What follows belongs to an exercise in optimizing a design on an open flow for small area and a short achievable clock period; a production flow would make more cautious choices. At most, simulation tests tie the RTL to the original design; equivalence was not proved. Not every run is shown, and edits may drop behaviour that the tests do not exercise. Only the layout flow was run in run 3; the RTL was not checked for function there.

## flow/constraint.sdc

```tcl
create_clock -name core_clock -period 58.0 [get_ports {clk}]
set_input_delay 11.6000 -clock core_clock [delete_from_list [all_inputs] [get_ports {clk}]]
set_output_delay 11.6000 -clock core_clock [all_outputs]
set_load 0.01 [all_outputs]
```

## flow/run.sh

```bash
#!/bin/bash
# synth_recipe.tcl (not shown) runs the flow's synth.tcl, then flattens the netlist and writes it again
# the make line also repeats each setting of config.mk as NAME=value (left out here)
make -C /OpenROAD-flow-scripts/flow DESIGN_CONFIG=/design/flow/config.mk WORK_HOME=/design/flow/orfs CLKGATE_MAP_FILE= SYNTH_SCRIPT=/design/flow/synth_recipe.tcl finish
```

## flow/config.mk

```make
export PLATFORM = sky130hd
export DESIGN_NAME = morph_top_multiscale
export DESIGN_NICKNAME = morph_top_multiscale
export VERILOG_FILES = /design/flow/design.v
export SDC_FILE = /design/flow/constraint.sdc
export NUM_CORES = 4
export LEC_CHECK = 0
export CAP_MARGIN = 20
export CORE_MARGIN = 2
export CORE_UTILIZATION = 45
export SLEW_MARGIN = 20
```

## flow/design.v

```verilog
`timescale 1ns / 1ps
module line_buffer_3x3 #(
    parameter IMG_W = 256
)(
    input  wire        clk,
    input  wire        rst,
    input  wire [7:0]  pixel_in,
    output wire [7:0]  w0,w1,w2,w3,w4,w5,w6,w7,w8
);
    reg [7:0] line1 [0:IMG_W-1];
    reg [7:0] line2 [0:IMG_W-1];
    reg [7:0] p0,p1,p2;
    integer i;
    always @(posedge clk or posedge rst) begin
        if (rst) begin
            p0<=0; p1<=0; p2<=0;
            for (i=0;i<IMG_W;i=i+1) begin
                line1[i]<=0; line2[i]<=0;
            end
        end else begin
            p2<=p1; p1<=p0; p0<=pixel_in;
            for (i=IMG_W-1;i>0;i=i-1) begin
                line2[i]<=line2[i-1];
                line1[i]<=line1[i-1];
            end
            line2[0]<=line1[IMG_W-1];
            line1[0]<=pixel_in;
        end
    end
    assign w0=line2[2]; assign w1=line2[1]; assign w2=line2[0];
    assign w3=line1[2]; assign w4=line1[1]; assign w5=line1[0];
    assign w6=p2;       assign w7=p1;       assign w8=p0;
endmodule
module line_buffer_5x5 #(
    parameter IMG_W = 256
)(
    input  wire        clk,
    input  wire        rst,
    input  wire [7:0]  pixel_in,
    output wire [7:0] w0,  w1,  w2,  w3,  w4,
    output wire [7:0] w5,  w6,  w7,  w8,  w9,
    output wire [7:0] w10, w11, w12, w13, w14,
    output wire [7:0] w15, w16, w17, w18, w19,
    output wire [7:0] w20, w21, w22, w23, w24
);
    reg [7:0] line [0:3][0:IMG_W-1];
    reg [7:0] p0,p1,p2,p3,p4;
    integer i,j;
    always @(posedge clk or posedge rst) begin
        if (rst) begin
            p0<=0; p1<=0; p2<=0; p3<=0; p4<=0;
            for (j=0;j<4;j=j+1)
                for (i=0;i<IMG_W;i=i+1)
                    line[j][i] <= 0;
        end else begin
            p4<=p3; p3<=p2; p2<=p1; p1<=p0; p0<=pixel_in;
            for (j=3;j>0;j=j-1)
                for (i=IMG_W-1;i>0;i=i-1)
                    line[j][i] <= line[j][i-1];
            for (i=IMG_W-1;i>0;i=i-1)
                line[0][i] <= line[0][i-1];
            line[3][0] <= line[2][IMG_W-1];
            line[2][0] <= line[1][IMG_W-1];
            line[1][0] <= line[0][IMG_W-1];
            line[0][0] <= pixel_in;
        end
    end
    assign w0=line[3][4];  assign w1=line[3][3];  assign w2=line[3][2];  assign w3=line[3][1];  assign w4=line[3][0];
    assign w5=line[2][4];  assign w6=line[2][3];  assign w7=line[2][2];  assign w8=line[2][1];  assign w9=line[2][0];
    assign w10=line[1][4]; assign w11=line[1][3]; assign w12=line[1][2]; assign w13=line[1][1]; assign w14=line[1][0];
    assign w15=line[0][4]; assign w16=line[0][3]; assign w17=line[0][2]; assign w18=line[0][1]; assign w19=line[0][0];
    assign w20=p4;         assign w21=p3;         assign w22=p2;         assign w23=p1;         assign w24=p0;
endmodule
module morph_dilate_3x3(
    input  wire [7:0] w0,w1,w2,w3,w4,w5,w6,w7,w8,
    output reg  [7:0] out
);
    always @(*) begin
        out=w0;
        if(w1>out)out=w1; if(w2>out)out=w2; if(w3>out)out=w3;
        if(w4>out)out=w4; if(w5>out)out=w5; if(w6>out)out=w6;
        if(w7>out)out=w7; if(w8>out)out=w8;
    end
endmodule
module morph_erode_3x3(
    input  wire [7:0] w0,w1,w2,w3,w4,w5,w6,w7,w8,
    output reg  [7:0] out
);
    always @(*) begin
        out=w0;
        if(w1<out)out=w1; if(w2<out)out=w2; if(w3<out)out=w3;
        if(w4<out)out=w4; if(w5<out)out=w5; if(w6<out)out=w6;
        if(w7<out)out=w7; if(w8<out)out=w8;
    end
endmodule
module morph_dilate_5x5(
    input wire [7:0] w0, w1, w2, w3, w4,
    input wire [7:0] w5, w6, w7, w8, w9,
    input wire [7:0] w10,w11,w12,w13,w14,
    input wire [7:0] w15,w16,w17,w18,w19,
    input wire [7:0] w20,w21,w22,w23,w24,
    output reg [7:0] out
);
    always @(*) begin
        out = w0;
        if(w1>out)out=w1; if(w2>out)out=w2; if(w3>out)out=w3; if(w4>out)out=w4;
        if(w5>out)out=w5; if(w6>out)out=w6; if(w7>out)out=w7; if(w8>out)out=w8; if(w9>out)out=w9;
        if(w10>out)out=w10; if(w11>out)out=w11; if(w12>out)out=w12; if(w13>out)out=w13; if(w14>out)out=w14;
        if(w15>out)out=w15; if(w16>out)out=w16; if(w17>out)out=w17; if(w18>out)out=w18; if(w19>out)out=w19;
        if(w20>out)out=w20; if(w21>out)out=w21; if(w22>out)out=w22; if(w23>out)out=w23; if(w24>out)out=w24;
    end
endmodule
module morph_erode_5x5(
    input wire [7:0] w0, w1, w2, w3, w4,
    input wire [7:0] w5, w6, w7, w8, w9,
    input wire [7:0] w10,w11,w12,w13,w14,
    input wire [7:0] w15,w16,w17,w18,w19,
    input wire [7:0] w20,w21,w22,w23,w24,
    output reg [7:0] out
);
    always @(*) begin
        out = w0;
        if(w1<out)out=w1; if(w2<out)out=w2; if(w3<out)out=w3; if(w4<out)out=w4;
        if(w5<out)out=w5; if(w6<out)out=w6; if(w7<out)out=w7; if(w8<out)out=w8; if(w9<out)out=w9;
        if(w10<out)out=w10; if(w11<out)out=w11; if(w12<out)out=w12; if(w13<out)out=w13; if(w14<out)out=w14;
        if(w15<out)out=w15; if(w16<out)out=w16; if(w17<out)out=w17; if(w18<out)out=w18; if(w19<out)out=w19;
        if(w20<out)out=w20; if(w21<out)out=w21; if(w22<out)out=w22; if(w23<out)out=w23; if(w24<out)out=w24;
    end
endmodule
module morph_edge_enhance(
    input  wire [7:0] pixel,
    input  wire [7:0] dilate,
    input  wire [7:0] erode,
    output wire [7:0] edge_out
);
    wire [7:0] yd, ye, emax, emin, diff;
    wire [8:0] sum;
    assign yd = (dilate > pixel) ? (dilate - pixel) : 8'd0;
    assign ye = (pixel > erode)  ? (pixel - erode)  : 8'd0;
    assign emax = (yd > ye) ? yd : ye;
    assign emin = (yd < ye) ? yd : ye;
    assign diff = emax - emin;
    assign sum = yd + ye + (diff >> 1);
    assign edge_out = (sum > 255) ? 8'hFF : sum[7:0];
endmodule
module morph_top_multiscale #(
    parameter IMG_W = 256
)(
    input  wire        clk,
    input  wire        rst,
    input  wire [7:0]  pixel_in,
    output reg  [7:0]  pixel_out
);
    wire [7:0] w0,w1,w2,w3,w4,w5,w6,w7,w8;
    wire [7:0] dilate_3, erode_3, edge_3;
    line_buffer_3x3 u_lb3 (
        .clk(clk), .rst(rst), .pixel_in(pixel_in),
        .w0(w0), .w1(w1), .w2(w2),
        .w3(w3), .w4(w4), .w5(w5),
        .w6(w6), .w7(w7), .w8(w8)
    );
    morph_dilate_3x3 u_d3 (
        w0,w1,w2,w3,w4,w5,w6,w7,w8,
        dilate_3
    );
    morph_erode_3x3 u_e3 (
        w0,w1,w2,w3,w4,w5,w6,w7,w8,
        erode_3
    );
    morph_edge_enhance u_edge3 (
        .pixel(pixel_in),
        .dilate(dilate_3),
        .erode(erode_3),
        .edge_out(edge_3)
    );
    wire [7:0]
        w50,w51,w52,w53,w54,
        w55,w56,w57,w58,w59,
        w510,w511,w512,w513,w514,
        w515,w516,w517,w518,w519,
        w520,w521,w522,w523,w524;
    wire [7:0] dilate_5, erode_5, edge_5;
    line_buffer_5x5 u_lb5 (
        .clk(clk), .rst(rst), .pixel_in(pixel_in),
        .w0(w50),  .w1(w51),  .w2(w52),  .w3(w53),  .w4(w54),
        .w5(w55),  .w6(w56),  .w7(w57),  .w8(w58),  .w9(w59),
        .w10(w510),.w11(w511),.w12(w512),.w13(w513),.w14(w514),
        .w15(w515),.w16(w516),.w17(w517),.w18(w518),.w19(w519),
        .w20(w520),.w21(w521),.w22(w522),.w23(w523),.w24(w524)
    );
    morph_dilate_5x5 u_d5 (
        w50,w51,w52,w53,w54,
        w55,w56,w57,w58,w59,
        w510,w511,w512,w513,w514,
        w515,w516,w517,w518,w519,
        w520,w521,w522,w523,w524,
        dilate_5
    );
    morph_erode_5x5 u_e5 (
        w50,w51,w52,w53,w54,
        w55,w56,w57,w58,w59,
        w510,w511,w512,w513,w514,
        w515,w516,w517,w518,w519,
        w520,w521,w522,w523,w524,
        erode_5
    );
    morph_edge_enhance u_edge5 (
        .pixel(pixel_in),
        .dilate(dilate_5),
        .erode(erode_5),
        .edge_out(edge_5)
    );
    wire [8:0] fuse_sum;
    wire [7:0] edge_fused;
    assign fuse_sum   = edge_3 + edge_5;
    assign edge_fused = fuse_sum >> 1;    
    reg [31:0] pix_cnt;
    wire       valid_pipe;
    assign valid_pipe = (pix_cnt > (IMG_W * 5));  
    always @(posedge clk) begin
        if (rst) begin
            pixel_out <= 8'd0;
            pix_cnt   <= 32'd0;
        end else begin
            pix_cnt <= pix_cnt + 1;
            if (valid_pipe)
                pixel_out <= edge_fused;
            else
                pixel_out <= 8'd0;    
        end
    end
endmodule
```

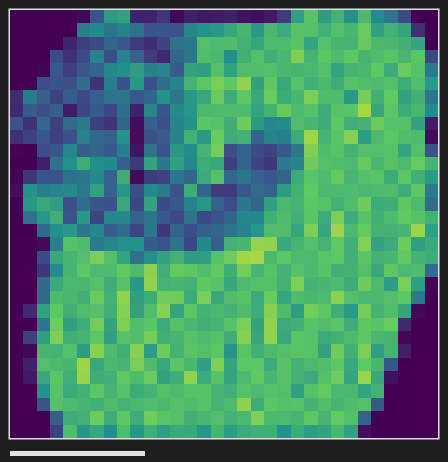
*Placement density heat map, run 1*
The bar under the picture is 200 um long. The die is cut into 32 by 32 equal tiles; dark purple is low, yellow is high, 0 to 100% covered.
mean over tiles	51%
emptiest ninth of the die	top left
nearly empty tiles	9.5%
fullest tile	87%
utilization after layout: 0.530
Core ar.: 0.399 sq mm

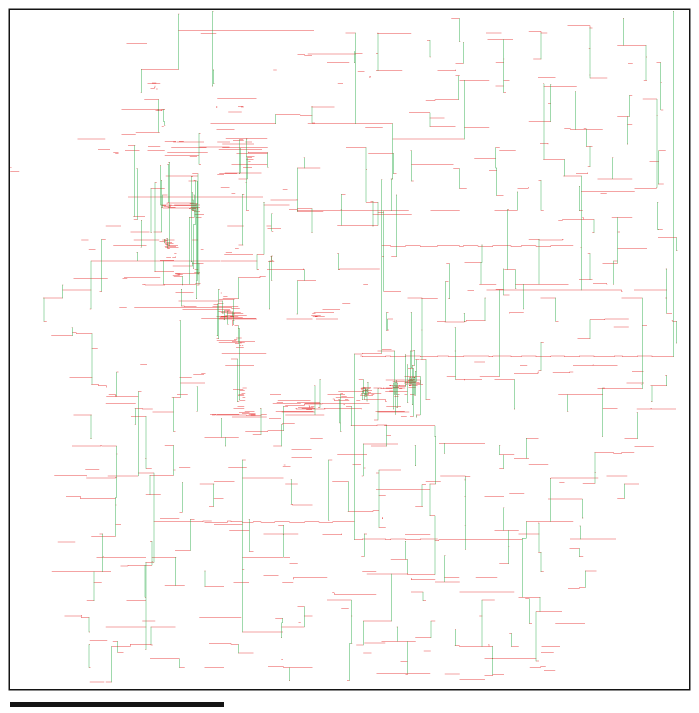
*Routed metal, one color a layer, run 1*
The bar under the picture is 200 um long. Two of the layers only.
color	layer	wire length
red	met3	11500 um
green	met4	8820 um
routed vias: 77.9k
WL/cell: 21.1 um
total track usage: 0.174

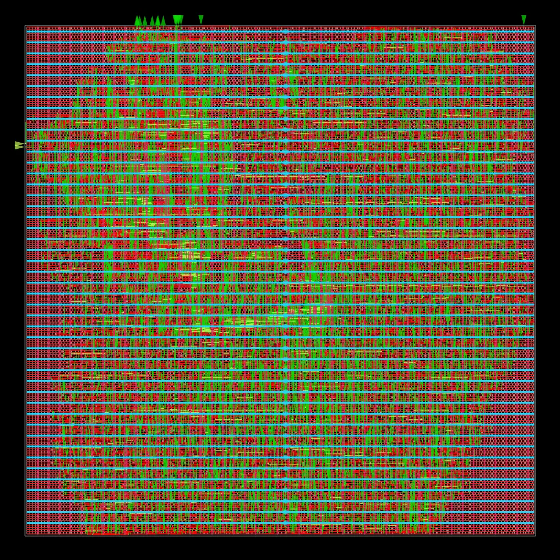
*Top view of the die, run 1*
fin cells: 16.5k
die width: 636 um
Ports: 18
# rows: 232

[run 1: worst min-delay path by stage]
stage                       startpoint                 end  slack (ns)  cells past startpoint
floorplan            u_lb3.line1[9][0]  u_lb3.line1[10][0]        0.33                      0
global placement    u_lb5.line[309][3]  u_lb5.line[310][3]        0.33                      0
detailed placement  u_lb3.line1[26][5]  u_lb3.line1[27][5]        0.33                      0
CTS                 u_lb5.line[124][0]  u_lb5.line[125][0]        0.31                      0
global route         u_lb5.line[83][2]   u_lb5.line[84][2]        0.32                      0
finish               u_lb5.line[63][0]   u_lb5.line[64][0]        0.31                      0
==> results.txt, run 1 <==
- Status: no timing/DRC/antenna violations
- Clk sink count: a little over 6k
- Initial DRC count: 5717
- Worst EP required: a little under 60 ns
- N_taps: 5265
- Nets: 11.3k
- Post-synth top area cell: dfrtp_1
- Remaining antenna violation count after routing: 0
- Routed WL: ~350000 um
- Area delta synth->final: 17.6%
- Largest net degree at the start of global routing: 219
- Startpoint Class: flop
- Setup Skew: 0.0584 ns
- Largest regs: u_lb5.line (5792), u_lb3.line1 (344), pix_cnt (32)
- Final Max Slew Viols: 0
- Top reg by flops: u_lb5.line
- # setup viols final: 0
- Seq cells: about 6.2k
- Post-layout instance area: 0.211 sq mm
- Main area contributors after synthesis: dfrtp_1, ha_1, inv_1
- Worst R2R Setup Slack: 4.11 ns
- Most common cell after layout, fill and taps aside: dfrtp_1
- Cts-stage hold buffer count: 0
- Critical path depth: 315
- Max_cap viols: 0
- Post-CTS setup buffers: 0
- Crit. Startpoint: u_lb5.line[771][1]
- Pre-antenna DRT Iters: 6
- Clock Network Area Fraction: 0.0937
- Sequential-to-total area share from yosys stat: 0.866
- Asr flop ratio synth: 0.994
- CP max-delay cell: or4_4
- Synthesized area: around 0.18 sq mm
- Yosys cell types: about 120
- Capture point of the worst reg-to-reg path: pixel_out[6]
- Most frequent cell after synthesis: dfrtp_1
## Run 2: what changed since run 1
==> flow/design.v (replaced) <==
module morph_edge_enhance(
    input  wire [7:0] pixel,
    input  wire [7:0] dilate,
    input  wire [7:0] erode,
    output wire [7:0] edge_out
);
    wire [7:0] yd, ye, emax, emin, diff;
    wire [8:0] sum;
    assign yd = (dilate > pixel) ? (dilate - pixel) : 8'd0;
    assign ye = (pixel > erode)  ? (pixel - erode)  : 8'd0;
    assign emax = (yd > ye) ? yd : ye;
    assign emin = (yd < ye) ? yd : ye;
    assign diff = emax - emin;
    assign sum = yd + ye + (diff >> 1);
    assign edge_out = (sum > 255) ? 8'hFF : sum[7:0];
endmodule
module morph_top_multiscale #(
    parameter IMG_W = 256
)(
    input  wire        clk,
    input  wire        rst,
    input  wire [7:0]  pixel_in,
    output reg  [7:0]  pixel_out
);
    localparam N = 3*IMG_W + 4;           
    reg [8*N-1:0] sr;
    always @(posedge clk)
        sr <= {sr[8*N-9:0], pixel_in};
    function [7:0] mx(input [7:0] a, input [7:0] b);
        mx = (a > b) ? a : b;
    endfunction
    function [7:0] mn(input [7:0] a, input [7:0] b);
        mn = (a < b) ? a : b;
    endfunction
    wire [7:0] a0 = sr[8*(1)-1 -: 8], a1 = sr[8*(2)-1 -: 8];
    wire [7:0] b0 = sr[8*(IMG_W)-1 -: 8], b1 = sr[8*(IMG_W+1)-1 -: 8], b2 = sr[8*(IMG_W+2)-1 -: 8];
    wire [7:0] a2 = sr[8*(3)-1 -: 8], a3 = sr[8*(4)-1 -: 8], b3 = sr[8*(IMG_W+3)-1 -: 8], b4 = sr[8*(IMG_W+4)-1 -: 8];
    wire [7:0] c0 = sr[8*(2*IMG_W)-1 -: 8], c1 = sr[8*(2*IMG_W+1)-1 -: 8], c2 = sr[8*(2*IMG_W+2)-1 -: 8],
               c3 = sr[8*(2*IMG_W+3)-1 -: 8], c4 = sr[8*(2*IMG_W+4)-1 -: 8];
    wire [7:0] d0 = sr[8*(3*IMG_W)-1 -: 8], d1 = sr[8*(3*IMG_W+1)-1 -: 8], d2 = sr[8*(3*IMG_W+2)-1 -: 8],
               d3 = sr[8*(3*IMG_W+3)-1 -: 8], d4 = sr[8*(3*IMG_W+4)-1 -: 8];
    wire [7:0] r3max = mx(mx(mx(a0, a1), b0), mx(b1, b2));
    wire [7:0] r3min = mn(mn(mn(a0, a1), b0), mn(b1, b2));
    wire [7:0] r5max = mx(mx(mx(r3max, mx(a2, a3)), mx(mx(b3, b4), mx(c0, c1))),
                          mx(mx(mx(c2, c3), mx(c4, d0)), mx(mx(d1, d2), mx(d3, d4))));
    wire [7:0] r5min = mn(mn(mn(r3min, mn(a2, a3)), mn(mn(b3, b4), mn(c0, c1))),
                          mn(mn(mn(c2, c3), mn(c4, d0)), mn(mn(d1, d2), mn(d3, d4))));
    reg [7:0] dil3, ero3, dil5, ero5;
    always @(posedge clk) begin
        dil3 <= mx(pixel_in, r3max);
        ero3 <= mn(pixel_in, r3min);
        dil5 <= mx(pixel_in, r5max);
        ero5 <= mn(pixel_in, r5min);
    end
    wire [7:0] edge_3, edge_5;
    morph_edge_enhance u_edge3 (.pixel(pixel_in), .dilate(dil3), .erode(ero3), .edge_out(edge_3));
    morph_edge_enhance u_edge5 (.pixel(pixel_in), .dilate(dil5), .erode(ero5), .edge_out(edge_5));
    wire [8:0] fuse_sum = edge_3 + edge_5;
    reg [10:0] cnt;
    wire       valid = (cnt == 11'd1281);
    always @(posedge clk) begin
        if (rst) begin
            pixel_out <= 8'd0;
            cnt       <= 11'd0;
        end else begin
            if (!valid)
                cnt <= cnt + 11'd1;
            pixel_out <= valid ? fuse_sum[8:1] : 8'd0;
        end
    end
endmodule
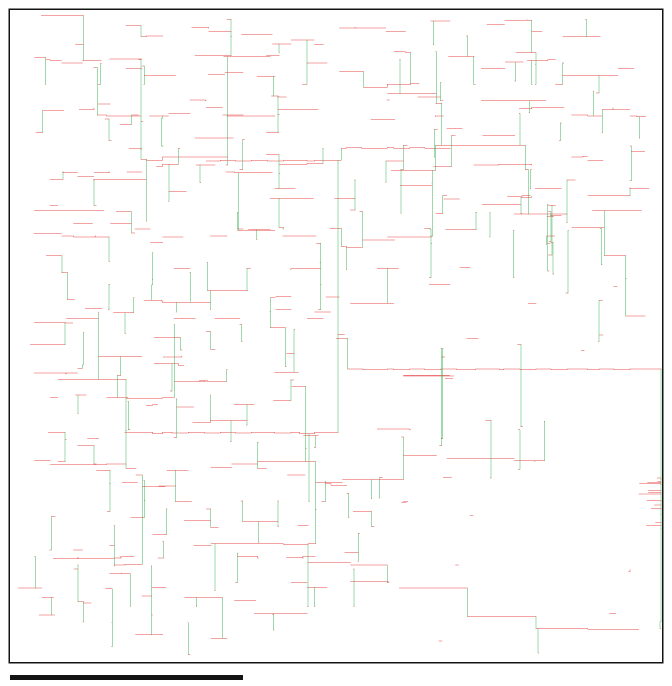
*Routed metal, one color a layer, run 2*
The bar under the picture is 200 um long. Two of the layers only.
color	layer	wire length
red	met3	6690 um
green	met4	5370 um

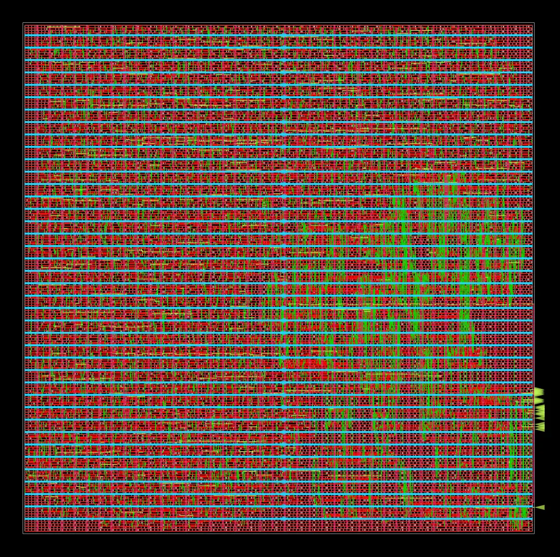
*Top view of the die, run 2*
post-layout instance area: 0.163 sq mm
die area: 0.314 sq mm
fin cells: 13.3k
# rows: 204

==> results.txt, run 2 <==
- Routed vias: 54.0k
- Asr flop ratio synth: 0
- Antenna cells: 4
- Compound-Gate Fraction of Synth Area: 0.0258
- Setup CP Type: input port to flop
- Type of the worst min-delay path: flop to flop
- Yosys cell types: roughly 110
- CP max-delay cell: o41ai_1
- WP buf/inv: 4
- Status: no timing/DRC/antenna violations
- Commonest cells post-synth: dfxtp_1, ha_1, inv_1
- Pre-antenna DRT Iters: 5
- GRT met3 Usage: 0.0248
- Max_cap viols: 0
- Critical path depth: between 40 and 50
- Seq cells: 6227
- Crit end category: flop
- Synthesized area per cell: roughly 17 sq um
- Initial antenna violation count: 7
- Setup Skew: about 0.065 ns
- Grt peak-use layer: met1
- GPL Wtd Cong: approximately 0.74
- Total track usage: 0.117
- Main area contributors after synthesis: dfxtp_1, ha_1, mux2i_1
- Cts-stage hold buffer count: 0
- Buffers excl. clock: 26
- Fraction of area in multi-input gates: 0.0832
- Grt total ovfl: 0
- Clock Network Area Fraction: 0.113
- Worst-Margin Slew: 1.00 ns
- Die width: 561 um
- Nets: 9094
- Core ar.: 0.309 sq mm
- Period minus WS final: 21.23 ns
- YS warnings: 1
- Share of the synthesized area in the top cell type: 0.894
- Via-to-Cell Ratio: 4.06
- Most common cell after layout, fill and taps aside: dfxtp_1
- Seq area share: 0.765
- Crit. Startpoint: pixel_in[0]
- Clk pin slew, worst setup/hold paths: 0.06 ns
- Initial Util: 0.452
- Multi-input gates: about 1.7k
- Max reg flops: 6176
- WL/cell: 13.7 um
- Post-CTS setup buffers: 0
- Cell family with most CP delay: compound AO/OA/AOI/OAI gates
- Share of layout cells above drive strength 1: 0.105
- Uppermost layer routed: met4
- Sequential-to-total area share from yosys stat: 0.894
- Hold Path End: sr[2455]
- Worst EP required: 58.83 ns
- Multi-input gate area: between 0.01 and 0.015 sq mm
- Top reg by flops: sr
- Slew Limit Headroom: 0.330
- Ports: 18
- Max Root-Sink Buffers: 4
- Die Y: 561 um
- Post-Synthesis Cells: 8184
- EDFF count, synth: 0
- Largest regs: sr (6176), cnt (11)
- Area delta synth->final: 16.9%
- Capture point of the worst reg-to-reg path: dil5[3]
- Routed WL: 183000 um
- Wire length on met2: around 74000 um
- Synthesized area: 0.139 sq mm
- Post-synth top area cell: dfxtp_1
- Non-clock inverter count in the final layout: 274
- Period Utilization, post-route: 0.366
- Worst R2R Setup Slack: between 40 and 50 ns
- TritonCTS buffer count: about 560
- Adder-cell area share of the yosys netlist: 0.0322
- RSZ-0062 raised after global routing: no
- Port bufs: 17
- TNS Setup: 0 ns
- # resized after CTS: 0
- Leading cell kind: sequential cells
- # setup viols final: 0
- NonClk Buf Share: 0.00146
- Largest net degree at the start of global routing: 22
- Max Clk Rate: 0.0471 GHz
- Startpoint Class: input port
- Final Max Slew Viols: 0
- Post-route DRC: 0
- Yosys reg bits: 6227
- CP endpoint: pixel_out[6]
- Hold path cells: 0
- Clk sink count: 6227
- N_taps: 4120
- Remaining antenna violation count after routing: 0
- Most frequent cell after synthesis: dfxtp_1
- Initial DRC count: roughly 2.2k
- Min-delay src: sr[2447]
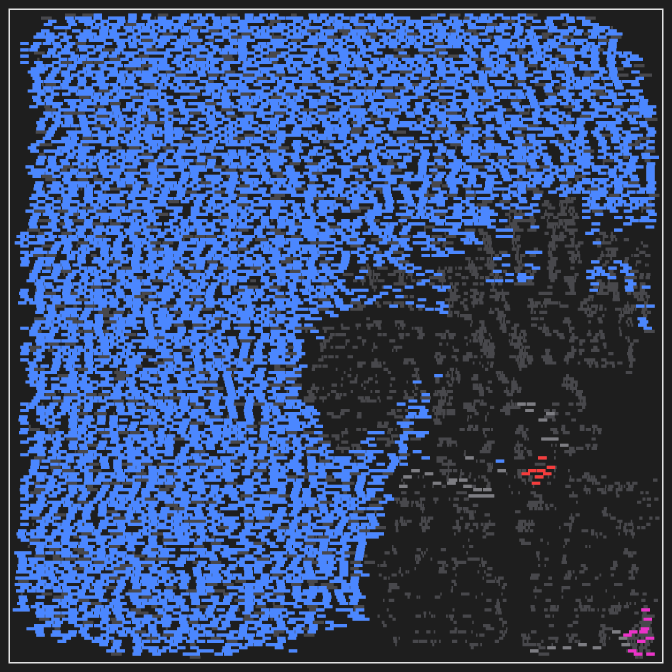
*Where the registers sit, run 2*
Other sequential cells in the stronger gray, the rest of the logic in the fainter gray.
color	signal	sequential cells
red	`ero5`	8
magenta	`cnt`	11
blue	`sr`	6176

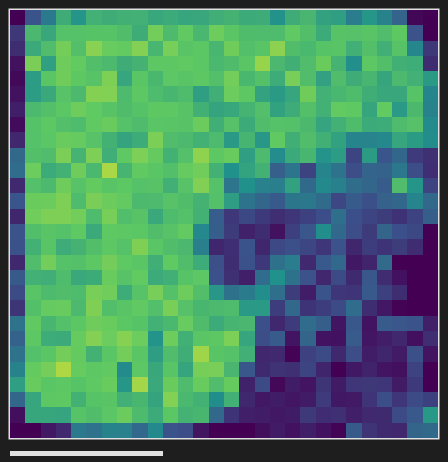
*Placement density heat map, run 2*
The bar under the picture is 200 um long. The die is cut into 28 by 28 equal tiles; dark purple is low, yellow is high, 0 to 100% covered.
emptiest ninth of the die	bottom right
nearly empty tiles	3.3%
tiles over 75% full	14%
mean over tiles	50%
fullest tile	88%

[run 2: cell count changes after synthesis, moves of 72 or more]
| cell | change |
|---|---|
| ha_1 | -187 |
| inv_1 | -179 |
| a21oi_1 | -165 |
| mux2_2 | -72 |
| mux2i_1 | +98 |
| a21o_1 | -93 |
| nor2_1 | -187 |
| o21ai_0 | -152 |
| dfrtp_1 | -6184 |
| nand2_1 | -81 |
| dfxtp_1 | +6187 |
[run 2: stage by stage]
| stage | setup slack, ns | utilization | std cells |
|---|---|---|---|
| after floorplan | 38.54 | - | 8184 |
| after global placement | 35.36 | 0.469 | 12300 |
| after detailed placement | 35.52 | 0.469 | 12300 |
| after CTS | 36.52 | 0.528 | 13287 |
| after global routing | 35.54 | 0.528 | 13288 |
| final | 36.77 | 0.528 | 13291 |
## Run 3: what changed since run 2
--- a/flow/design.v
+++ b/flow/design.v
@@ -5,13 +5,24 @@
     output wire [7:0] edge_out
 );
-    wire [7:0] yd, ye, emax, emin, diff;
-    wire [8:0] sum;
-    assign yd = (dilate > pixel) ? (dilate - pixel) : 8'd0;
-    assign ye = (pixel > erode)  ? (pixel - erode)  : 8'd0;
-    assign emax = (yd > ye) ? yd : ye;
-    assign emin = (yd < ye) ? yd : ye;
-    assign diff = emax - emin;
-    assign sum = yd + ye + (diff >> 1);
-    assign edge_out = (sum > 255) ? 8'hFF : sum[7:0];
+    wire [8:0] sum_de = dilate + erode;
+    wire [7:0] half_lo = sum_de[8:1];                  
+    wire [8:0] half_hi = sum_de[8:1] + sum_de[0];      
+    wire [8:0] range  = dilate - erode;
+    wire [8:0] k_lo = range + half_lo;
+    wire [8:0] k_hi = range - half_hi;
+    wire [9:0] d3 = {dilate, 1'b0} + dilate;
+    wire [9:0] e3 = {erode, 1'b0} + erode;
+    wire [9:0] p3 = {pixel, 1'b0} + pixel;
+    wire [9:0] t_lo = d3 - p3;
+    wire [9:0] t_hi = p3 - e3;
+    wire [8:0] s_lo  = t_lo[9:1];
+    wire [8:0] s_mlo = k_lo - pixel;
+    wire [8:0] s_mhi = k_hi + pixel;
+    wire [8:0] s_hi  = t_hi[9:1];
+    wire below = (pixel <= erode);
+    wire above = (pixel >= dilate);
+    wire lower = (pixel <= half_lo);
+    wire [8:0] s = below ? s_lo : above ? s_hi : lower ? s_mlo : s_mhi;
+    assign edge_out = s[7:0] | {8{s[8]}};
 endmodule
 module morph_top_multiscale #(
==> flow/flow/run.sh (new file) <==
#!/bin/bash
# Standard ORFS layout, with timing repair aimed well below the clock period
# (the input-to-register path is otherwise left unoptimised because it meets
# the long clock by a wide margin) and CTS without dummy loads.
set -euo pipefail
bash standard.sh \
  SETUP_SLACK_MARGIN=44 \
  "CTS_ARGS=-sink_clustering_enable -repair_clock_nets -sink_clustering_size 20 -dont_use_dummy_load" \
  finish > standard_flow.log 2>&1
==> flow/standard.sh (new file) <==
#!/bin/bash
# synth_recipe.tcl (not shown) runs the flow's synth.tcl, then flattens the netlist and writes it again
# the make line also repeats each setting of config.mk as NAME=value (left out here)
make -C /OpenROAD-flow-scripts/flow DESIGN_CONFIG=/design/flow/config.mk WORK_HOME=/design/flow/orfs CLKGATE_MAP_FILE= SYNTH_SCRIPT=/design/flow/synth_recipe.tcl "${@:-finish}"
--- a/flow/config.mk
+++ b/flow/config.mk
@@ -8,4 +8,5 @@
 export CAP_MARGIN = 20
 export CORE_MARGIN = 2
-export CORE_UTILIZATION = 45
+export CORE_UTILIZATION = 60
+export CTS_CLUSTER_SIZE = 20
 export SLEW_MARGIN = 20
removed: flow/run.sh
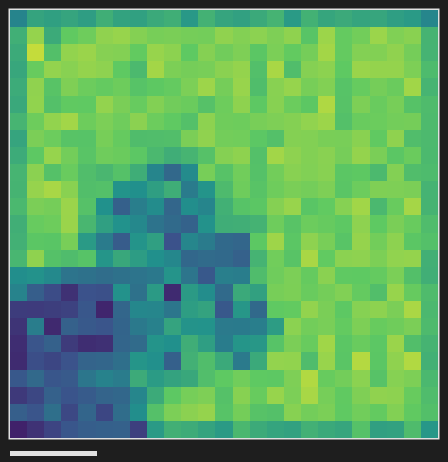
*Placement density heat map, run 3*
The bar under the picture is 100 um long. The die is cut into 25 by 25 equal tiles; dark purple is low, yellow is high, 0 to 100% covered.
mean over tiles	65%
tiles over 75% full	44%
emptiest ninth of the die	bottom left

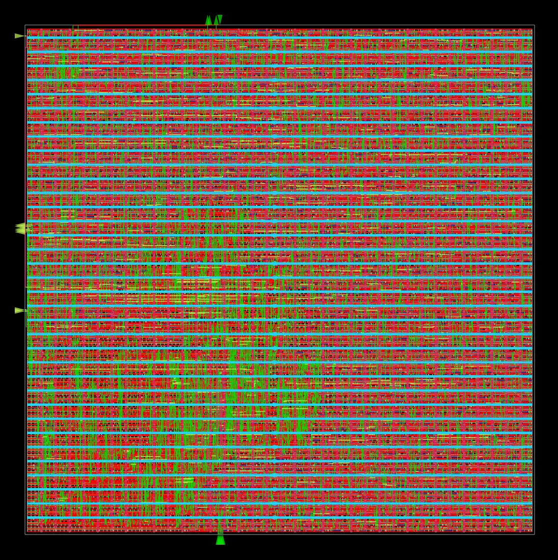
*Top view of the die, run 3*
utilization after layout: 0.685
Die Y: 491 um
fin cells: 12.3k
die area: 0.241 sq mm
die width: 491 um

==> results.txt, run 3 <==
- Clk sink count: a little over 6k
- Min-delay src: sr[2226]
- Top reg by flops: sr
- Place WS: 39.89 ns
- Max_cap viols: 0
- Port bufs: 17
- N_taps: 3150
- RSZ-0062 raised after global routing: yes
- Max reg flops: 6176
- Most frequent cell after synthesis: dfxtp_1
- Status: no timing/DRC/antenna violations
- # rows: approximately 180
- Crit end category: flop
- NonClk Buf Share: 0.00576
- Area delta synth->final: 13.3%
- Hold Path End: sr[2234]
- Multi-input gates: 1854
- Initial antenna violation count: 17
- Yosys reg bits: 6227
- Largest net degree at the start of global routing: 21
- Initial DRC count: 2282
- Seq area share: 0.773
- Via-to-Cell Ratio: 4.52
- Largest regs: sr (6176), cnt (11)
- Capture point of the worst reg-to-reg path: dil5[0]
- Crit. Startpoint: pixel_in[1]
- YS warnings: 1
- Nets: approximately 9.6k
- Most common cell after layout, fill and taps aside: dfxtp_1
- Cell family with most CP delay: compound AO/OA/AOI/OAI gates
- Initial Util: 0.604
- Period Utilization, post-route: 0.279
- Seq cells: 6227
- Post-route DRC: 0
- EDFF count, synth: 0
- Critical path depth: 28
- Hold path cells: 0
- Worst setup margin: 41.82 ns
- WP buf/inv: 4
- Cts-stage hold buffer count: 0
- Worst EP required: 58.81 ns
- Final Max Slew Viols: 0
- CP max-delay cell: or4_1
- Non-clock inverter count in the final layout: 381
- Post-synth top area cell: dfxtp_1
- Type of the worst min-delay path: flop to flop
- # setup viols final: 0
- Leading cell kind: sequential cells
- Clk pin slew, worst setup/hold paths: 0.06 ns
- GPL Wtd Cong: 0.837
- Share of layout cells above drive strength 1: 0.0862
- Sequential-to-total area share from yosys stat: 0.876
- Buffers excl. clock: 95
- Max Root-Sink Buffers: 4
- Setup Skew: 0.0731 ns
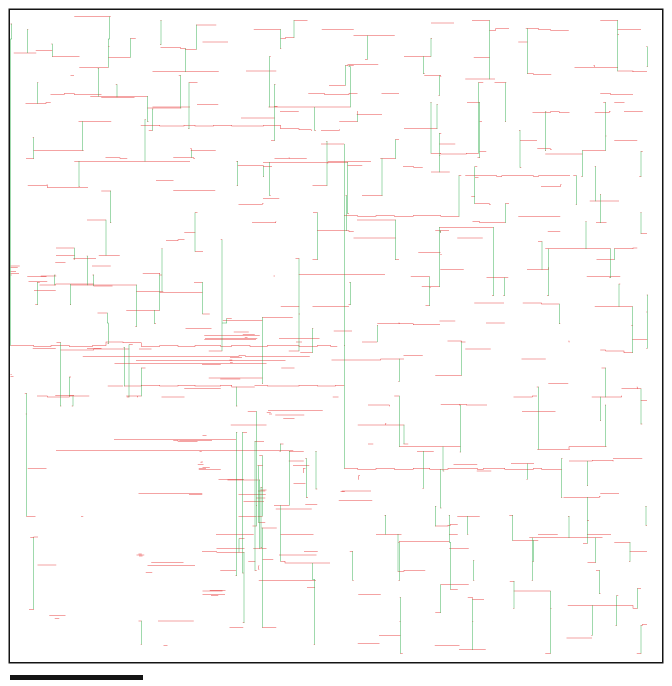
*Routed metal, one color a layer, run 3*
The bar under the picture is 100 um long. Two of the layers only.
color	layer	wire length
green	met4	5190 um
red	met3	7620 um
routed vias: 55.5k
Routed WL: 197000 um
WL/cell: 16.1 um
total track usage: 0.166

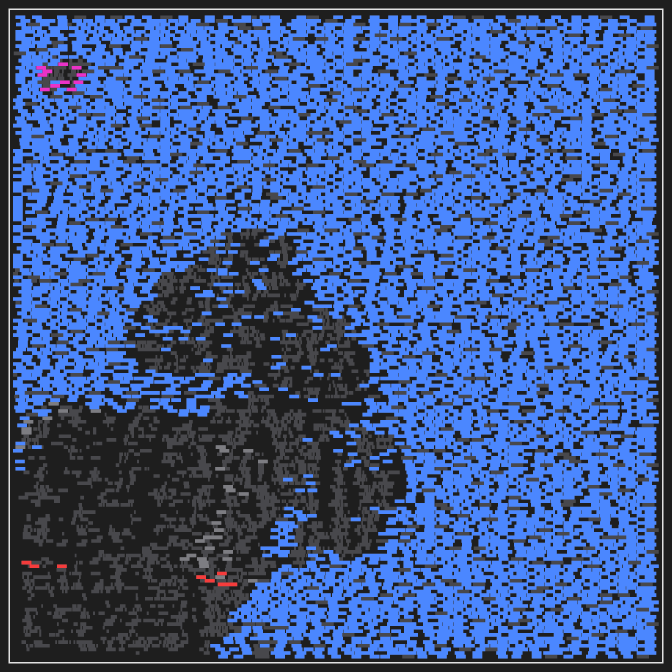
*Where the registers sit, run 3*
Other sequential cells in the stronger gray, the rest of the logic in the fainter gray.
color	signal	sequential cells
blue	`sr`	6176
magenta	`cnt`	11
red	`ero5`	8
not colored	32

[run 3: cell count changes after synthesis, moves of 36 or more]
cell | before | now
fa_1 | 23 | 70
inv_1 | 267 | 377
nand2_1 | 132 | 93
ha_1 | 322 | 425
nor2_1 | 101 | 159
a21oi_1 | 125 | 180
xnor2_1 | 24 | 60
[run 3: repair_timing]
item	4_1_cts	5_1_grt
gates resized for setup	77	42
pin swaps	29	40
setup buffers	45	16
endpoints found under the setup margin	13	24
[run 3: cell families (layout without fill, tap and decap cells)]
group | after synthesis | count (layout) | synth area share
flops | 6227 | 6227 | 0.876
compound gates | 552 | 552 | 0.0252
fa+ha+maj | 495 | 495 | 0.0472
simple gates | 453 | 453 | 0.0153
buf+inv | 419 | 1026 | 0.0114
mux | 259 | 259 | 0.0187
xor+xnor | 95 | 95 | 0.00606
other cells | 0 | 11 | 0
[run 3: per-layer routing]
metal  share of wire  up-vias  GRT usage
li1                -    28052          -
met1            0.51    26202      0.246
met2            0.42      810      0.245
met3           0.039      409     0.0316
met4           0.026        0     0.0582
met5               0        -          0
[run 3: metrics by stage]
step	area [sq um]	instances
global placement	146000	11645
finish	161000	12268
CTS	161000	12240
detailed placement	146000	11645
floorplan	142000	8500
global route	161000	12265
--- run 4 (changed files replaced; the others as in run 3) ---
==> flow/design.v <==
module morph_edge_const(
    input  wire [7:0] dilate,
    input  wire [7:0] erode,
    output wire [7:0] half,       
    output wire [9:0] c1,         
    output wire [9:0] c2,
    output wire [9:0] c3,
    output wire [9:0] c4,
    output wire       wide,       
    output wire       lo_en,      
    output wire [7:0] tl,
    output wire       hi_en,      
    output wire [7:0] th
);
    wire [8:0] sum_de = dilate + erode;
    assign half = sum_de[8:1];
    wire [7:0] range = dilate - erode;
    wire [8:0] k_lo = range + half;                         
    wire [9:0] k_hi = {1'b0, erode, 1'b0} - half;           
    wire [8:0] a3 = dilate + dilate[7:1];                   
    wire [8:0] b3 = erode + erode[7:1] + erode[0];          
    assign c1 = {a3, 1'b1};
    assign c2 = {k_lo, 1'b1};
    assign c3 = ~{k_hi[8:0], 1'b0};
    assign c4 = ~{b3, 1'b0};
    assign wide  = (range >= 8'd171);
    assign lo_en = wide | (dilate >= 8'd171);
    assign tl    = wide ? k_lo[7:0] : dilate + 8'd85;
    assign hi_en = wide | (erode <= 8'd84);
    assign th    = wide ? k_hi[7:0] : erode + 8'd171;
endmodule
module morph_edge_sel(
    input  wire [7:0] pixel,
    input  wire [9:0] u,          
    input  wire [9:0] v,          
    input  wire [7:0] dilate,
    input  wire [7:0] erode,
    input  wire [7:0] half,
    input  wire [9:0] c1,
    input  wire [9:0] c2,
    input  wire [9:0] c3,
    input  wire [9:0] c4,
    input  wire       wide,
    input  wire       lo_en,
    input  wire [7:0] tl,
    input  wire       hi_en,
    input  wire [7:0] th,
    output wire [9:0] c,          
    output wire [9:0] sp          
);
    wire below = (pixel <= erode);
    wire above = (pixel >= dilate);
    wire lower = (pixel <= half);
    wire sat   = (lo_en && pixel <= tl && (lower || !wide))
              || (hi_en && pixel >= th && (!lower || !wide));
    wire r1 = !sat && below;
    wire r4 = !sat && !below && above;
    wire r2 = !sat && !below && !above && lower;
    wire r3 = !sat && !below && !above && !lower;
    wire [9:0] p2 = {1'b0, pixel, 1'b0};
    wire [9:0] t1 = dilate[0] ? ~v : ~u;
    wire [9:0] t4 = erode[0] ? (u | 10'd1) : (v | 10'd1);
    assign c  = ({10{sat}} & 10'd510) | ({10{r1}} & c1) | ({10{r2}} & c2)
              | ({10{r3}} & c3) | ({10{r4}} & c4);
    assign sp = ({10{r1}} & t1) | ({10{r4}} & t4) | ({10{r2}} & ~p2)
              | ({10{r3}} & (p2 | 10'd1));
endmodule
module morph_fuse(
    input  wire [7:0]  pixel,
    input  wire [7:0]  dil3, ero3, half3, tl3, th3,
    input  wire [9:0]  c13, c23, c33, c43,
    input  wire        wide3, loen3, hien3,
    input  wire [7:0]  dil5, ero5, half5, tl5, th5,
    input  wire [9:0]  c15, c25, c35, c45,
    input  wire        wide5, loen5, hien5,
    output wire [7:0]  fused
);
    wire [8:0] w0 = pixel + pixel[7:1];                     
    wire [8:0] w1 = pixel + pixel[7:1] + pixel[0];          
    wire [9:0] u = {w1, 1'b0};
    wire [9:0] v = {w0, 1'b0};
    wire [9:0] c_3, sp_3, c_5, sp_5;
    morph_edge_sel u_s3 (.pixel(pixel), .u(u), .v(v), .dilate(dil3), .erode(ero3), .half(half3),
        .c1(c13), .c2(c23), .c3(c33), .c4(c43), .wide(wide3),
        .lo_en(loen3), .tl(tl3), .hi_en(hien3), .th(th3), .c(c_3), .sp(sp_3));
    morph_edge_sel u_s5 (.pixel(pixel), .u(u), .v(v), .dilate(dil5), .erode(ero5), .half(half5),
        .c1(c15), .c2(c25), .c3(c35), .c4(c45), .wide(wide5),
        .lo_en(loen5), .tl(tl5), .hi_en(hien5), .th(th5), .c(c_5), .sp(sp_5));
    wire [9:0] sum2 = c_3 + sp_3 + c_5 + sp_5;
    assign fused = sum2[9:2];
endmodule
module morph_top_multiscale #(
    parameter IMG_W = 256
)(
    input  wire        clk,
    input  wire        rst,
    input  wire [7:0]  pixel_in,
    output reg  [7:0]  pixel_out
);
    localparam N = 3*IMG_W + 4;           
    reg [8*N-1:0] sr;
    always @(posedge clk)
        sr <= {sr[8*N-9:0], pixel_in};
    function [7:0] mx(input [7:0] a, input [7:0] b);
        mx = (a > b) ? a : b;
    endfunction
    function [7:0] mn(input [7:0] a, input [7:0] b);
        mn = (a < b) ? a : b;
    endfunction
    function [15:0] srt(input [7:0] a, input [7:0] b);
        srt = (a > b) ? {a, b} : {b, a};
    endfunction
    wire [15:0] q1 = srt(sr[8*1-1 -: 8], sr[8*(IMG_W+1)-1 -: 8]);
    wire [15:0] q2 = srt(sr[8*2-1 -: 8], sr[8*(IMG_W+2)-1 -: 8]);
    wire [15:0] q3 = srt(sr[8*3-1 -: 8], sr[8*(IMG_W+3)-1 -: 8]);
    wire [15:0] q4 = srt(sr[8*4-1 -: 8], sr[8*(IMG_W+4)-1 -: 8]);
    wire [15:0] q5 = srt(sr[8*(2*IMG_W)-1 -: 8], sr[8*(3*IMG_W)-1 -: 8]);
    wire [15:0] q6 = srt(sr[8*(2*IMG_W+1)-1 -: 8], sr[8*(3*IMG_W+1)-1 -: 8]);
    wire [15:0] q7 = srt(sr[8*(2*IMG_W+2)-1 -: 8], sr[8*(3*IMG_W+2)-1 -: 8]);
    wire [15:0] q8 = srt(sr[8*(2*IMG_W+3)-1 -: 8], sr[8*(3*IMG_W+3)-1 -: 8]);
    wire [15:0] q9 = srt(sr[8*(2*IMG_W+4)-1 -: 8], sr[8*(3*IMG_W+4)-1 -: 8]);
    wire [7:0] r3max = mx(mx(q1[15:8], q2[15:8]), sr[8*(IMG_W)-1 -: 8]);
    wire [7:0] r3min = mn(mn(q1[7:0], q2[7:0]), sr[8*(IMG_W)-1 -: 8]);
    wire [7:0] r5max = mx(mx(mx(r3max, q3[15:8]), mx(q4[15:8], q5[15:8])),
                          mx(mx(q6[15:8], q7[15:8]), mx(q8[15:8], q9[15:8])));
    wire [7:0] r5min = mn(mn(mn(r3min, q3[7:0]), mn(q4[7:0], q5[7:0])),
                          mn(mn(q6[7:0], q7[7:0]), mn(q8[7:0], q9[7:0])));
    reg [7:0] r3max_q, r3min_q, r5max_q, r5min_q;
    always @(posedge clk) begin
        r3max_q <= r3max;
        r3min_q <= r3min;
        r5max_q <= r5max;
        r5min_q <= r5min;
    end
    wire [7:0] x1 = sr[7:0];
    wire [7:0] dil3 = mx(x1, r3max_q);
    wire [7:0] ero3 = mn(x1, r3min_q);
    wire [7:0] dil5 = mx(x1, r5max_q);
    wire [7:0] ero5 = mn(x1, r5min_q);
    wire [7:0] half3, tl3, th3, half5, tl5, th5;
    wire [9:0] c13, c23, c33, c43, c15, c25, c35, c45;
    wire       wide3, loen3, hien3, wide5, loen5, hien5;
    morph_edge_const u_k3 (.dilate(dil3), .erode(ero3), .half(half3),
        .c1(c13), .c2(c23), .c3(c33), .c4(c43), .wide(wide3),
        .lo_en(loen3), .tl(tl3), .hi_en(hien3), .th(th3));
    morph_edge_const u_k5 (.dilate(dil5), .erode(ero5), .half(half5),
        .c1(c15), .c2(c25), .c3(c35), .c4(c45), .wide(wide5),
        .lo_en(loen5), .tl(tl5), .hi_en(hien5), .th(th5));
    wire [7:0] edge_fused;
    morph_fuse u_fuse (.pixel(pixel_in),
        .dil3(dil3), .ero3(ero3), .half3(half3), .tl3(tl3), .th3(th3),
        .c13(c13), .c23(c23), .c33(c33), .c43(c43), .wide3(wide3), .loen3(loen3), .hien3(hien3),
        .dil5(dil5), .ero5(ero5), .half5(half5), .tl5(tl5), .th5(th5),
        .c15(c15), .c25(c25), .c35(c35), .c45(c45), .wide5(wide5), .loen5(loen5), .hien5(hien5),
        .fused(edge_fused));
    reg [10:0] cnt;
    wire       valid = (cnt == 11'd1281);
    always @(posedge clk) begin
        if (rst) begin
            pixel_out <= 8'd0;
            cnt       <= 11'd0;
        end else begin
            if (!valid)
                cnt <= cnt + 11'd1;
            pixel_out <= valid ? edge_fused : 8'd0;
        end
    end
endmodule
==> flow/flow/run.sh <==
#!/bin/bash
# Standard ORFS layout (standard.sh, standard synthesis), with two
# changes to how the layout is made:
#  - timing repair aims far below the clock period: the input-to-register
#    path meets the long clock by a wide margin and would otherwise be left
#    unoptimised, though it sets the achieved period;
#  - CTS clusters up to 24 sinks per leaf buffer and adds no dummy loads.
# The make output goes to standard_flow.log; each ORFS step also writes its
# own log under orfs/logs/.
set -euo pipefail
bash standard.sh \
  SETUP_SLACK_MARGIN=46 \
  "CTS_ARGS=-sink_clustering_enable -repair_clock_nets -sink_clustering_size 24 -sink_clustering_max_diameter 60 -dont_use_dummy_load" \
  finish > standard_flow.log 2>&1
==> flow/config.mk <==
export PLATFORM = sky130hd
export DESIGN_NAME = morph_top_multiscale
export DESIGN_NICKNAME = morph_top_multiscale
export VERILOG_FILES = /design/flow/design.v
export SDC_FILE = /design/flow/constraint.sdc
export NUM_CORES = 4
export LEC_CHECK = 0
export CAP_MARGIN = 20
export CORE_MARGIN = 2
export CORE_UTILIZATION = 65
export SLEW_MARGIN = 20
export SYNTH_HIERARCHICAL = 1
export SYNTH_MINIMUM_KEEP_SIZE = 0
==> results.txt, run 4 <==
- # rows: 173
- Status: aborted with a tool error
- Commonest cells post-synth: dfxtp_1, ha_1, inv_1
- Port bufs: 17
- Yosys reg bits: 6227
- Die Y: 477 um
- YS warnings: 7
- Die width: 477 um
- Initial Util: 0.655
- Synthesized area per cell: ~16 sq um
- Most frequent cell after synthesis: dfxtp_1
- Asr flop ratio synth: 0
- Synth Flop Type: dfxtp_1
- GPL Wtd Cong: 0.857
- EDFF count, synth: 0
- Main area contributors after synthesis: dfxtp_1, ha_1, inv_1
- Post-synth top area cell: dfxtp_1
- Err: Error: detail_place.tcl, 38 bad optional access
- Sequential-to-total area share from yosys stat: 0.856
- Ports: 18
- Halt Stage: detailed placement (3_5_place_dp)
- Post-Synthesis Cells: 9011
- Synthesized area: 0.146 sq mm
- Yosys cell types: 114
- Share of the synthesized area in the top cell type: 0.856
[run 4: cell types whose count changed after synthesis, moves of 19 or more]
cell     before  now
inv_1       377  433
a21oi_1     180  243
xnor2_1      60   94
fa_1         70   31
nor2b_1      27   52
mux2_2       36   96
mux2i_1     217  141
ha_1        425  449
a22oi_1       0   27
nand3_1      46   92
o22ai_1       5   33
o21a_1       47   28
a21o_1       52   79
and2_1        1   23
[run 4: cell families after synthesis]
logic type,synth area share
buffers and inverters,0.0142
AOI/OAI and AO/OA,0.0395
DFF,0.856
other,0.0000773
xor gates and xnor gates,0.00788
and+or+nand+nor,0.0221
adders and majority gates,0.0430
muxes,0.0175
[run 4: through the flow]
step	instances	cell area [sq um]	setup WS, ns
3_3_place_gp	11978	150000	39.97
2_1_floorplan	9020	146000	42.06
[run 4: how the worst max path moves through the flow]
stage	to	slack [ns]	cells past startpoint
3_3_place_gp	pixel_out[7]	39.97	24
2_1_floorplan	pixel_out[7]	42.06	23
## Run 5: files that changed since run 4, shown whole
==> flow/design.v <==
module morph_edge_const(
    input  wire [7:0] dilate,
    input  wire [7:0] erode,
    output wire [7:0] half,       
    output wire [7:0] k1,         
    output wire [7:0] k2,         
    output wire [7:0] k3,         
    output wire [7:0] k4,         
    output wire       wide,       
    output wire       lo_en,      
    output wire [7:0] tl,
    output wire       hi_en,      
    output wire [7:0] th
);
    wire [8:0] sum_de = dilate + erode;
    assign half = sum_de[8:1];
    wire [7:0] range = dilate - erode;
    assign k1 = dilate + dilate[7:1];
    assign k2 = range + half;
    assign k3 = {erode[6:0], 1'b0} - half;
    assign k4 = erode + erode[7:1] + erode[0];
    assign wide  = (range >= 8'd171);
    assign lo_en = wide | (dilate >= 8'd171);
    assign tl    = wide ? k2 : dilate + 8'd85;
    assign hi_en = wide | (erode <= 8'd84);
    assign th    = wide ? k3 : erode + 8'd171;
endmodule
module morph_edge_sel(
    input  wire [7:0] pixel,
    input  wire [7:0] dilate,
    input  wire [7:0] erode,
    input  wire [7:0] half,
    input  wire [7:0] k1,
    input  wire [7:0] k2,
    input  wire [7:0] k3,
    input  wire [7:0] k4,
    input  wire       wide,
    input  wire       lo_en,
    input  wire [7:0] tl,
    input  wire       hi_en,
    input  wire [7:0] th,
    output wire [7:0] edge_out
);
    wire below = (pixel <= erode);
    wire above = (pixel >= dilate);
    wire lower = (pixel <= half);
    wire sat   = (lo_en && pixel <= tl && (lower || !wide))
              || (hi_en && pixel >= th && (!lower || !wide));
    wire r1 = !sat && below;
    wire r4 = !sat && !below && above;
    wire r2 = !sat && !below && !above && lower;
    wire r3 = !sat && !below && !above && !lower;
    wire [7:0] s1 = k1 - pixel - pixel[7:1] - (pixel[0] & !dilate[0]);
    wire [7:0] s2 = k2 - pixel;
    wire [7:0] s3 = pixel - k3;
    wire [7:0] s4 = pixel + pixel[7:1] + (pixel[0] & erode[0]) - k4;
    assign edge_out = {8{sat}} | ({8{r1}} & s1) | ({8{r2}} & s2)
                    | ({8{r3}} & s3) | ({8{r4}} & s4);
endmodule
module morph_fuse(
    input  wire [7:0]  pixel,
    input  wire [7:0]  dil3, ero3, half3, tl3, th3,
    input  wire [7:0]  k13, k23, k33, k43,
    input  wire        wide3, loen3, hien3,
    input  wire [7:0]  dil5, ero5, half5, tl5, th5,
    input  wire [7:0]  k15, k25, k35, k45,
    input  wire        wide5, loen5, hien5,
    output wire [7:0]  fused
);
    wire [7:0] e3, e5;
    morph_edge_sel u_s3 (.pixel(pixel), .dilate(dil3), .erode(ero3), .half(half3),
        .k1(k13), .k2(k23), .k3(k33), .k4(k43), .wide(wide3),
        .lo_en(loen3), .tl(tl3), .hi_en(hien3), .th(th3), .edge_out(e3));
    morph_edge_sel u_s5 (.pixel(pixel), .dilate(dil5), .erode(ero5), .half(half5),
        .k1(k15), .k2(k25), .k3(k35), .k4(k45), .wide(wide5),
        .lo_en(loen5), .tl(tl5), .hi_en(hien5), .th(th5), .edge_out(e5));
    wire [8:0] sum = e3 + e5;
    assign fused = sum[8:1];
endmodule
module morph_top_multiscale #(
    parameter IMG_W = 256
)(
    input  wire        clk,
    input  wire        rst,
    input  wire [7:0]  pixel_in,
    output reg  [7:0]  pixel_out
);
    localparam N = 3*IMG_W + 4;           
    reg [8*N-1:0] sr;
    always @(posedge clk)
        sr <= {sr[8*N-9:0], pixel_in};
    function [7:0] mx(input [7:0] a, input [7:0] b);
        mx = (a > b) ? a : b;
    endfunction
    function [7:0] mn(input [7:0] a, input [7:0] b);
        mn = (a < b) ? a : b;
    endfunction
    function [15:0] srt(input [7:0] a, input [7:0] b);
        srt = (a > b) ? {a, b} : {b, a};
    endfunction
    wire [15:0] q1 = srt(sr[8*1-1 -: 8], sr[8*(IMG_W+1)-1 -: 8]);
    wire [15:0] q2 = srt(sr[8*2-1 -: 8], sr[8*(IMG_W+2)-1 -: 8]);
    wire [15:0] q3 = srt(sr[8*3-1 -: 8], sr[8*(IMG_W+3)-1 -: 8]);
    wire [15:0] q4 = srt(sr[8*4-1 -: 8], sr[8*(IMG_W+4)-1 -: 8]);
    wire [15:0] q5 = srt(sr[8*(2*IMG_W)-1 -: 8], sr[8*(3*IMG_W)-1 -: 8]);
    wire [15:0] q6 = srt(sr[8*(2*IMG_W+1)-1 -: 8], sr[8*(3*IMG_W+1)-1 -: 8]);
    wire [15:0] q7 = srt(sr[8*(2*IMG_W+2)-1 -: 8], sr[8*(3*IMG_W+2)-1 -: 8]);
    wire [15:0] q8 = srt(sr[8*(2*IMG_W+3)-1 -: 8], sr[8*(3*IMG_W+3)-1 -: 8]);
    wire [15:0] q9 = srt(sr[8*(2*IMG_W+4)-1 -: 8], sr[8*(3*IMG_W+4)-1 -: 8]);
    wire [7:0] r3max = mx(mx(q1[15:8], q2[15:8]), sr[8*(IMG_W)-1 -: 8]);
    wire [7:0] r3min = mn(mn(q1[7:0], q2[7:0]), sr[8*(IMG_W)-1 -: 8]);
    wire [7:0] r5max = mx(mx(mx(r3max, q3[15:8]), mx(q4[15:8], q5[15:8])),
                          mx(mx(q6[15:8], q7[15:8]), mx(q8[15:8], q9[15:8])));
    wire [7:0] r5min = mn(mn(mn(r3min, q3[7:0]), mn(q4[7:0], q5[7:0])),
                          mn(mn(q6[7:0], q7[7:0]), mn(q8[7:0], q9[7:0])));
    reg [7:0] r3max_q, r3min_q, r5max_q, r5min_q;
    always @(posedge clk) begin
        r3max_q <= r3max;
        r3min_q <= r3min;
        r5max_q <= r5max;
        r5min_q <= r5min;
    end
    wire [7:0] x1 = sr[7:0];
    wire [7:0] dil3 = mx(x1, r3max_q);
    wire [7:0] ero3 = mn(x1, r3min_q);
    wire [7:0] dil5 = mx(x1, r5max_q);
    wire [7:0] ero5 = mn(x1, r5min_q);
    wire [7:0] half3, tl3, th3, half5, tl5, th5;
    wire [7:0] k13, k23, k33, k43, k15, k25, k35, k45;
    wire       wide3, loen3, hien3, wide5, loen5, hien5;
    morph_edge_const u_k3 (.dilate(dil3), .erode(ero3), .half(half3),
        .k1(k13), .k2(k23), .k3(k33), .k4(k43), .wide(wide3),
        .lo_en(loen3), .tl(tl3), .hi_en(hien3), .th(th3));
    morph_edge_const u_k5 (.dilate(dil5), .erode(ero5), .half(half5),
        .k1(k15), .k2(k25), .k3(k35), .k4(k45), .wide(wide5),
        .lo_en(loen5), .tl(tl5), .hi_en(hien5), .th(th5));
    wire [7:0] edge_fused;
    morph_fuse u_fuse (.pixel(pixel_in),
        .dil3(dil3), .ero3(ero3), .half3(half3), .tl3(tl3), .th3(th3),
        .k13(k13), .k23(k23), .k33(k33), .k43(k43), .wide3(wide3), .loen3(loen3), .hien3(hien3),
        .dil5(dil5), .ero5(ero5), .half5(half5), .tl5(tl5), .th5(th5),
        .k15(k15), .k25(k25), .k35(k35), .k45(k45), .wide5(wide5), .loen5(loen5), .hien5(hien5),
        .fused(edge_fused));
    reg [10:0] cnt;
    wire       valid = (cnt == 11'd1281);
    always @(posedge clk) begin
        if (rst) begin
            pixel_out <= 8'd0;
            cnt       <= 11'd0;
        end else begin
            if (!valid)
                cnt <= cnt + 11'd1;
            pixel_out <= valid ? edge_fused : 8'd0;
        end
    end
endmodule
==> flow/config.mk <==
export PLATFORM = sky130hd
export DESIGN_NAME = morph_top_multiscale
export DESIGN_NICKNAME = morph_top_multiscale
export VERILOG_FILES = /design/flow/design.v
export SDC_FILE = /design/flow/constraint.sdc
export NUM_CORES = 4
export LEC_CHECK = 0
export CAP_MARGIN = 20
export CORE_MARGIN = 2
export CORE_UTILIZATION = 60
export SLEW_MARGIN = 20
export SYNTH_HIERARCHICAL = 1
export SYNTH_MINIMUM_KEEP_SIZE = 0
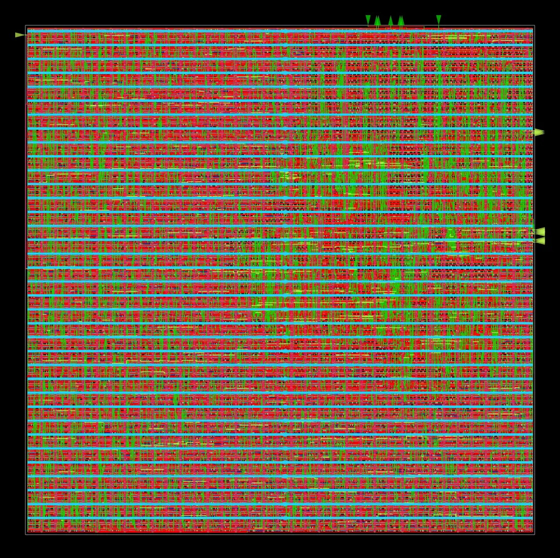
*Top view of the die, run 5*
post-layout instance area: 0.160 sq mm
utilization after layout: 0.660
Die Y: 498 um
die area: 0.248 sq mm
die width: 498 um

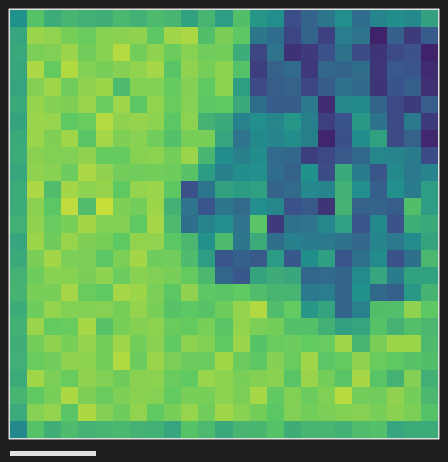
*Placement density heat map, run 5*
The bar under the picture is 100 um long. The die is cut into 25 by 25 equal tiles; dark purple is low, yellow is high, 0 to 100% covered.
fullest tile	92%
mean over tiles	63%
emptiest ninth of the die	top right
tiles over 75% full	44%

==> results.txt, run 5 <==
- WP buf/inv: 8
- Fin cells: 12.7k
- Adder-cell area share of the yosys netlist: 0.0503
- Max Clk Rate: 0.0695 GHz
- Cts-stage hold buffer count: 0
- NonClk Buf Share: 0.00752
- Initial antenna violation count: 4
- Crit end category: flop
- Non-clock inverter count in the final layout: 498
- EDFF count, synth: 0
- Antenna cells: 4
- Largest net degree at the start of global routing: 25
- Synthesized area per cell: 16.0 sq um
- DP Area: 0.151 sq mm
- Sequential-to-total area share from yosys stat: 0.851
- Max Root-Sink Buffers: 4
- Placed cells: about 12k
- Synth Flop Type: dfxtp_1
- Largest family of logic cells by synthesized area: adder cells
- Synthesized area: 0.146 sq mm
- Most frequent cell after synthesis: dfxtp_1
- Period Utilization, post-route: 0.248
- YS warnings: 7
- N_taps: roughly 3.2k
- Cell family with most CP delay: compound AO/OA/AOI/OAI gates
- Setup Skew: roughly 0.096 ns
- Core ar.: 0.243 sq mm
- Seq cells: 6227
- Grt total ovfl: 0
- TNS Setup: 0 ns
- Final Max Slew Viols: 0
- Setup CP Type: input port to flop
- Worst-Margin Slew: approximately 1.1 ns
- Clock Network Area Fraction: 0.0502
- Commonest cells post-synth: dfxtp_1, ha_1, inv_1
- Slew Limit Headroom: 0.296
- Share of the synthesized area in the top cell type: 0.851
- Largest regs: sr (6176), cnt (11)
- Compound-Gate Fraction of Synth Area: 0.0358
- CP max-delay cell: a221o_1
- Multi-input gate area: ~0.021 sq mm
- Most common cell after layout, fill and taps aside: dfxtp_1
- Max reg flops: 6176
- Clk sink count: just over 6k
- Port bufs: 17
- Initial DRC count: 3062
- Yosys reg bits: approximately 6.2k
- Yosys cell types: 95
- Asr flop ratio synth: 0
- Total track usage: 0.184
- Mux cell area share after synthesis: 0.0162
- Worst EP required: between 50 and 60 ns
- Post-Synthesis Cells: 9124
- Startpoint Class: input port
- WL/cell: around 18 um
- Buffers excl. clock: 124
- Main area contributors after synthesis: dfxtp_1, ha_1, inv_1
- Remaining antenna violation count after routing: 0
- Worst setup margin: 43.62 ns
- Nets: 10.1k
- Via-to-Cell Ratio: 4.63
- Share of layout cells above drive strength 1: 0.0776
- Type of the worst min-delay path: flop to flop
- # rows: 181
- Top reg by flops: sr
- Post-route DRC: 0
- Worst Path Max Fanout: 5
- Ports: 18
- Post-synth top area cell: dfxtp_1
- Leading cell kind: sequential cells
- Routed vias: 59.0k
- Post-Synth Simple-Gate Area: 0.0216
- Period minus WS final: 14.38 ns
- Initial Util: 0.603
- Place WS: about 42 ns
- Area delta synth->final: 9.59%
- GPL Wtd Cong: 0.867
- XOR/XNOR Fraction of Synth Area: 0.0101
- Routed WL: 226000 um
- Max_cap viols: 0
- RSZ-0062 raised after global routing: yes
- # setup viols final: 0
- TritonCTS buffer count: around 320
- Status: no timing/DRC/antenna violations
- Pre-antenna DRT Iters: 5
- Fraction of area in multi-input gates: 0.128
- Multi-input gates: 2347
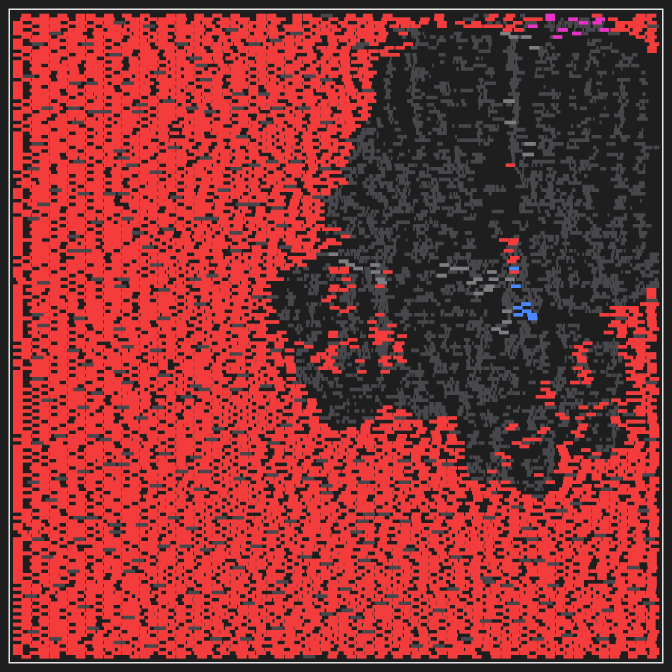
*Where the registers sit, run 5*
Other sequential cells in the stronger gray, the rest of the logic in the fainter gray.
color	signal	sequential cells	where
red	`sr`	6176	all over the die
magenta	`cnt`	11	top right
blue	`r5min_q`	8	right middle
Seq area share: 0.777

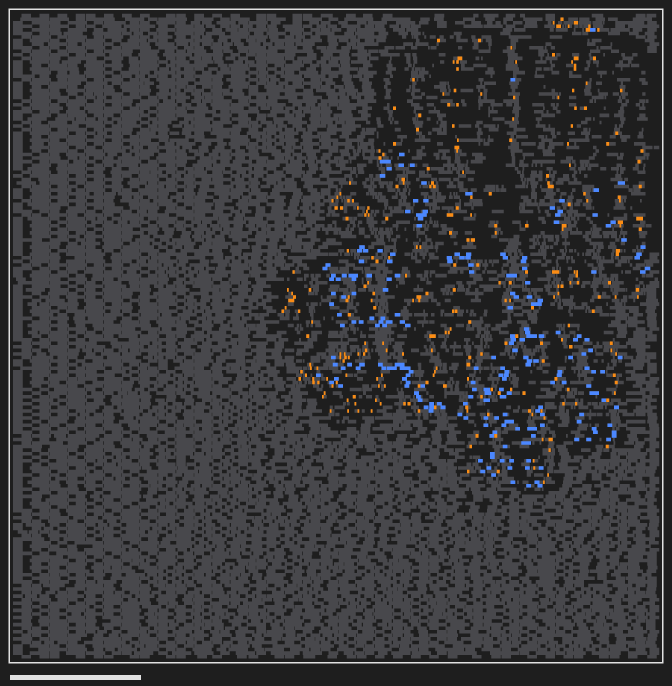
*Selected gate families, run 5*
The bar under the picture is 100 um long.
color	family	cells
blue	multiplexers	227
orange	NAND gates	281

-- run 5: worst paths after layout --
| path | slack [ns] | end | from | cells past startpoint |
|---|---|---|---|---|
| worst max-delay path | 43.62 | pixel_out[6] | pixel_in[0] | 21 |
| worst min-delay path | 0.23 | sr[2211] | sr[2203] | 0 |
| worst max register to register | 46.68 | r5max_q[7] | sr[0] | 54 |
| worst min register to register | 0.23 | sr[2211] | sr[2203] | 0 |
-- run 5: cell families after synthesis --
kind of cell	Yosys count
DFF	6227
xor gates and xnor gates	169
and+or+nand+nor	616
muxes	227
adders and majority gates	559
AOI/OAI and AO/OA	776
buffers and inverters	550
-- run 5: layer usage --
metal,vias up,track usage,wire length (um)
met5,-,0,0
met4,0,0.0593,6960
met3,410,0.0235,6150
met2,716,0.291,101000
met1,27993,0.264,111000
li1,29849,-,-
-- run 5: repair_timing --
action / 4_1_cts / 5_1_grt
pin swaps: 62 / 55
gates cloned: 2 / 1
setup endpoints to repair: 32 / 32
setup buffers: 54 / 28
resized for setup: 171 / 66
hold endpoints to repair: 0 / 0
## Run 6: what changed since run 5
--- a/flow/design.v
+++ b/flow/design.v
@@ -66,4 +66,5 @@
     input  wire [7:0]  k15, k25, k35, k45,
     input  wire        wide5, loen5, hien5,
+    input  wire        en,            
     output wire [7:0]  fused
 );
@@ -76,5 +77,5 @@
         .lo_en(loen5), .tl(tl5), .hi_en(hien5), .th(th5), .edge_out(e5));
     wire [8:0] sum = e3 + e5;
-    assign fused = sum[8:1];
+    assign fused = sum[8:1] & {8{en}};
 endmodule
 module morph_top_multiscale #(
@@ -90,12 +91,20 @@
     always @(posedge clk)
         sr <= {sr[8*N-9:0], pixel_in};
+    function gt(input [7:0] a, input [7:0] b);
+        integer i;
+        begin
+            gt = 1'b0;
+            for (i = 0; i < 8; i = i + 1)
+                gt = (a[i] & !b[i]) | ((a[i] | !b[i]) & gt);
+        end
+    endfunction
     function [7:0] mx(input [7:0] a, input [7:0] b);
-        mx = (a > b) ? a : b;
+        mx = gt(a, b) ? a : b;
     endfunction
     function [7:0] mn(input [7:0] a, input [7:0] b);
-        mn = (a < b) ? a : b;
+        mn = gt(a, b) ? b : a;
     endfunction
     function [15:0] srt(input [7:0] a, input [7:0] b);
-        srt = (a > b) ? {a, b} : {b, a};
+        srt = gt(a, b) ? {a, b} : {b, a};
     endfunction
     wire [15:0] q1 = srt(sr[8*1-1 -: 8], sr[8*(IMG_W+1)-1 -: 8]);
@@ -135,4 +144,6 @@
         .k1(k15), .k2(k25), .k3(k35), .k4(k45), .wide(wide5),
         .lo_en(loen5), .tl(tl5), .hi_en(hien5), .th(th5));
+    reg [10:0] cnt;
+    wire       valid = (cnt == 11'd1281);
     wire [7:0] edge_fused;
     morph_fuse u_fuse (.pixel(pixel_in),
@@ -141,16 +152,11 @@
         .dil5(dil5), .ero5(ero5), .half5(half5), .tl5(tl5), .th5(th5),
         .k15(k15), .k25(k25), .k35(k35), .k45(k45), .wide5(wide5), .loen5(loen5), .hien5(hien5),
-        .fused(edge_fused));
-    reg [10:0] cnt;
-    wire       valid = (cnt == 11'd1281);
+        .en(valid && !rst), .fused(edge_fused));
     always @(posedge clk) begin
-        if (rst) begin
-            pixel_out <= 8'd0;
-            cnt       <= 11'd0;
-        end else begin
-            if (!valid)
-                cnt <= cnt + 11'd1;
-            pixel_out <= valid ? edge_fused : 8'd0;
-        end
+        if (rst)
+            cnt <= 11'd0;
+        else if (!valid)
+            cnt <= cnt + 11'd1;
+        pixel_out <= edge_fused;
     end
 endmodule
--- a/flow/config.mk
+++ b/flow/config.mk
@@ -6,4 +6,5 @@
 export NUM_CORES = 4
 export LEC_CHECK = 0
+export ABC_AREA = 1
 export CAP_MARGIN = 20
 export CORE_MARGIN = 2
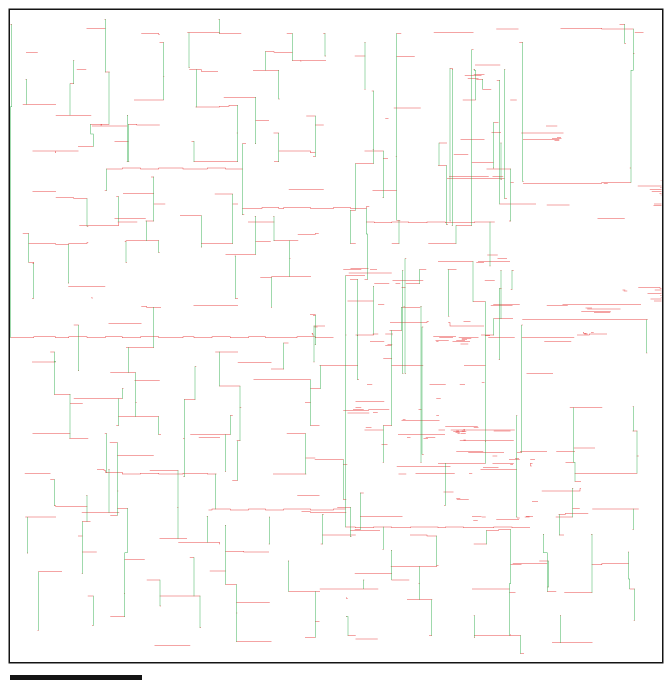
*Routed metal, one color a layer, run 6*
The bar under the picture is 100 um long. Two of the layers only.
color	layer	wire length
green	met4	6040 um
red	met3	6360 um

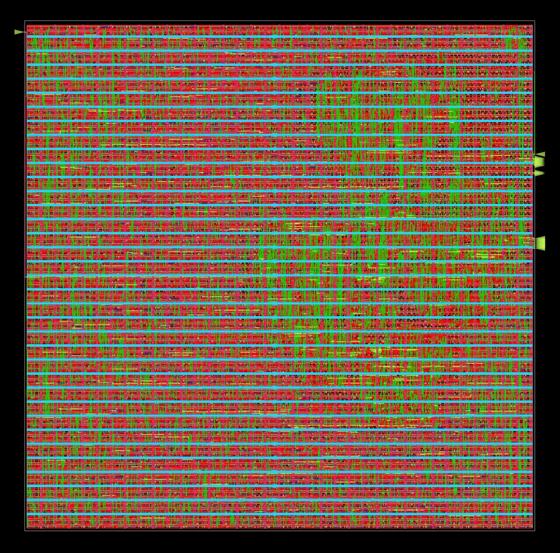
*Top view of the die, run 6*
# rows: 179
die area: 0.244 sq mm
die width: 494 um
Die Y: 494 um

==> results.txt, run 6 <==
- Period minus WS final: 14.11 ns
- Clk pin slew, worst setup/hold paths: ~0.09 ns
- Yosys cell types: 60
- Slew Limit Headroom: 0.281
- Synthesized area per cell: approximately 15 sq um
- Status: no timing/DRC/antenna violations
- Post-CTS setup buffers: 21
- Final Max Slew Viols: 0
- Seq cells: 6227
- WL met3: about 6400 um
- Worst EP required: roughly 59 ns
- Startpoint Class: input port
- Worst Path Max Fanout: 5
- CP endpoint: pixel_out[7]
- Worst-Margin Slew: 1.07 ns
- Post-route DRC: 0
- Period Utilization, post-route: 0.243
- GPL Wtd Cong: 0.846
- YS warnings: 7
- Post-layout instance area: 0.157 sq mm
- TritonCTS buffer count: 323
- Buffers excl. clock: 96
- Capture point of the worst reg-to-reg path: pixel_out[5]
- Crit. Startpoint: pixel_in[0]
- Hold path cells: 0
- Initial antenna violation count: 5
- Share of layout cells above drive strength 1: 0.0740
- NonClk Buf Share: 0.00577
- Synthesized area: 0.144 sq mm
- RSZ-0062 raised after global routing: yes
- GRT met3 Usage: 0.0241
- Remaining antenna violation count after routing: 0
- Met1 GRT Util: 0.257
- Placed cells: about 13k
- Uppermost layer routed: met4
- Post-Synthesis Cells: 9674
- CP max-delay cell: fa_1
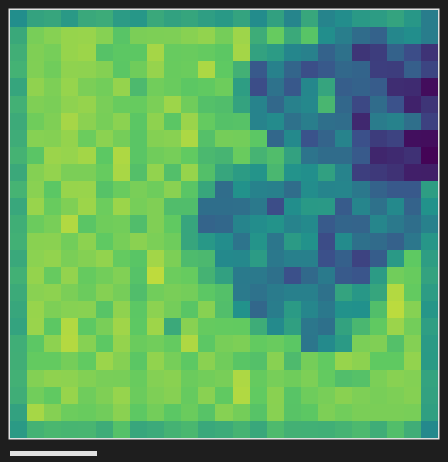
*Placement density heat map, run 6*
The bar under the picture is 100 um long. The die is cut into 25 by 25 equal tiles; dark purple is low, yellow is high, 0 to 100% covered.
mean over tiles	63%
tiles over 75% full	42%
emptiest ninth of the die	top right
nearly empty tiles	0.20%
Initial Util: 0.605
Core ar.: 0.238 sq mm
utilization after layout: 0.661

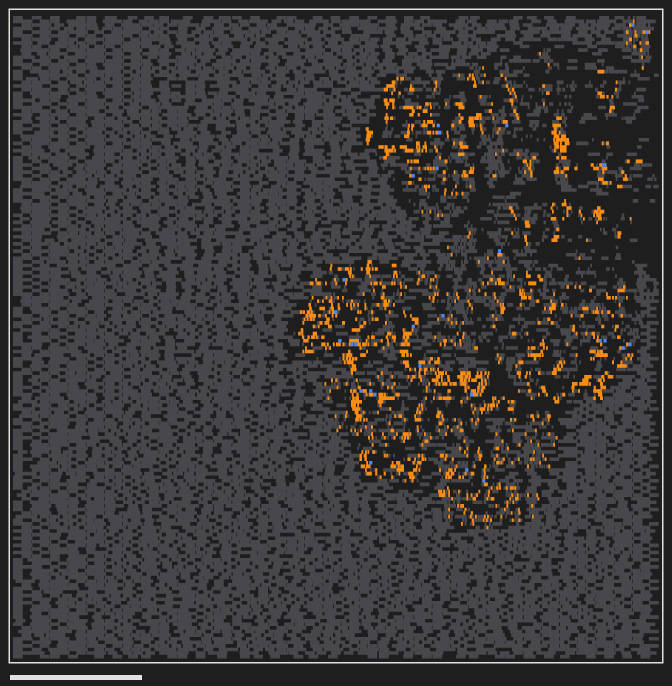
*Selected gate families, run 6*
The bar under the picture is 100 um long.
color	family	cells
blue	AND and OR gates	28
orange	NAND gates	1312
fraction of area in multi-input gates: 0.107
most common cell after layout, fill and taps aside: dfxtp_1
fin cells: 13.2k

run 6: changes by cell type after synthesis, moves of 57 or more:
cell and delta:
nand2_1 +826, o21ai_0 +151, a21oi_1 -60, mux2i_1 -142, ha_1 -237, mux2_2 -81, nor2b_1 -57, inv_1 +241
a21o_1 -65, xnor2_1 -80, nand3_1 +143
run 6: per-module statistics from Yosys (local to each module, per instance):
| module | copies in the design | flip-flops and latches | cell area (sq um) | cells |
|---|---|---|---|---|
| morph_fuse | 1 | 0 | 389 | 70 |
| morph_edge_sel | 2 | 0 | 3050 | 463 |
| morph_edge_const | 2 | 0 | 2660 | 399 |
| morph_top_multiscale | 1 | 6227 | 132000 | 7880 |
run 6: cell families (layout without fill, tap and decap cells):
group,Yosys count,count (layout),share of synthesized area
flip-flops,6227,6227,0.865
AND/OR/NAND/NOR,1490,1490,0.0459
buffers and inverters,825,1190,0.0231
AO/OA/AOI/OAI,673,673,0.0274
adder cells (fa/ha/maj),322,322,0.0305
XOR/XNOR,137,137,0.00843
other,0,2,0
## Run 7: what changed since run 6
--- a/flow/config.mk
+++ b/flow/config.mk
@@ -9,5 +9,5 @@
 export CAP_MARGIN = 20
 export CORE_MARGIN = 2
-export CORE_UTILIZATION = 60
+export CORE_UTILIZATION = 70
 export SLEW_MARGIN = 20
 export SYNTH_HIERARCHICAL = 1
==> results.txt, run 7 <==
- Initial Util: 0.705
- Synthesized area: 0.144 sq mm
- Port bufs: 17
- Synth Flop Type: dfxtp_1
- Post-CTS setup buffers: 53
- Share of the synthesized area in the top cell type: 0.865
- Err: [ERROR DPL-0033] detailed placement checks failed during check placement.
- DP Area: 0.148 sq mm
- Root buf cell: clkbuf_16
- # rows: 166
- Post-Synthesis Cells: about 9.7k
- EDFF count, synth: 0
- Ports: 18
- Cts-stage hold buffer count: 0
- GPL Wtd Cong: 0.861
- Most frequent cell after synthesis: dfxtp_1
- Adder-cell area share of the yosys netlist: 0.0305
- XOR/XNOR Fraction of Synth Area: 0.00843
- Halt Stage: clock tree synthesis (4_1_cts)
- Clk sink count: 6227
- Asr flop ratio synth: 0
- Synthesized area per cell: 14.9 sq um
- H-tree Lvls: 5
- Die width: 458 um
- Die Y: between 400 and 500 um
- Compound-Gate Fraction of Synth Area: 0.0274
- Main area contributors after synthesis: dfxtp_1, nand2_1, ha_1
- Dpl hpwl: 178000 um
- Max Root-Sink Buffers: 4
- Yosys reg bits: 6227
- YS warnings: 7
- # resized after CTS: 236
- Placed cells: 12.4k
- Largest family of logic cells by synthesized area: simple AND/OR/NAND/NOR gates
- Commonest cells post-synth: dfxtp_1, nand2_1, inv_1
- Post-synth top area cell: dfxtp_1
- Post-Synth Simple-Gate Area: 0.0459
- TritonCTS buffer count: about 320
- Yosys cell types: 60
- Mux cell area share after synthesis: 0
- Status: aborted with a tool error
- Sequential-to-total area share from yosys stat: 0.865
==> run 7: kinds of logic after synthesis <==
| logic type | count (synthesis) |
|---|---|
| adder cells (fa/ha/maj) | 322 |
| AND/OR/NAND/NOR | 1490 |
| buffers and inverters | 825 |
| XOR/XNOR | 137 |
| AO/OA/AOI/OAI | 673 |
| flip-flops | 6227 |
==> run 7: Yosys stat by module (local to each module, per instance) <==
module	flip-flops and latches	area (sq um)
morph_top_multiscale	6227	132000
morph_edge_sel	0	3050
morph_edge_const	0	2660
morph_fuse	0	389
==> run 7: how the worst max path moves through the flow <==
stage	endpoint	from	depth (start not counted)
3_5_place_dp	pixel_out[6]	pixel_in[0]	19
2_1_floorplan	pixel_out[6]	pixel_in[0]	18
3_3_place_gp	pixel_out[6]	pixel_in[0]	19
==> run 7: metrics by stage <==
step,setup WS (ns),hold slack [ns]
after detailed placement,41.97,0.312
after global placement,41.92,0.310
after floorplan,43.52,0.310
==> run 8: a larger rewrite; changed files in full <==
==> flow/design.v <==
module morph_edge_const(
    input  wire [7:0] dilate,
    input  wire [7:0] erode,
    output wire [7:0] half,       
    output wire [8:0] k1,         
    output wire [8:0] k2,         
    output wire [8:0] k3,         
    output wire [8:0] k4          
);
    wire [8:0] sum_de = dilate + erode;
    assign half = sum_de[8:1];
    assign k1 = dilate + dilate[7:1] + 9'd1;
    assign k2 = dilate - erode + half;
    assign k3 = {erode, 1'b0} - half;
    assign k4 = erode + erode[7:1] - !erode[0];
endmodule
module morph_edge_sel(
    input  wire [7:0] pixel,
    input  wire [7:0] dilate,
    input  wire [7:0] erode,
    input  wire [7:0] half,
    input  wire [8:0] k1,
    input  wire [8:0] k2,
    input  wire [8:0] k3,
    input  wire [8:0] k4,
    output wire [7:0] edge_out
);
    wire below = (pixel <= erode);
    wire above = (pixel >= dilate);
    wire lower = (pixel <= half);
    wire r1 = below;
    wire r4 = !below && above;
    wire r2 = !below && !above && lower;
    wire r3 = !below && !above && !lower;
    wire [8:0] pa = ~{1'b0, pixel}, pb = ~{2'b00, pixel[7:1]};
    wire [8:0] x1 = k1 ^ pa ^ pb;
    wire [8:0] y1 = (k1 & pa) | (k1 & pb) | (pa & pb);
    wire [8:0] s1 = x1 + {y1[7:0], !(pixel[0] & !dilate[0])};
    wire [8:0] s2 = k2 - pixel;
    wire [8:0] s3 = pixel - k3;
    wire [8:0] pc = {2'b00, pixel[7:1]}, nk4 = ~k4;
    wire [8:0] x4 = {1'b0, pixel} ^ pc ^ nk4;
    wire [8:0] y4 = ({1'b0, pixel} & pc) | ({1'b0, pixel} & nk4) | (pc & nk4);
    wire [8:0] s4 = x4 + {y4[7:0], pixel[0] & erode[0]};
    wire [7:0] t1 = s1[7:0] | {8{s1[8]}};
    wire [7:0] t2 = s2[7:0] | {8{s2[8]}};
    wire [7:0] t3 = s3[7:0] | {8{s3[8]}};
    wire [7:0] t4 = s4[7:0] | {8{s4[8]}};
    assign edge_out = ({8{r1}} & t1) | ({8{r2}} & t2) | ({8{r3}} & t3) | ({8{r4}} & t4);
endmodule
module morph_fuse(
    input  wire [7:0]  pixel,
    input  wire [7:0]  dil3, ero3, half3,
    input  wire [8:0]  k13, k23, k33, k43,
    input  wire [7:0]  dil5, ero5, half5,
    input  wire [8:0]  k15, k25, k35, k45,
    input  wire        en,            
    output wire [7:0]  fused
);
    wire [7:0] e3, e5;
    morph_edge_sel u_s3 (.pixel(pixel), .dilate(dil3), .erode(ero3), .half(half3),
        .k1(k13), .k2(k23), .k3(k33), .k4(k43), .edge_out(e3));
    morph_edge_sel u_s5 (.pixel(pixel), .dilate(dil5), .erode(ero5), .half(half5),
        .k1(k15), .k2(k25), .k3(k35), .k4(k45), .edge_out(e5));
    wire [8:0] sum = e3 + e5;
    assign fused = sum[8:1] & {8{en}};
endmodule
module morph_top_multiscale #(
    parameter IMG_W = 256
)(
    input  wire        clk,
    input  wire        rst,
    input  wire [7:0]  pixel_in,
    output reg  [7:0]  pixel_out
);
    localparam N = 3*IMG_W + 4;           
    reg [8*N-1:0] sr;
    always @(posedge clk)
        sr <= {sr[8*N-9:0], pixel_in};
    function gt(input [7:0] a, input [7:0] b);
        integer i;
        begin
            gt = 1'b0;
            for (i = 0; i < 8; i = i + 1)
                gt = (a[i] & !b[i]) | ((a[i] | !b[i]) & gt);
        end
    endfunction
    function [7:0] mx(input [7:0] a, input [7:0] b);
        mx = gt(a, b) ? a : b;
    endfunction
    function [7:0] mn(input [7:0] a, input [7:0] b);
        mn = gt(a, b) ? b : a;
    endfunction
    function [15:0] srt(input [7:0] a, input [7:0] b);
        srt = gt(a, b) ? {a, b} : {b, a};
    endfunction
    wire [15:0] q1 = srt(sr[8*1-1 -: 8], sr[8*(IMG_W+1)-1 -: 8]);
    wire [15:0] q2 = srt(sr[8*2-1 -: 8], sr[8*(IMG_W+2)-1 -: 8]);
    wire [15:0] q3 = srt(sr[8*3-1 -: 8], sr[8*(IMG_W+3)-1 -: 8]);
    wire [15:0] q4 = srt(sr[8*4-1 -: 8], sr[8*(IMG_W+4)-1 -: 8]);
    wire [15:0] q5 = srt(sr[8*(2*IMG_W)-1 -: 8], sr[8*(3*IMG_W)-1 -: 8]);
    wire [15:0] q6 = srt(sr[8*(2*IMG_W+1)-1 -: 8], sr[8*(3*IMG_W+1)-1 -: 8]);
    wire [15:0] q7 = srt(sr[8*(2*IMG_W+2)-1 -: 8], sr[8*(3*IMG_W+2)-1 -: 8]);
    wire [15:0] q8 = srt(sr[8*(2*IMG_W+3)-1 -: 8], sr[8*(3*IMG_W+3)-1 -: 8]);
    wire [15:0] q9 = srt(sr[8*(2*IMG_W+4)-1 -: 8], sr[8*(3*IMG_W+4)-1 -: 8]);
    wire [7:0] r3max = mx(mx(q1[15:8], q2[15:8]), sr[8*(IMG_W)-1 -: 8]);
    wire [7:0] r3min = mn(mn(q1[7:0], q2[7:0]), sr[8*(IMG_W)-1 -: 8]);
    wire [7:0] r5max = mx(mx(mx(r3max, q3[15:8]), mx(q4[15:8], q5[15:8])),
                          mx(mx(q6[15:8], q7[15:8]), mx(q8[15:8], q9[15:8])));
    wire [7:0] r5min = mn(mn(mn(r3min, q3[7:0]), mn(q4[7:0], q5[7:0])),
                          mn(mn(q6[7:0], q7[7:0]), mn(q8[7:0], q9[7:0])));
    reg [7:0] r3max_q, r3min_q, r5max_q, r5min_q;
    always @(posedge clk) begin
        r3max_q <= r3max;
        r3min_q <= r3min;
        r5max_q <= r5max;
        r5min_q <= r5min;
    end
    wire [7:0] x1 = sr[7:0];
    wire [7:0] dil3 = mx(x1, r3max_q);
    wire [7:0] ero3 = mn(x1, r3min_q);
    wire [7:0] dil5 = mx(x1, r5max_q);
    wire [7:0] ero5 = mn(x1, r5min_q);
    wire [7:0] half3, half5;
    wire [8:0] k13, k23, k33, k43, k15, k25, k35, k45;
    morph_edge_const u_k3 (.dilate(dil3), .erode(ero3), .half(half3),
        .k1(k13), .k2(k23), .k3(k33), .k4(k43));
    morph_edge_const u_k5 (.dilate(dil5), .erode(ero5), .half(half5),
        .k1(k15), .k2(k25), .k3(k35), .k4(k45));
    reg [10:0] cnt;
    wire       valid = (cnt == 11'd1281);
    wire [7:0] edge_fused;
    morph_fuse u_fuse (.pixel(pixel_in),
        .dil3(dil3), .ero3(ero3), .half3(half3), .k13(k13), .k23(k23), .k33(k33), .k43(k43),
        .dil5(dil5), .ero5(ero5), .half5(half5), .k15(k15), .k25(k25), .k35(k35), .k45(k45),
        .en(valid && !rst), .fused(edge_fused));
    always @(posedge clk) begin
        if (rst)
            cnt <= 11'd0;
        else if (!valid)
            cnt <= cnt + 11'd1;
        pixel_out <= edge_fused;
    end
endmodule
==> flow/flow/run.sh <==
#!/bin/bash
# Standard ORFS layout (standard.sh and its synthesis script), with
# these changes to how the layout is made:
#  - full- and half-adder cells are added to the don't-use list, so Yosys
#    leaves adders as plain gates for ABC, which maps them with shorter
#    carry paths than the extracted adder cells give;
#  - timing repair aims far below the clock period: the input-to-register
#    path meets the long clock by a wide margin and would otherwise be left
#    unoptimised, though it sets the achieved period;
#  - CTS clusters up to 24 sinks per leaf buffer and adds no dummy loads.
# The make output goes to standard_flow.log; each ORFS step also writes its
# own log under orfs/logs/.
set -euo pipefail
bash standard.sh \
  "DONT_USE_CELLS=sky130_fd_sc_hd__probe_p_8 sky130_fd_sc_hd__probec_p_8 sky130_fd_sc_hd__lpflow_bleeder_1 sky130_fd_sc_hd__lpflow_clkbufkapwr_1 sky130_fd_sc_hd__lpflow_clkbufkapwr_16 sky130_fd_sc_hd__lpflow_clkbufkapwr_2 sky130_fd_sc_hd__lpflow_clkbufkapwr_4 sky130_fd_sc_hd__lpflow_clkbufkapwr_8 sky130_fd_sc_hd__lpflow_clkinvkapwr_1 sky130_fd_sc_hd__lpflow_clkinvkapwr_16 sky130_fd_sc_hd__lpflow_clkinvkapwr_2 sky130_fd_sc_hd__lpflow_clkinvkapwr_4 sky130_fd_sc_hd__lpflow_clkinvkapwr_8 sky130_fd_sc_hd__lpflow_decapkapwr_12 sky130_fd_sc_hd__lpflow_decapkapwr_3 sky130_fd_sc_hd__lpflow_decapkapwr_4 sky130_fd_sc_hd__lpflow_decapkapwr_6 sky130_fd_sc_hd__lpflow_decapkapwr_8 sky130_fd_sc_hd__lpflow_inputiso0n_1 sky130_fd_sc_hd__lpflow_inputiso0p_1 sky130_fd_sc_hd__lpflow_inputiso1n_1 sky130_fd_sc_hd__lpflow_inputiso1p_1 sky130_fd_sc_hd__lpflow_inputisolatch_1 sky130_fd_sc_hd__lpflow_isobufsrc_1 sky130_fd_sc_hd__lpflow_isobufsrc_16 sky130_fd_sc_hd__lpflow_isobufsrc_2 sky130_fd_sc_hd__lpflow_isobufsrc_4 sky130_fd_sc_hd__lpflow_isobufsrc_8 sky130_fd_sc_hd__lpflow_isobufsrckapwr_16 sky130_fd_sc_hd__lpflow_lsbuf_lh_hl_isowell_tap_1 sky130_fd_sc_hd__lpflow_lsbuf_lh_hl_isowell_tap_2 sky130_fd_sc_hd__lpflow_lsbuf_lh_hl_isowell_tap_4 sky130_fd_sc_hd__lpflow_lsbuf_lh_isowell_4 sky130_fd_sc_hd__lpflow_lsbuf_lh_isowell_tap_1 sky130_fd_sc_hd__lpflow_lsbuf_lh_isowell_tap_2 sky130_fd_sc_hd__lpflow_lsbuf_lh_isowell_tap_4 sky130_fd_sc_hd__fa_1 sky130_fd_sc_hd__fa_2 sky130_fd_sc_hd__fa_4 sky130_fd_sc_hd__ha_1 sky130_fd_sc_hd__ha_2 sky130_fd_sc_hd__ha_4" \
  SETUP_SLACK_MARGIN=46 \
  "CTS_ARGS=-sink_clustering_enable -repair_clock_nets -sink_clustering_size 24 -sink_clustering_max_diameter 60 -dont_use_dummy_load" \
  finish > standard_flow.log 2>&1
==> flow/config.mk <==
export PLATFORM = sky130hd
export DESIGN_NAME = morph_top_multiscale
export DESIGN_NICKNAME = morph_top_multiscale
export VERILOG_FILES = /design/flow/design.v
export SDC_FILE = /design/flow/constraint.sdc
export NUM_CORES = 4
export LEC_CHECK = 0
export ABC_AREA = 1
export CAP_MARGIN = 20
export CORE_MARGIN = 2
export CORE_UTILIZATION = 60
export SLEW_MARGIN = 20
export SYNTH_HIERARCHICAL = 1
export SYNTH_MINIMUM_KEEP_SIZE = 0
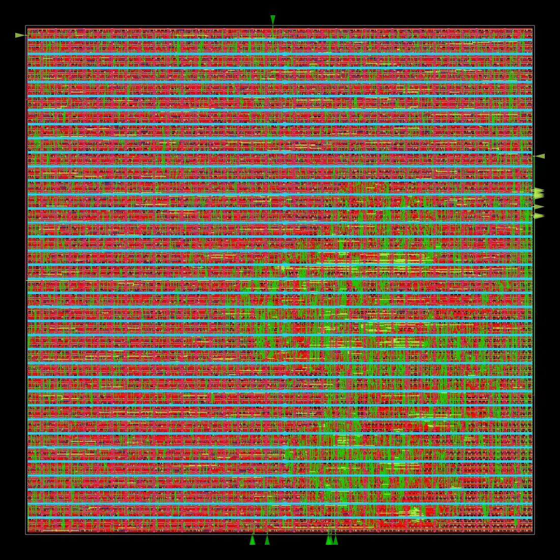
*Top view of the die, run 8*
Die Y: 493 um
die width: 493 um
utilization after layout: 0.664
die area: 0.243 sq mm
fin cells: 13.7k

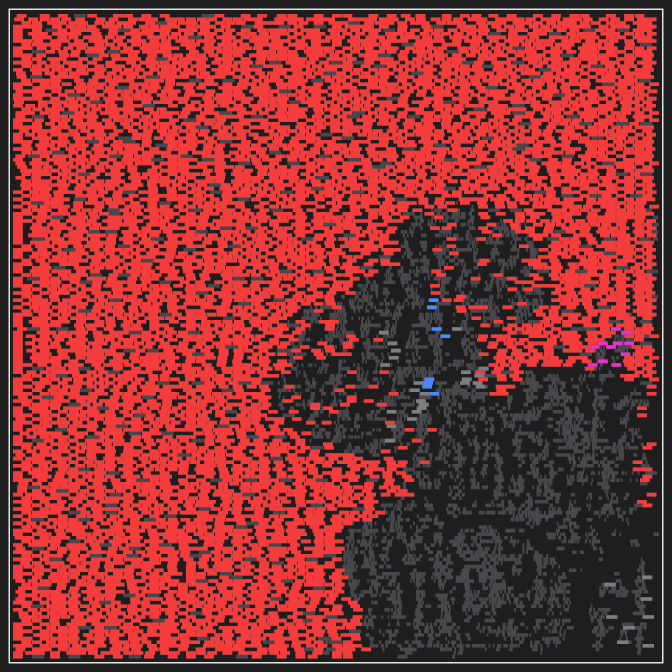
*Where the registers sit, run 8*
Other sequential cells in the stronger gray, the rest of the logic in the fainter gray.
color	signal	sequential cells
blue	`r5min_q`	8
red	`sr`	6176
magenta	`cnt`	11
not colored	32
Sequential Area: 0.125 sq mm
Seq area share: 0.791

==> results.txt, run 8 <==
- Compound-Gate Fraction of Synth Area: 0.0246
- Max_cap viols: 0
- Synth Flop Type: dfxtp_1
- Via-to-Cell Ratio: between 4 and 5
- Setup CP Type: input port to flop
- Placed cells: around 13k
- EDFF count, synth: 0
- Worst-Margin Slew: 1.12 ns
- Share of layout cells above drive strength 1: 0.112
- Commonest cells post-synth: dfxtp_1, nand2_1, inv_1
- Post-synth top area cell: dfxtp_1
- WL met3: 7750 um
- # rows: about 180
- Hold path cells: 0
- Initial Util: 0.603
- GPL Wtd Cong: between 0.8 and 0.9
- Dpl hpwl: 122000 um
- Post-Synth Simple-Gate Area: 0.0745
- Slew Limit Headroom: 0.248
- Status: no timing/DRC/antenna violations
- Final Max Slew Viols: 0
- Largest net degree at the start of global routing: 29
- Min-delay src: sr[4755]
- Worst EP required: 58.73 ns
- Asr flop ratio synth: 0
- Worst Path Max Fanout: 11
- Mux cell area share after synthesis: 0
- Post-Synthesis Cells: 10.1k
- Core ar.: 0.238 sq mm
- Type of the worst min-delay path: flop to flop
- Capture point of the worst reg-to-reg path: pixel_out[4]
- Largest regs: sr (6176), cnt (11)
- Most frequent cell after synthesis: dfxtp_1
- Crit end category: flop
- Clk pin slew, worst setup/hold paths: 0.08 ns
- Initial antenna violation count: 5
- WL/cell: 15.1 um
- Synthesized area: approximately 0.14 sq mm
- Post-route DRC: 0
- Hold Path End: sr[4763]
- Area delta synth->final: 10.1%
- Initial DRC count: 3208
- Place WS: 42.85 ns
- Ports: 18
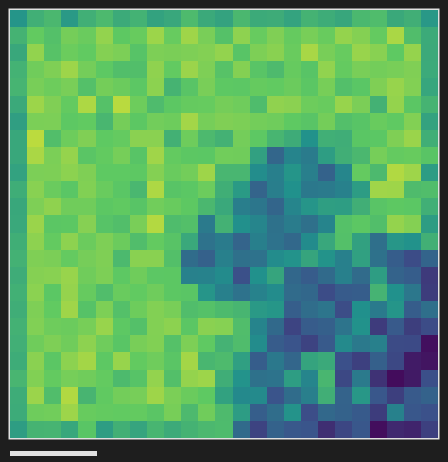
*Placement density heat map, run 8*
The bar under the picture is 100 um long. The die is cut into 25 by 25 equal tiles; dark purple is low, yellow is high, 0 to 100% covered.
emptiest ninth of the die	bottom right
mean over tiles	63%
tiles over 75% full	38%
fullest tile	90%

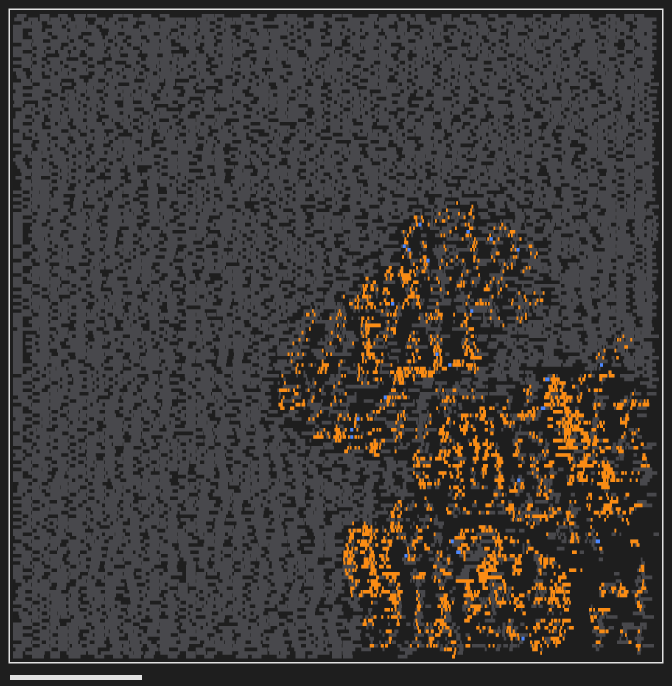
*Selected gate families, run 8*
The bar under the picture is 100 um long.
color	family	cells
blue	AND and OR gates	24
orange	NAND gates	2059
fraction of area in multi-input gates: 0.106

==> run 8: changes by cell type after synthesis, sizes merged, moves of 25 or more <==
cell	change
a21oi	-87
nand3	+113
fa	-49
inv	-85
nor2	+126
ha	-271
buf	+25
nand4	-29
nand2	+659
==> run 8: cell type report <==
class                           instances  area [sq um]
Inverter                              683          2710
Timing Repair Buffer                  149          1620
Multi-Input combinational cell       3111         16700
Sequential cell                      6227        125000
Tap cell                             3167          3960
Clock buffer                          319          7980
Fill cell                           16319         79900
Antenna cell                            3          7.51
Timing Repair inverter                  2          17.5
==> run 8: Yosys stat by module (local to each module, per instance) <==
| module | flops+latches | cells inside |
|---|---|---|
| morph_top_multiscale | 6227 | 7863 |
| morph_edge_sel | 0 | 679 |
| morph_edge_const | 0 | 389 |
| morph_fuse | 0 | 100 |
==> run 8: cells by family (layout without fill, tap and decap cells) <==
| group | after synthesis | count (layout) |
|---|---|---|
| flops | 6227 | 6227 |
| simple gates | 2375 | 2375 |
| buf+inv | 761 | 1153 |
| compound gates | 606 | 606 |
| xor+xnor | 125 | 125 |
| fa+ha+maj | 5 | 5 |
| other cells | 0 | 3 |
## Run 9: what changed since run 8
--- a/flow/flow/run.sh
+++ b/flow/flow/run.sh
@@ -8,5 +8,5 @@
 #    path meets the long clock by a wide margin and would otherwise be left
 #    unoptimised, though it sets the achieved period;
-#  - CTS clusters up to 24 sinks per leaf buffer and adds no dummy loads.
+#  - CTS clusters up to 20 sinks, at most 50 um apart, per leaf buffer and adds no dummy loads.
 # The make output goes to standard_flow.log; each ORFS step also writes its
 # own log under orfs/logs/.
@@ -15,4 +15,4 @@
   "DONT_USE_CELLS=sky130_fd_sc_hd__probe_p_8 sky130_fd_sc_hd__probec_p_8 sky130_fd_sc_hd__lpflow_bleeder_1 sky130_fd_sc_hd__lpflow_clkbufkapwr_1 sky130_fd_sc_hd__lpflow_clkbufkapwr_16 sky130_fd_sc_hd__lpflow_clkbufkapwr_2 sky130_fd_sc_hd__lpflow_clkbufkapwr_4 sky130_fd_sc_hd__lpflow_clkbufkapwr_8 sky130_fd_sc_hd__lpflow_clkinvkapwr_1 sky130_fd_sc_hd__lpflow_clkinvkapwr_16 sky130_fd_sc_hd__lpflow_clkinvkapwr_2 sky130_fd_sc_hd__lpflow_clkinvkapwr_4 sky130_fd_sc_hd__lpflow_clkinvkapwr_8 sky130_fd_sc_hd__lpflow_decapkapwr_12 sky130_fd_sc_hd__lpflow_decapkapwr_3 sky130_fd_sc_hd__lpflow_decapkapwr_4 sky130_fd_sc_hd__lpflow_decapkapwr_6 sky130_fd_sc_hd__lpflow_decapkapwr_8 sky130_fd_sc_hd__lpflow_inputiso0n_1 sky130_fd_sc_hd__lpflow_inputiso0p_1 sky130_fd_sc_hd__lpflow_inputiso1n_1 sky130_fd_sc_hd__lpflow_inputiso1p_1 sky130_fd_sc_hd__lpflow_inputisolatch_1 sky130_fd_sc_hd__lpflow_isobufsrc_1 sky130_fd_sc_hd__lpflow_isobufsrc_16 sky130_fd_sc_hd__lpflow_isobufsrc_2 sky130_fd_sc_hd__lpflow_isobufsrc_4 sky130_fd_sc_hd__lpflow_isobufsrc_8 sky130_fd_sc_hd__lpflow_isobufsrckapwr_16 sky130_fd_sc_hd__lpflow_lsbuf_lh_hl_isowell_tap_1 sky130_fd_sc_hd__lpflow_lsbuf_lh_hl_isowell_tap_2 sky130_fd_sc_hd__lpflow_lsbuf_lh_hl_isowell_tap_4 sky130_fd_sc_hd__lpflow_lsbuf_lh_isowell_4 sky130_fd_sc_hd__lpflow_lsbuf_lh_isowell_tap_1 sky130_fd_sc_hd__lpflow_lsbuf_lh_isowell_tap_2 sky130_fd_sc_hd__lpflow_lsbuf_lh_isowell_tap_4 sky130_fd_sc_hd__fa_1 sky130_fd_sc_hd__fa_2 sky130_fd_sc_hd__fa_4 sky130_fd_sc_hd__ha_1 sky130_fd_sc_hd__ha_2 sky130_fd_sc_hd__ha_4" \
   SETUP_SLACK_MARGIN=46 \
-  "CTS_ARGS=-sink_clustering_enable -repair_clock_nets -sink_clustering_size 24 -sink_clustering_max_diameter 60 -dont_use_dummy_load" \
+  "CTS_ARGS=-sink_clustering_enable -repair_clock_nets -sink_clustering_size 20 -sink_clustering_max_diameter 50 -dont_use_dummy_load" \
   finish > standard_flow.log 2>&1
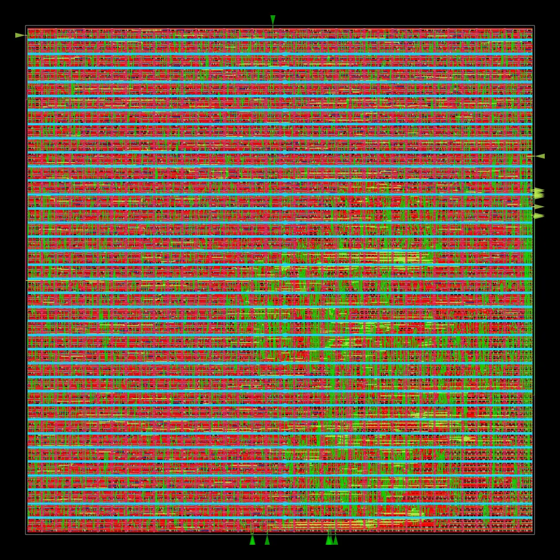
*Top view of the die, run 9*
post-layout instance area: 0.159 sq mm
utilization after layout: 0.671
Routed WL: 212000 um
fin cells: 13.7k

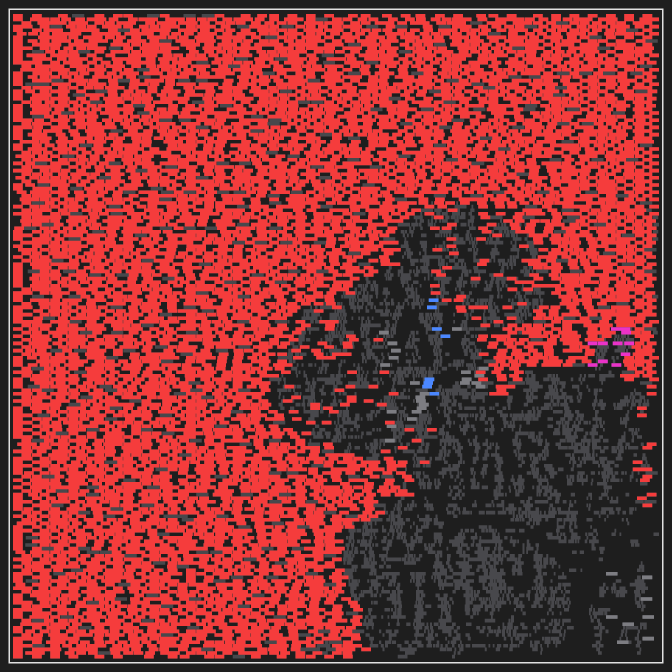
*Where the registers sit, run 9*
Other sequential cells in the stronger gray, the rest of the logic in the fainter gray.
color	signal	sequential cells
blue	`r5min_q`	8
red	`sr`	6176
magenta	`cnt`	11
Seq area share: 0.783

==> results.txt, run 9 <==
- Worst setup margin: between 40 and 50 ns
- Most common cell after layout, fill and taps aside: dfxtp_1
- Max Clk Rate: 0.0751 GHz
- Max Root-Sink Buffers: 4
- Status: no timing/DRC/antenna violations
- Dpl hpwl: 122000 um
- Yosys reg bits: 6227
- Capture point of the worst reg-to-reg path: pixel_out[5]
- Period minus WS final: 13.32 ns
- Die width: between 400 and 500 um
- TritonCTS buffer count: 393
- Multi-input gates: 3111
- Initial Util: 0.603
- Slew Limit Headroom: 0.270
- H-tree Lvls: 5
- Worst EP required: approximately 59 ns
- CP endpoint: pixel_out[6]
- Hold Path End: sr[4007]
- Area delta synth->final: 11.2%
- Die Y: slightly below 500 um
- # setup viols final: 0
- Top reg by flops: sr
- Die area: 0.243 sq mm
- Buffers excl. clock: 151
- Asr flop ratio synth: 0
- N_taps: 3167
- Final Max Slew Viols: 0
- Clock Network Area Fraction: 0.0617
- Hold path cells: 0
- Worst Path Max Fanout: 7
- Max_cap viols: 0
- Clk pin slew, worst setup/hold paths: ~0.07 ns
- Clock Buffer Count: slightly below 400
- Post-route DRC: 0
- Met1 WL: 105000 um
- Place WS: roughly 43 ns
- GR Util met2: 0.265
- Pre-antenna DRT Iters: 6
- TNS Setup: 0 ns
- Setup Skew: 0.104 ns
- Multi-input gate area: roughly 0.017 sq mm
- Core ar.: 0.238 sq mm
- Post-synth top area cell: dfxtp_1
- Commonest cells post-synth: dfxtp_1, nand2_1, inv_1
- Period Utilization, post-route: 0.230
- Min-delay src: sr[3999]
- Wire length on met2: around 91000 um
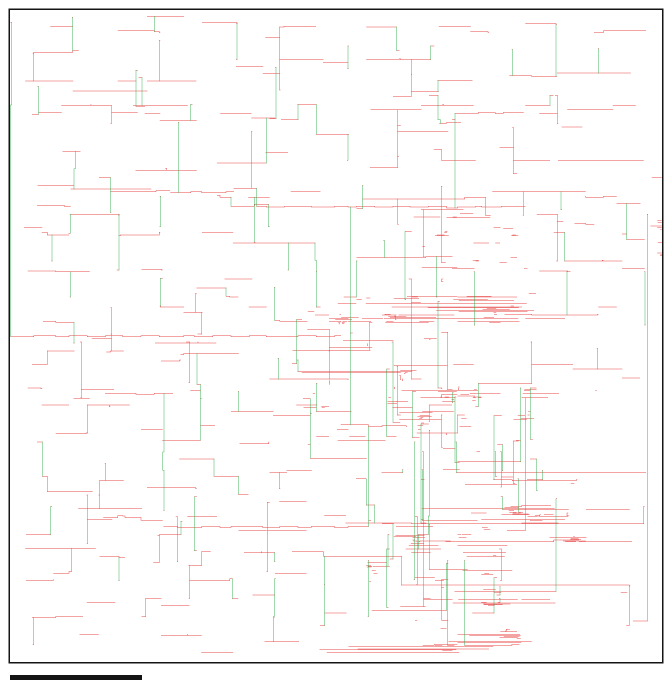
*Routed metal, one color a layer, run 9*
The bar under the picture is 100 um long. Two of the layers only.
color	layer	wire length
red	met3	10900 um
green	met4	5620 um
WL/cell: 15.5 um
routed vias: 62.4k
total track usage: 0.176

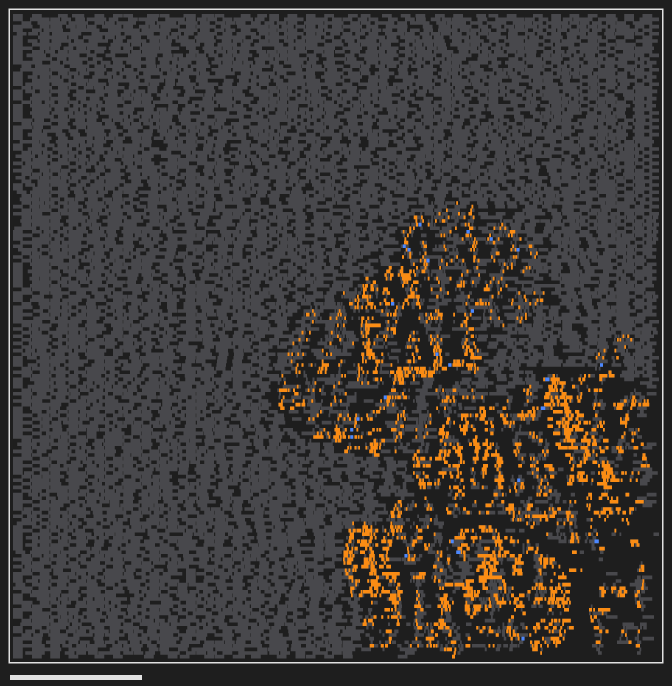
*Selected gate families, run 9*
The bar under the picture is 100 um long.
color	family	cells
orange	NAND gates	2059
blue	AND and OR gates	24

run 9: critical path, cell delays in order:
cell     delay, ns
buf_12        0.13
buf_16        0.16
buf_4         0.16
nand2_2       0.13
nand2_2       0.09
nor2_2        0.15
a21oi_1       0.11
nand2_2       0.12
xor2_4        0.29
buf_6         0.14
nand2_1       0.05
nand2_2       0.07
nand2_2       0.06
inv_2         0.06
nand3_4       0.08
inv_1         0.06
nand2_1       0.05
nand2_2       0.11
nand2_2       0.08
nor2_2        0.09
nor2_2        0.05
nand3_1       0.08
nand2_1       0.05
nor2_1        0.10
run 9: what timing repair did:
action                                  in CTS  in global routing
setup buffers                               70                 22
hold buffers                                 0                  0
pin swaps                                  118                 41
endpoints found under the setup margin      16                 16
gates cloned                                 8                  1
gates resized for setup                    371                 68
run 9: cells by family after synthesis:
| kind of cell | Yosys count | share of synthesized area |
|---|---|---|
| fa+ha+maj | 5 | 0.000349 |
| xor+xnor | 125 | 0.00790 |
| flops | 6227 | 0.870 |
| simple gates | 2375 | 0.0745 |
| buf+inv | 761 | 0.0225 |
| compound gates | 606 | 0.0246 |
## Run 10: what changed since run 9
--- a/flow/design.v
+++ b/flow/design.v
@@ -17,4 +17,7 @@
 module morph_edge_sel(
     input  wire [7:0] pixel,
+    input  wire [8:0] pu,         
+    input  wire [8:0] pn,         
+    input  wire [8:0] po,         
     input  wire [7:0] dilate,
     input  wire [7:0] erode,
@@ -33,13 +36,11 @@
     wire r2 = !below && !above && lower;
     wire r3 = !below && !above && !lower;
-    wire [8:0] pa = ~{1'b0, pixel}, pb = ~{2'b00, pixel[7:1]};
-    wire [8:0] x1 = k1 ^ pa ^ pb;
-    wire [8:0] y1 = (k1 & pa) | (k1 & pb) | (pa & pb);
+    wire [8:0] x1 = k1 ^ pu;
+    wire [8:0] y1 = (k1 & ~pn) | (~k1 & ~po);
     wire [8:0] s1 = x1 + {y1[7:0], !(pixel[0] & !dilate[0])};
     wire [8:0] s2 = k2 - pixel;
     wire [8:0] s3 = pixel - k3;
-    wire [8:0] pc = {2'b00, pixel[7:1]}, nk4 = ~k4;
-    wire [8:0] x4 = {1'b0, pixel} ^ pc ^ nk4;
-    wire [8:0] y4 = ({1'b0, pixel} & pc) | ({1'b0, pixel} & nk4) | (pc & nk4);
+    wire [8:0] x4 = ~k4 ^ pu;
+    wire [8:0] y4 = (~k4 & po) | (k4 & pn);
     wire [8:0] s4 = x4 + {y4[7:0], pixel[0] & erode[0]};
     wire [7:0] t1 = s1[7:0] | {8{s1[8]}};
@@ -58,8 +59,10 @@
     output wire [7:0]  fused
 );
+    wire [8:0] p9 = {1'b0, pixel}, h9 = {2'b00, pixel[7:1]};
+    wire [8:0] pu = p9 ^ h9, pn = p9 & h9, po = p9 | h9;
     wire [7:0] e3, e5;
-    morph_edge_sel u_s3 (.pixel(pixel), .dilate(dil3), .erode(ero3), .half(half3),
+    morph_edge_sel u_s3 (.pixel(pixel), .pu(pu), .pn(pn), .po(po), .dilate(dil3), .erode(ero3), .half(half3),
         .k1(k13), .k2(k23), .k3(k33), .k4(k43), .edge_out(e3));
-    morph_edge_sel u_s5 (.pixel(pixel), .dilate(dil5), .erode(ero5), .half(half5),
+    morph_edge_sel u_s5 (.pixel(pixel), .pu(pu), .pn(pn), .po(po), .dilate(dil5), .erode(ero5), .half(half5),
         .k1(k15), .k2(k25), .k3(k35), .k4(k45), .edge_out(e5));
     wire [8:0] sum = e3 + e5;
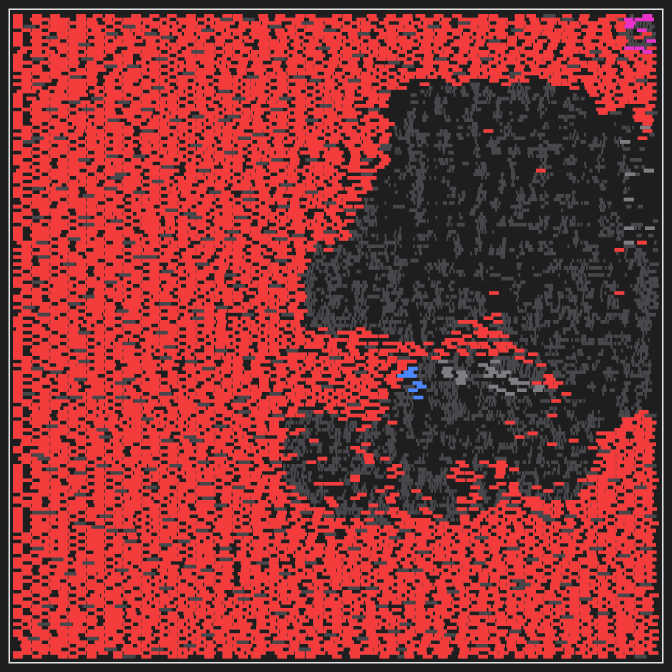
*Where the registers sit, run 10*
Other sequential cells in the stronger gray, the rest of the logic in the fainter gray.
color	signal	sequential cells
magenta	`cnt`	11
red	`sr`	6176
blue	`r5min_q`	8
Sequential Area: 0.125 sq mm
utilization after layout: 0.671

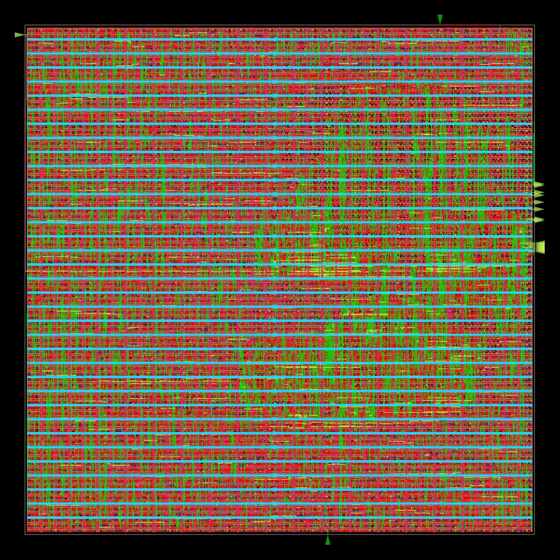
*Top view of the die, run 10*
die width: 493 um
fin cells: 13.9k
Routed WL: 226000 um

==> results.txt, run 10 <==
- # setup viols final: 0
- # rows: around 180
- Remaining antenna violation count after routing: 0
- Initial antenna violation count: 5
- Grt peak-use layer: met2
- Fill count: 15.9k
- Max reg flops: 6176
- Setup CP Type: input port to flop
- GRT met3 Usage: 0.0273
- Clk sink count: roughly 6.2k
- Synth Flop Type: dfxtp_1
- N_taps: 3167
- Largest net degree at the start of global routing: 29
- RSZ-0062 raised after global routing: yes
- EDFF count, synth: 0
- Worst-case reg-to-reg path depth: 40
- Die area: 0.243 sq mm
- TritonCTS buffer count: around 390
- Clk pin slew, worst setup/hold paths: 0.07 ns
- Startpoint Class: input port
- Core ar.: 0.238 sq mm
- Hold Path End: sr[6137]
- Initial Util: 0.603
- Seq area share: 0.782
- Share of layout cells above drive strength 1: 0.109
- Largest family of logic cells by synthesized area: simple AND/OR/NAND/NOR gates
- Crit end category: flop
- Worst-Margin Slew: 1.15 ns
- Commonest cells post-synth: dfxtp_1, nand2_1, inv_1
- XOR/XNOR Fraction of Synth Area: 0.00811
- Antenna cells: 4
- Final Max Slew Viols: 0
- Port bufs: 17
- Slew Limit Headroom: 0.228
- Place WS: between 40 and 50 ns
- Asr flop ratio synth: 0
- Sequential-to-total area share from yosys stat: 0.870
- Synthesized area: about 0.14 sq mm
- Setup Skew: 0.117 ns
- Most common cell after layout, fill and taps aside: dfxtp_1
- H-tree Lvls: 5
- YS warnings: 7
- Worst EP required: between 50 and 60 ns
- Period Utilization, post-route: 0.233
- Routed vias: 63.0k
- Clock Network Area Fraction: 0.0617
- Critical path depth: 27
- Status: no timing/DRC/antenna violations
- Post-route DRC: 0
- Adder-cell area share of the yosys netlist: 0.000140
- GR Util met2: 0.304
- Worst Path Max Fanout: 8
- TNS Setup: 0 ns
- Compound-Gate Fraction of Synth Area: 0.0250
- Grt total ovfl: 0
- Dpl hpwl: 126000 um
- Largest regs: sr (6176), cnt (11)
- Max Root-Sink Buffers: 4
- Synthesized area per cell: 14.1 sq um
- Pre-antenna DRT Iters: 6
- Ports: 18
- Worst setup margin: 44.51 ns
- Crit. Startpoint: pixel_in[6]
- Via-to-Cell Ratio: 4.55
- Post-synth top area cell: dfxtp_1
- Nets: 10.7k
- Hold path cells: 0
- Multi-input gate area: ~0.017 sq mm
- Most frequent cell after synthesis: dfxtp_1
- Max_cap viols: 0
- Max incr delay on CP: 0.26 ns
- Non-clock inverter count in the final layout: approximately 690
- Period minus WS final: between 10 and 15 ns
- Worst R2R Setup Slack: ~51 ns
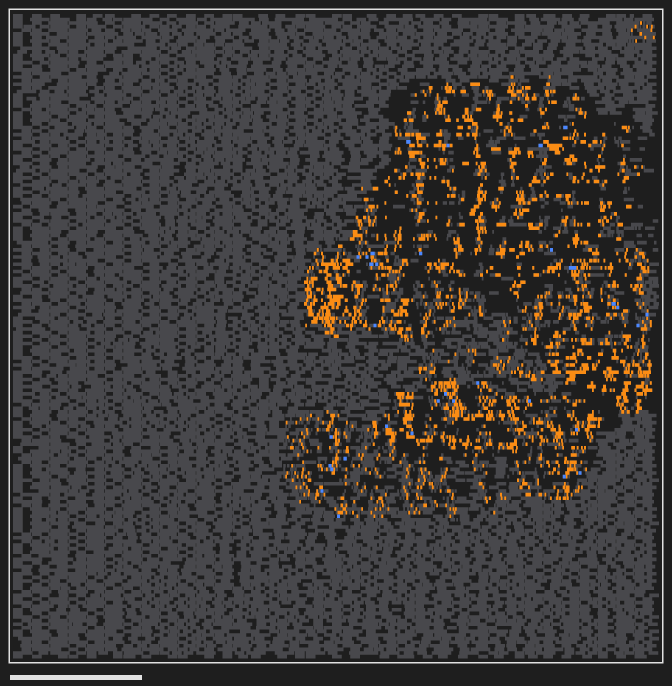
*Selected gate families, run 10*
The bar under the picture is 100 um long.
color	family	cells
orange	NAND gates	2114
blue	AND and OR gates	34
fraction of area in multi-input gates: 0.104

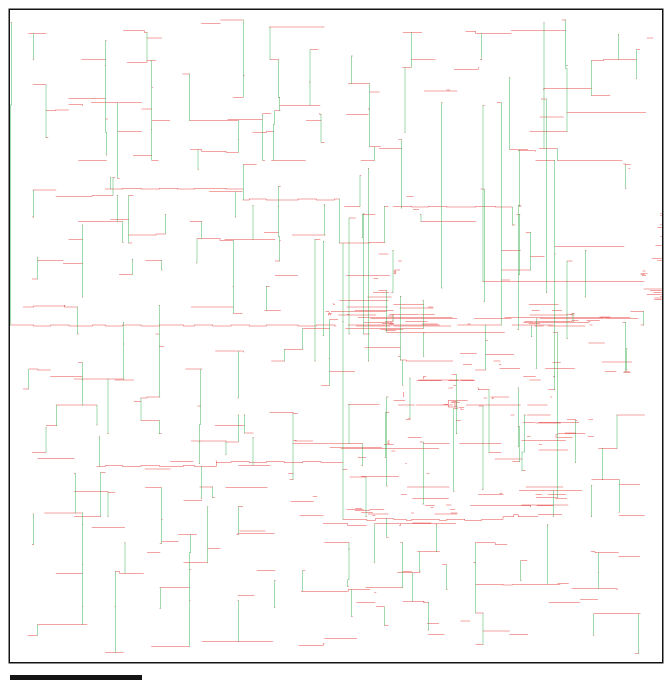
*Routed metal, one color a layer, run 10*
The bar under the picture is 100 um long. Two of the layers only.
color	layer	wire length
red	met3	7730 um
green	met4	6700 um

==> run 10: cell count changes after synthesis, moves of 7 or more <==
cell,before,now
buf_6,30,20
nand4_1,14,30
a21oi_1,73,87
inv_1,606,627
a21boi_0,14,6
nand2_2,202,165
nand2_1,1449,1607
nand3_1,313,249
inv_4,13,2
nor2_2,34,27
nand3_2,36,26
o21ai_0,296,315
==> run 10: through the flow <==
step	std cells	cell area, sq um
3_3_place_gp	13344	147000
5_1_grt	13863	159000
4_1_cts	13844	159000
2_1_floorplan	10193	143000
3_5_place_dp	13345	147000
6_report	13866	159000
==> run 10: timing repair <==
item                       4_1_cts  5_1_grt
hold buffers                     0        0
buffers inserted               104       17
setup endpoints to repair       16       16
pin swaps                      133       74
cloned                           2        0
resized for setup              314       87
==> run 10: per-layer routing <==
| layer | routed length [um] | vias to the layer above |
|---|---|---|
| li1 | - | 32209 |
| met1 | 109000 | 29493 |
| met2 | 103000 | 908 |
| met3 | 7730 | 424 |
| met4 | 6700 | 0 |
| met5 | 0 | - |

==> re-timing with driven ports <==
No port has a modelled driver above. Below, the same layouts with a new extraction and two added sets of constraints.
Step 1 assumes that a clkbuf_16 drives the clock port and a buf_2 every other input.
Step 2, shift: input delay + t, output delay - t, t = (earliest + latest rising clock arrival at the registers) / 2. This alone moves slack from input paths to output paths.
a / b / c = ideal ports / drivers / drivers and shift; a / b = the first two.
run	t, ns	setup slack, ns	latest minus earliest clock arrival (ns)	cell pins on the clock port's net
run 1	1.115	4.110 / 4.110 / 4.110	0.089 / 0.089	1
run 2	1.024	36.770 / 36.795 / 35.771	0.070 / 0.070	1
run 3	0.978	41.817 / 41.873 / 40.895	0.125 / 0.125	1
run 5	1.000	43.617 / 43.570 / 42.571	0.200 / 0.201	1
run 6	0.996	43.891 / 43.935 / 42.939	0.164 / 0.165	1
run 8	0.997	44.626 / 44.556 / 43.559	0.182 / 0.182	1
run 9	0.999	44.683 / 44.579 / 43.580	0.144 / 0.144	1
run 10	1.000	44.510 / 44.552 / 43.552	0.176 / 0.177	1
After both steps every run listed still meets setup and hold. The setup slack of run 9, which loses most, moves by -0.104 ns with the drivers and by -1.103 ns with both steps.
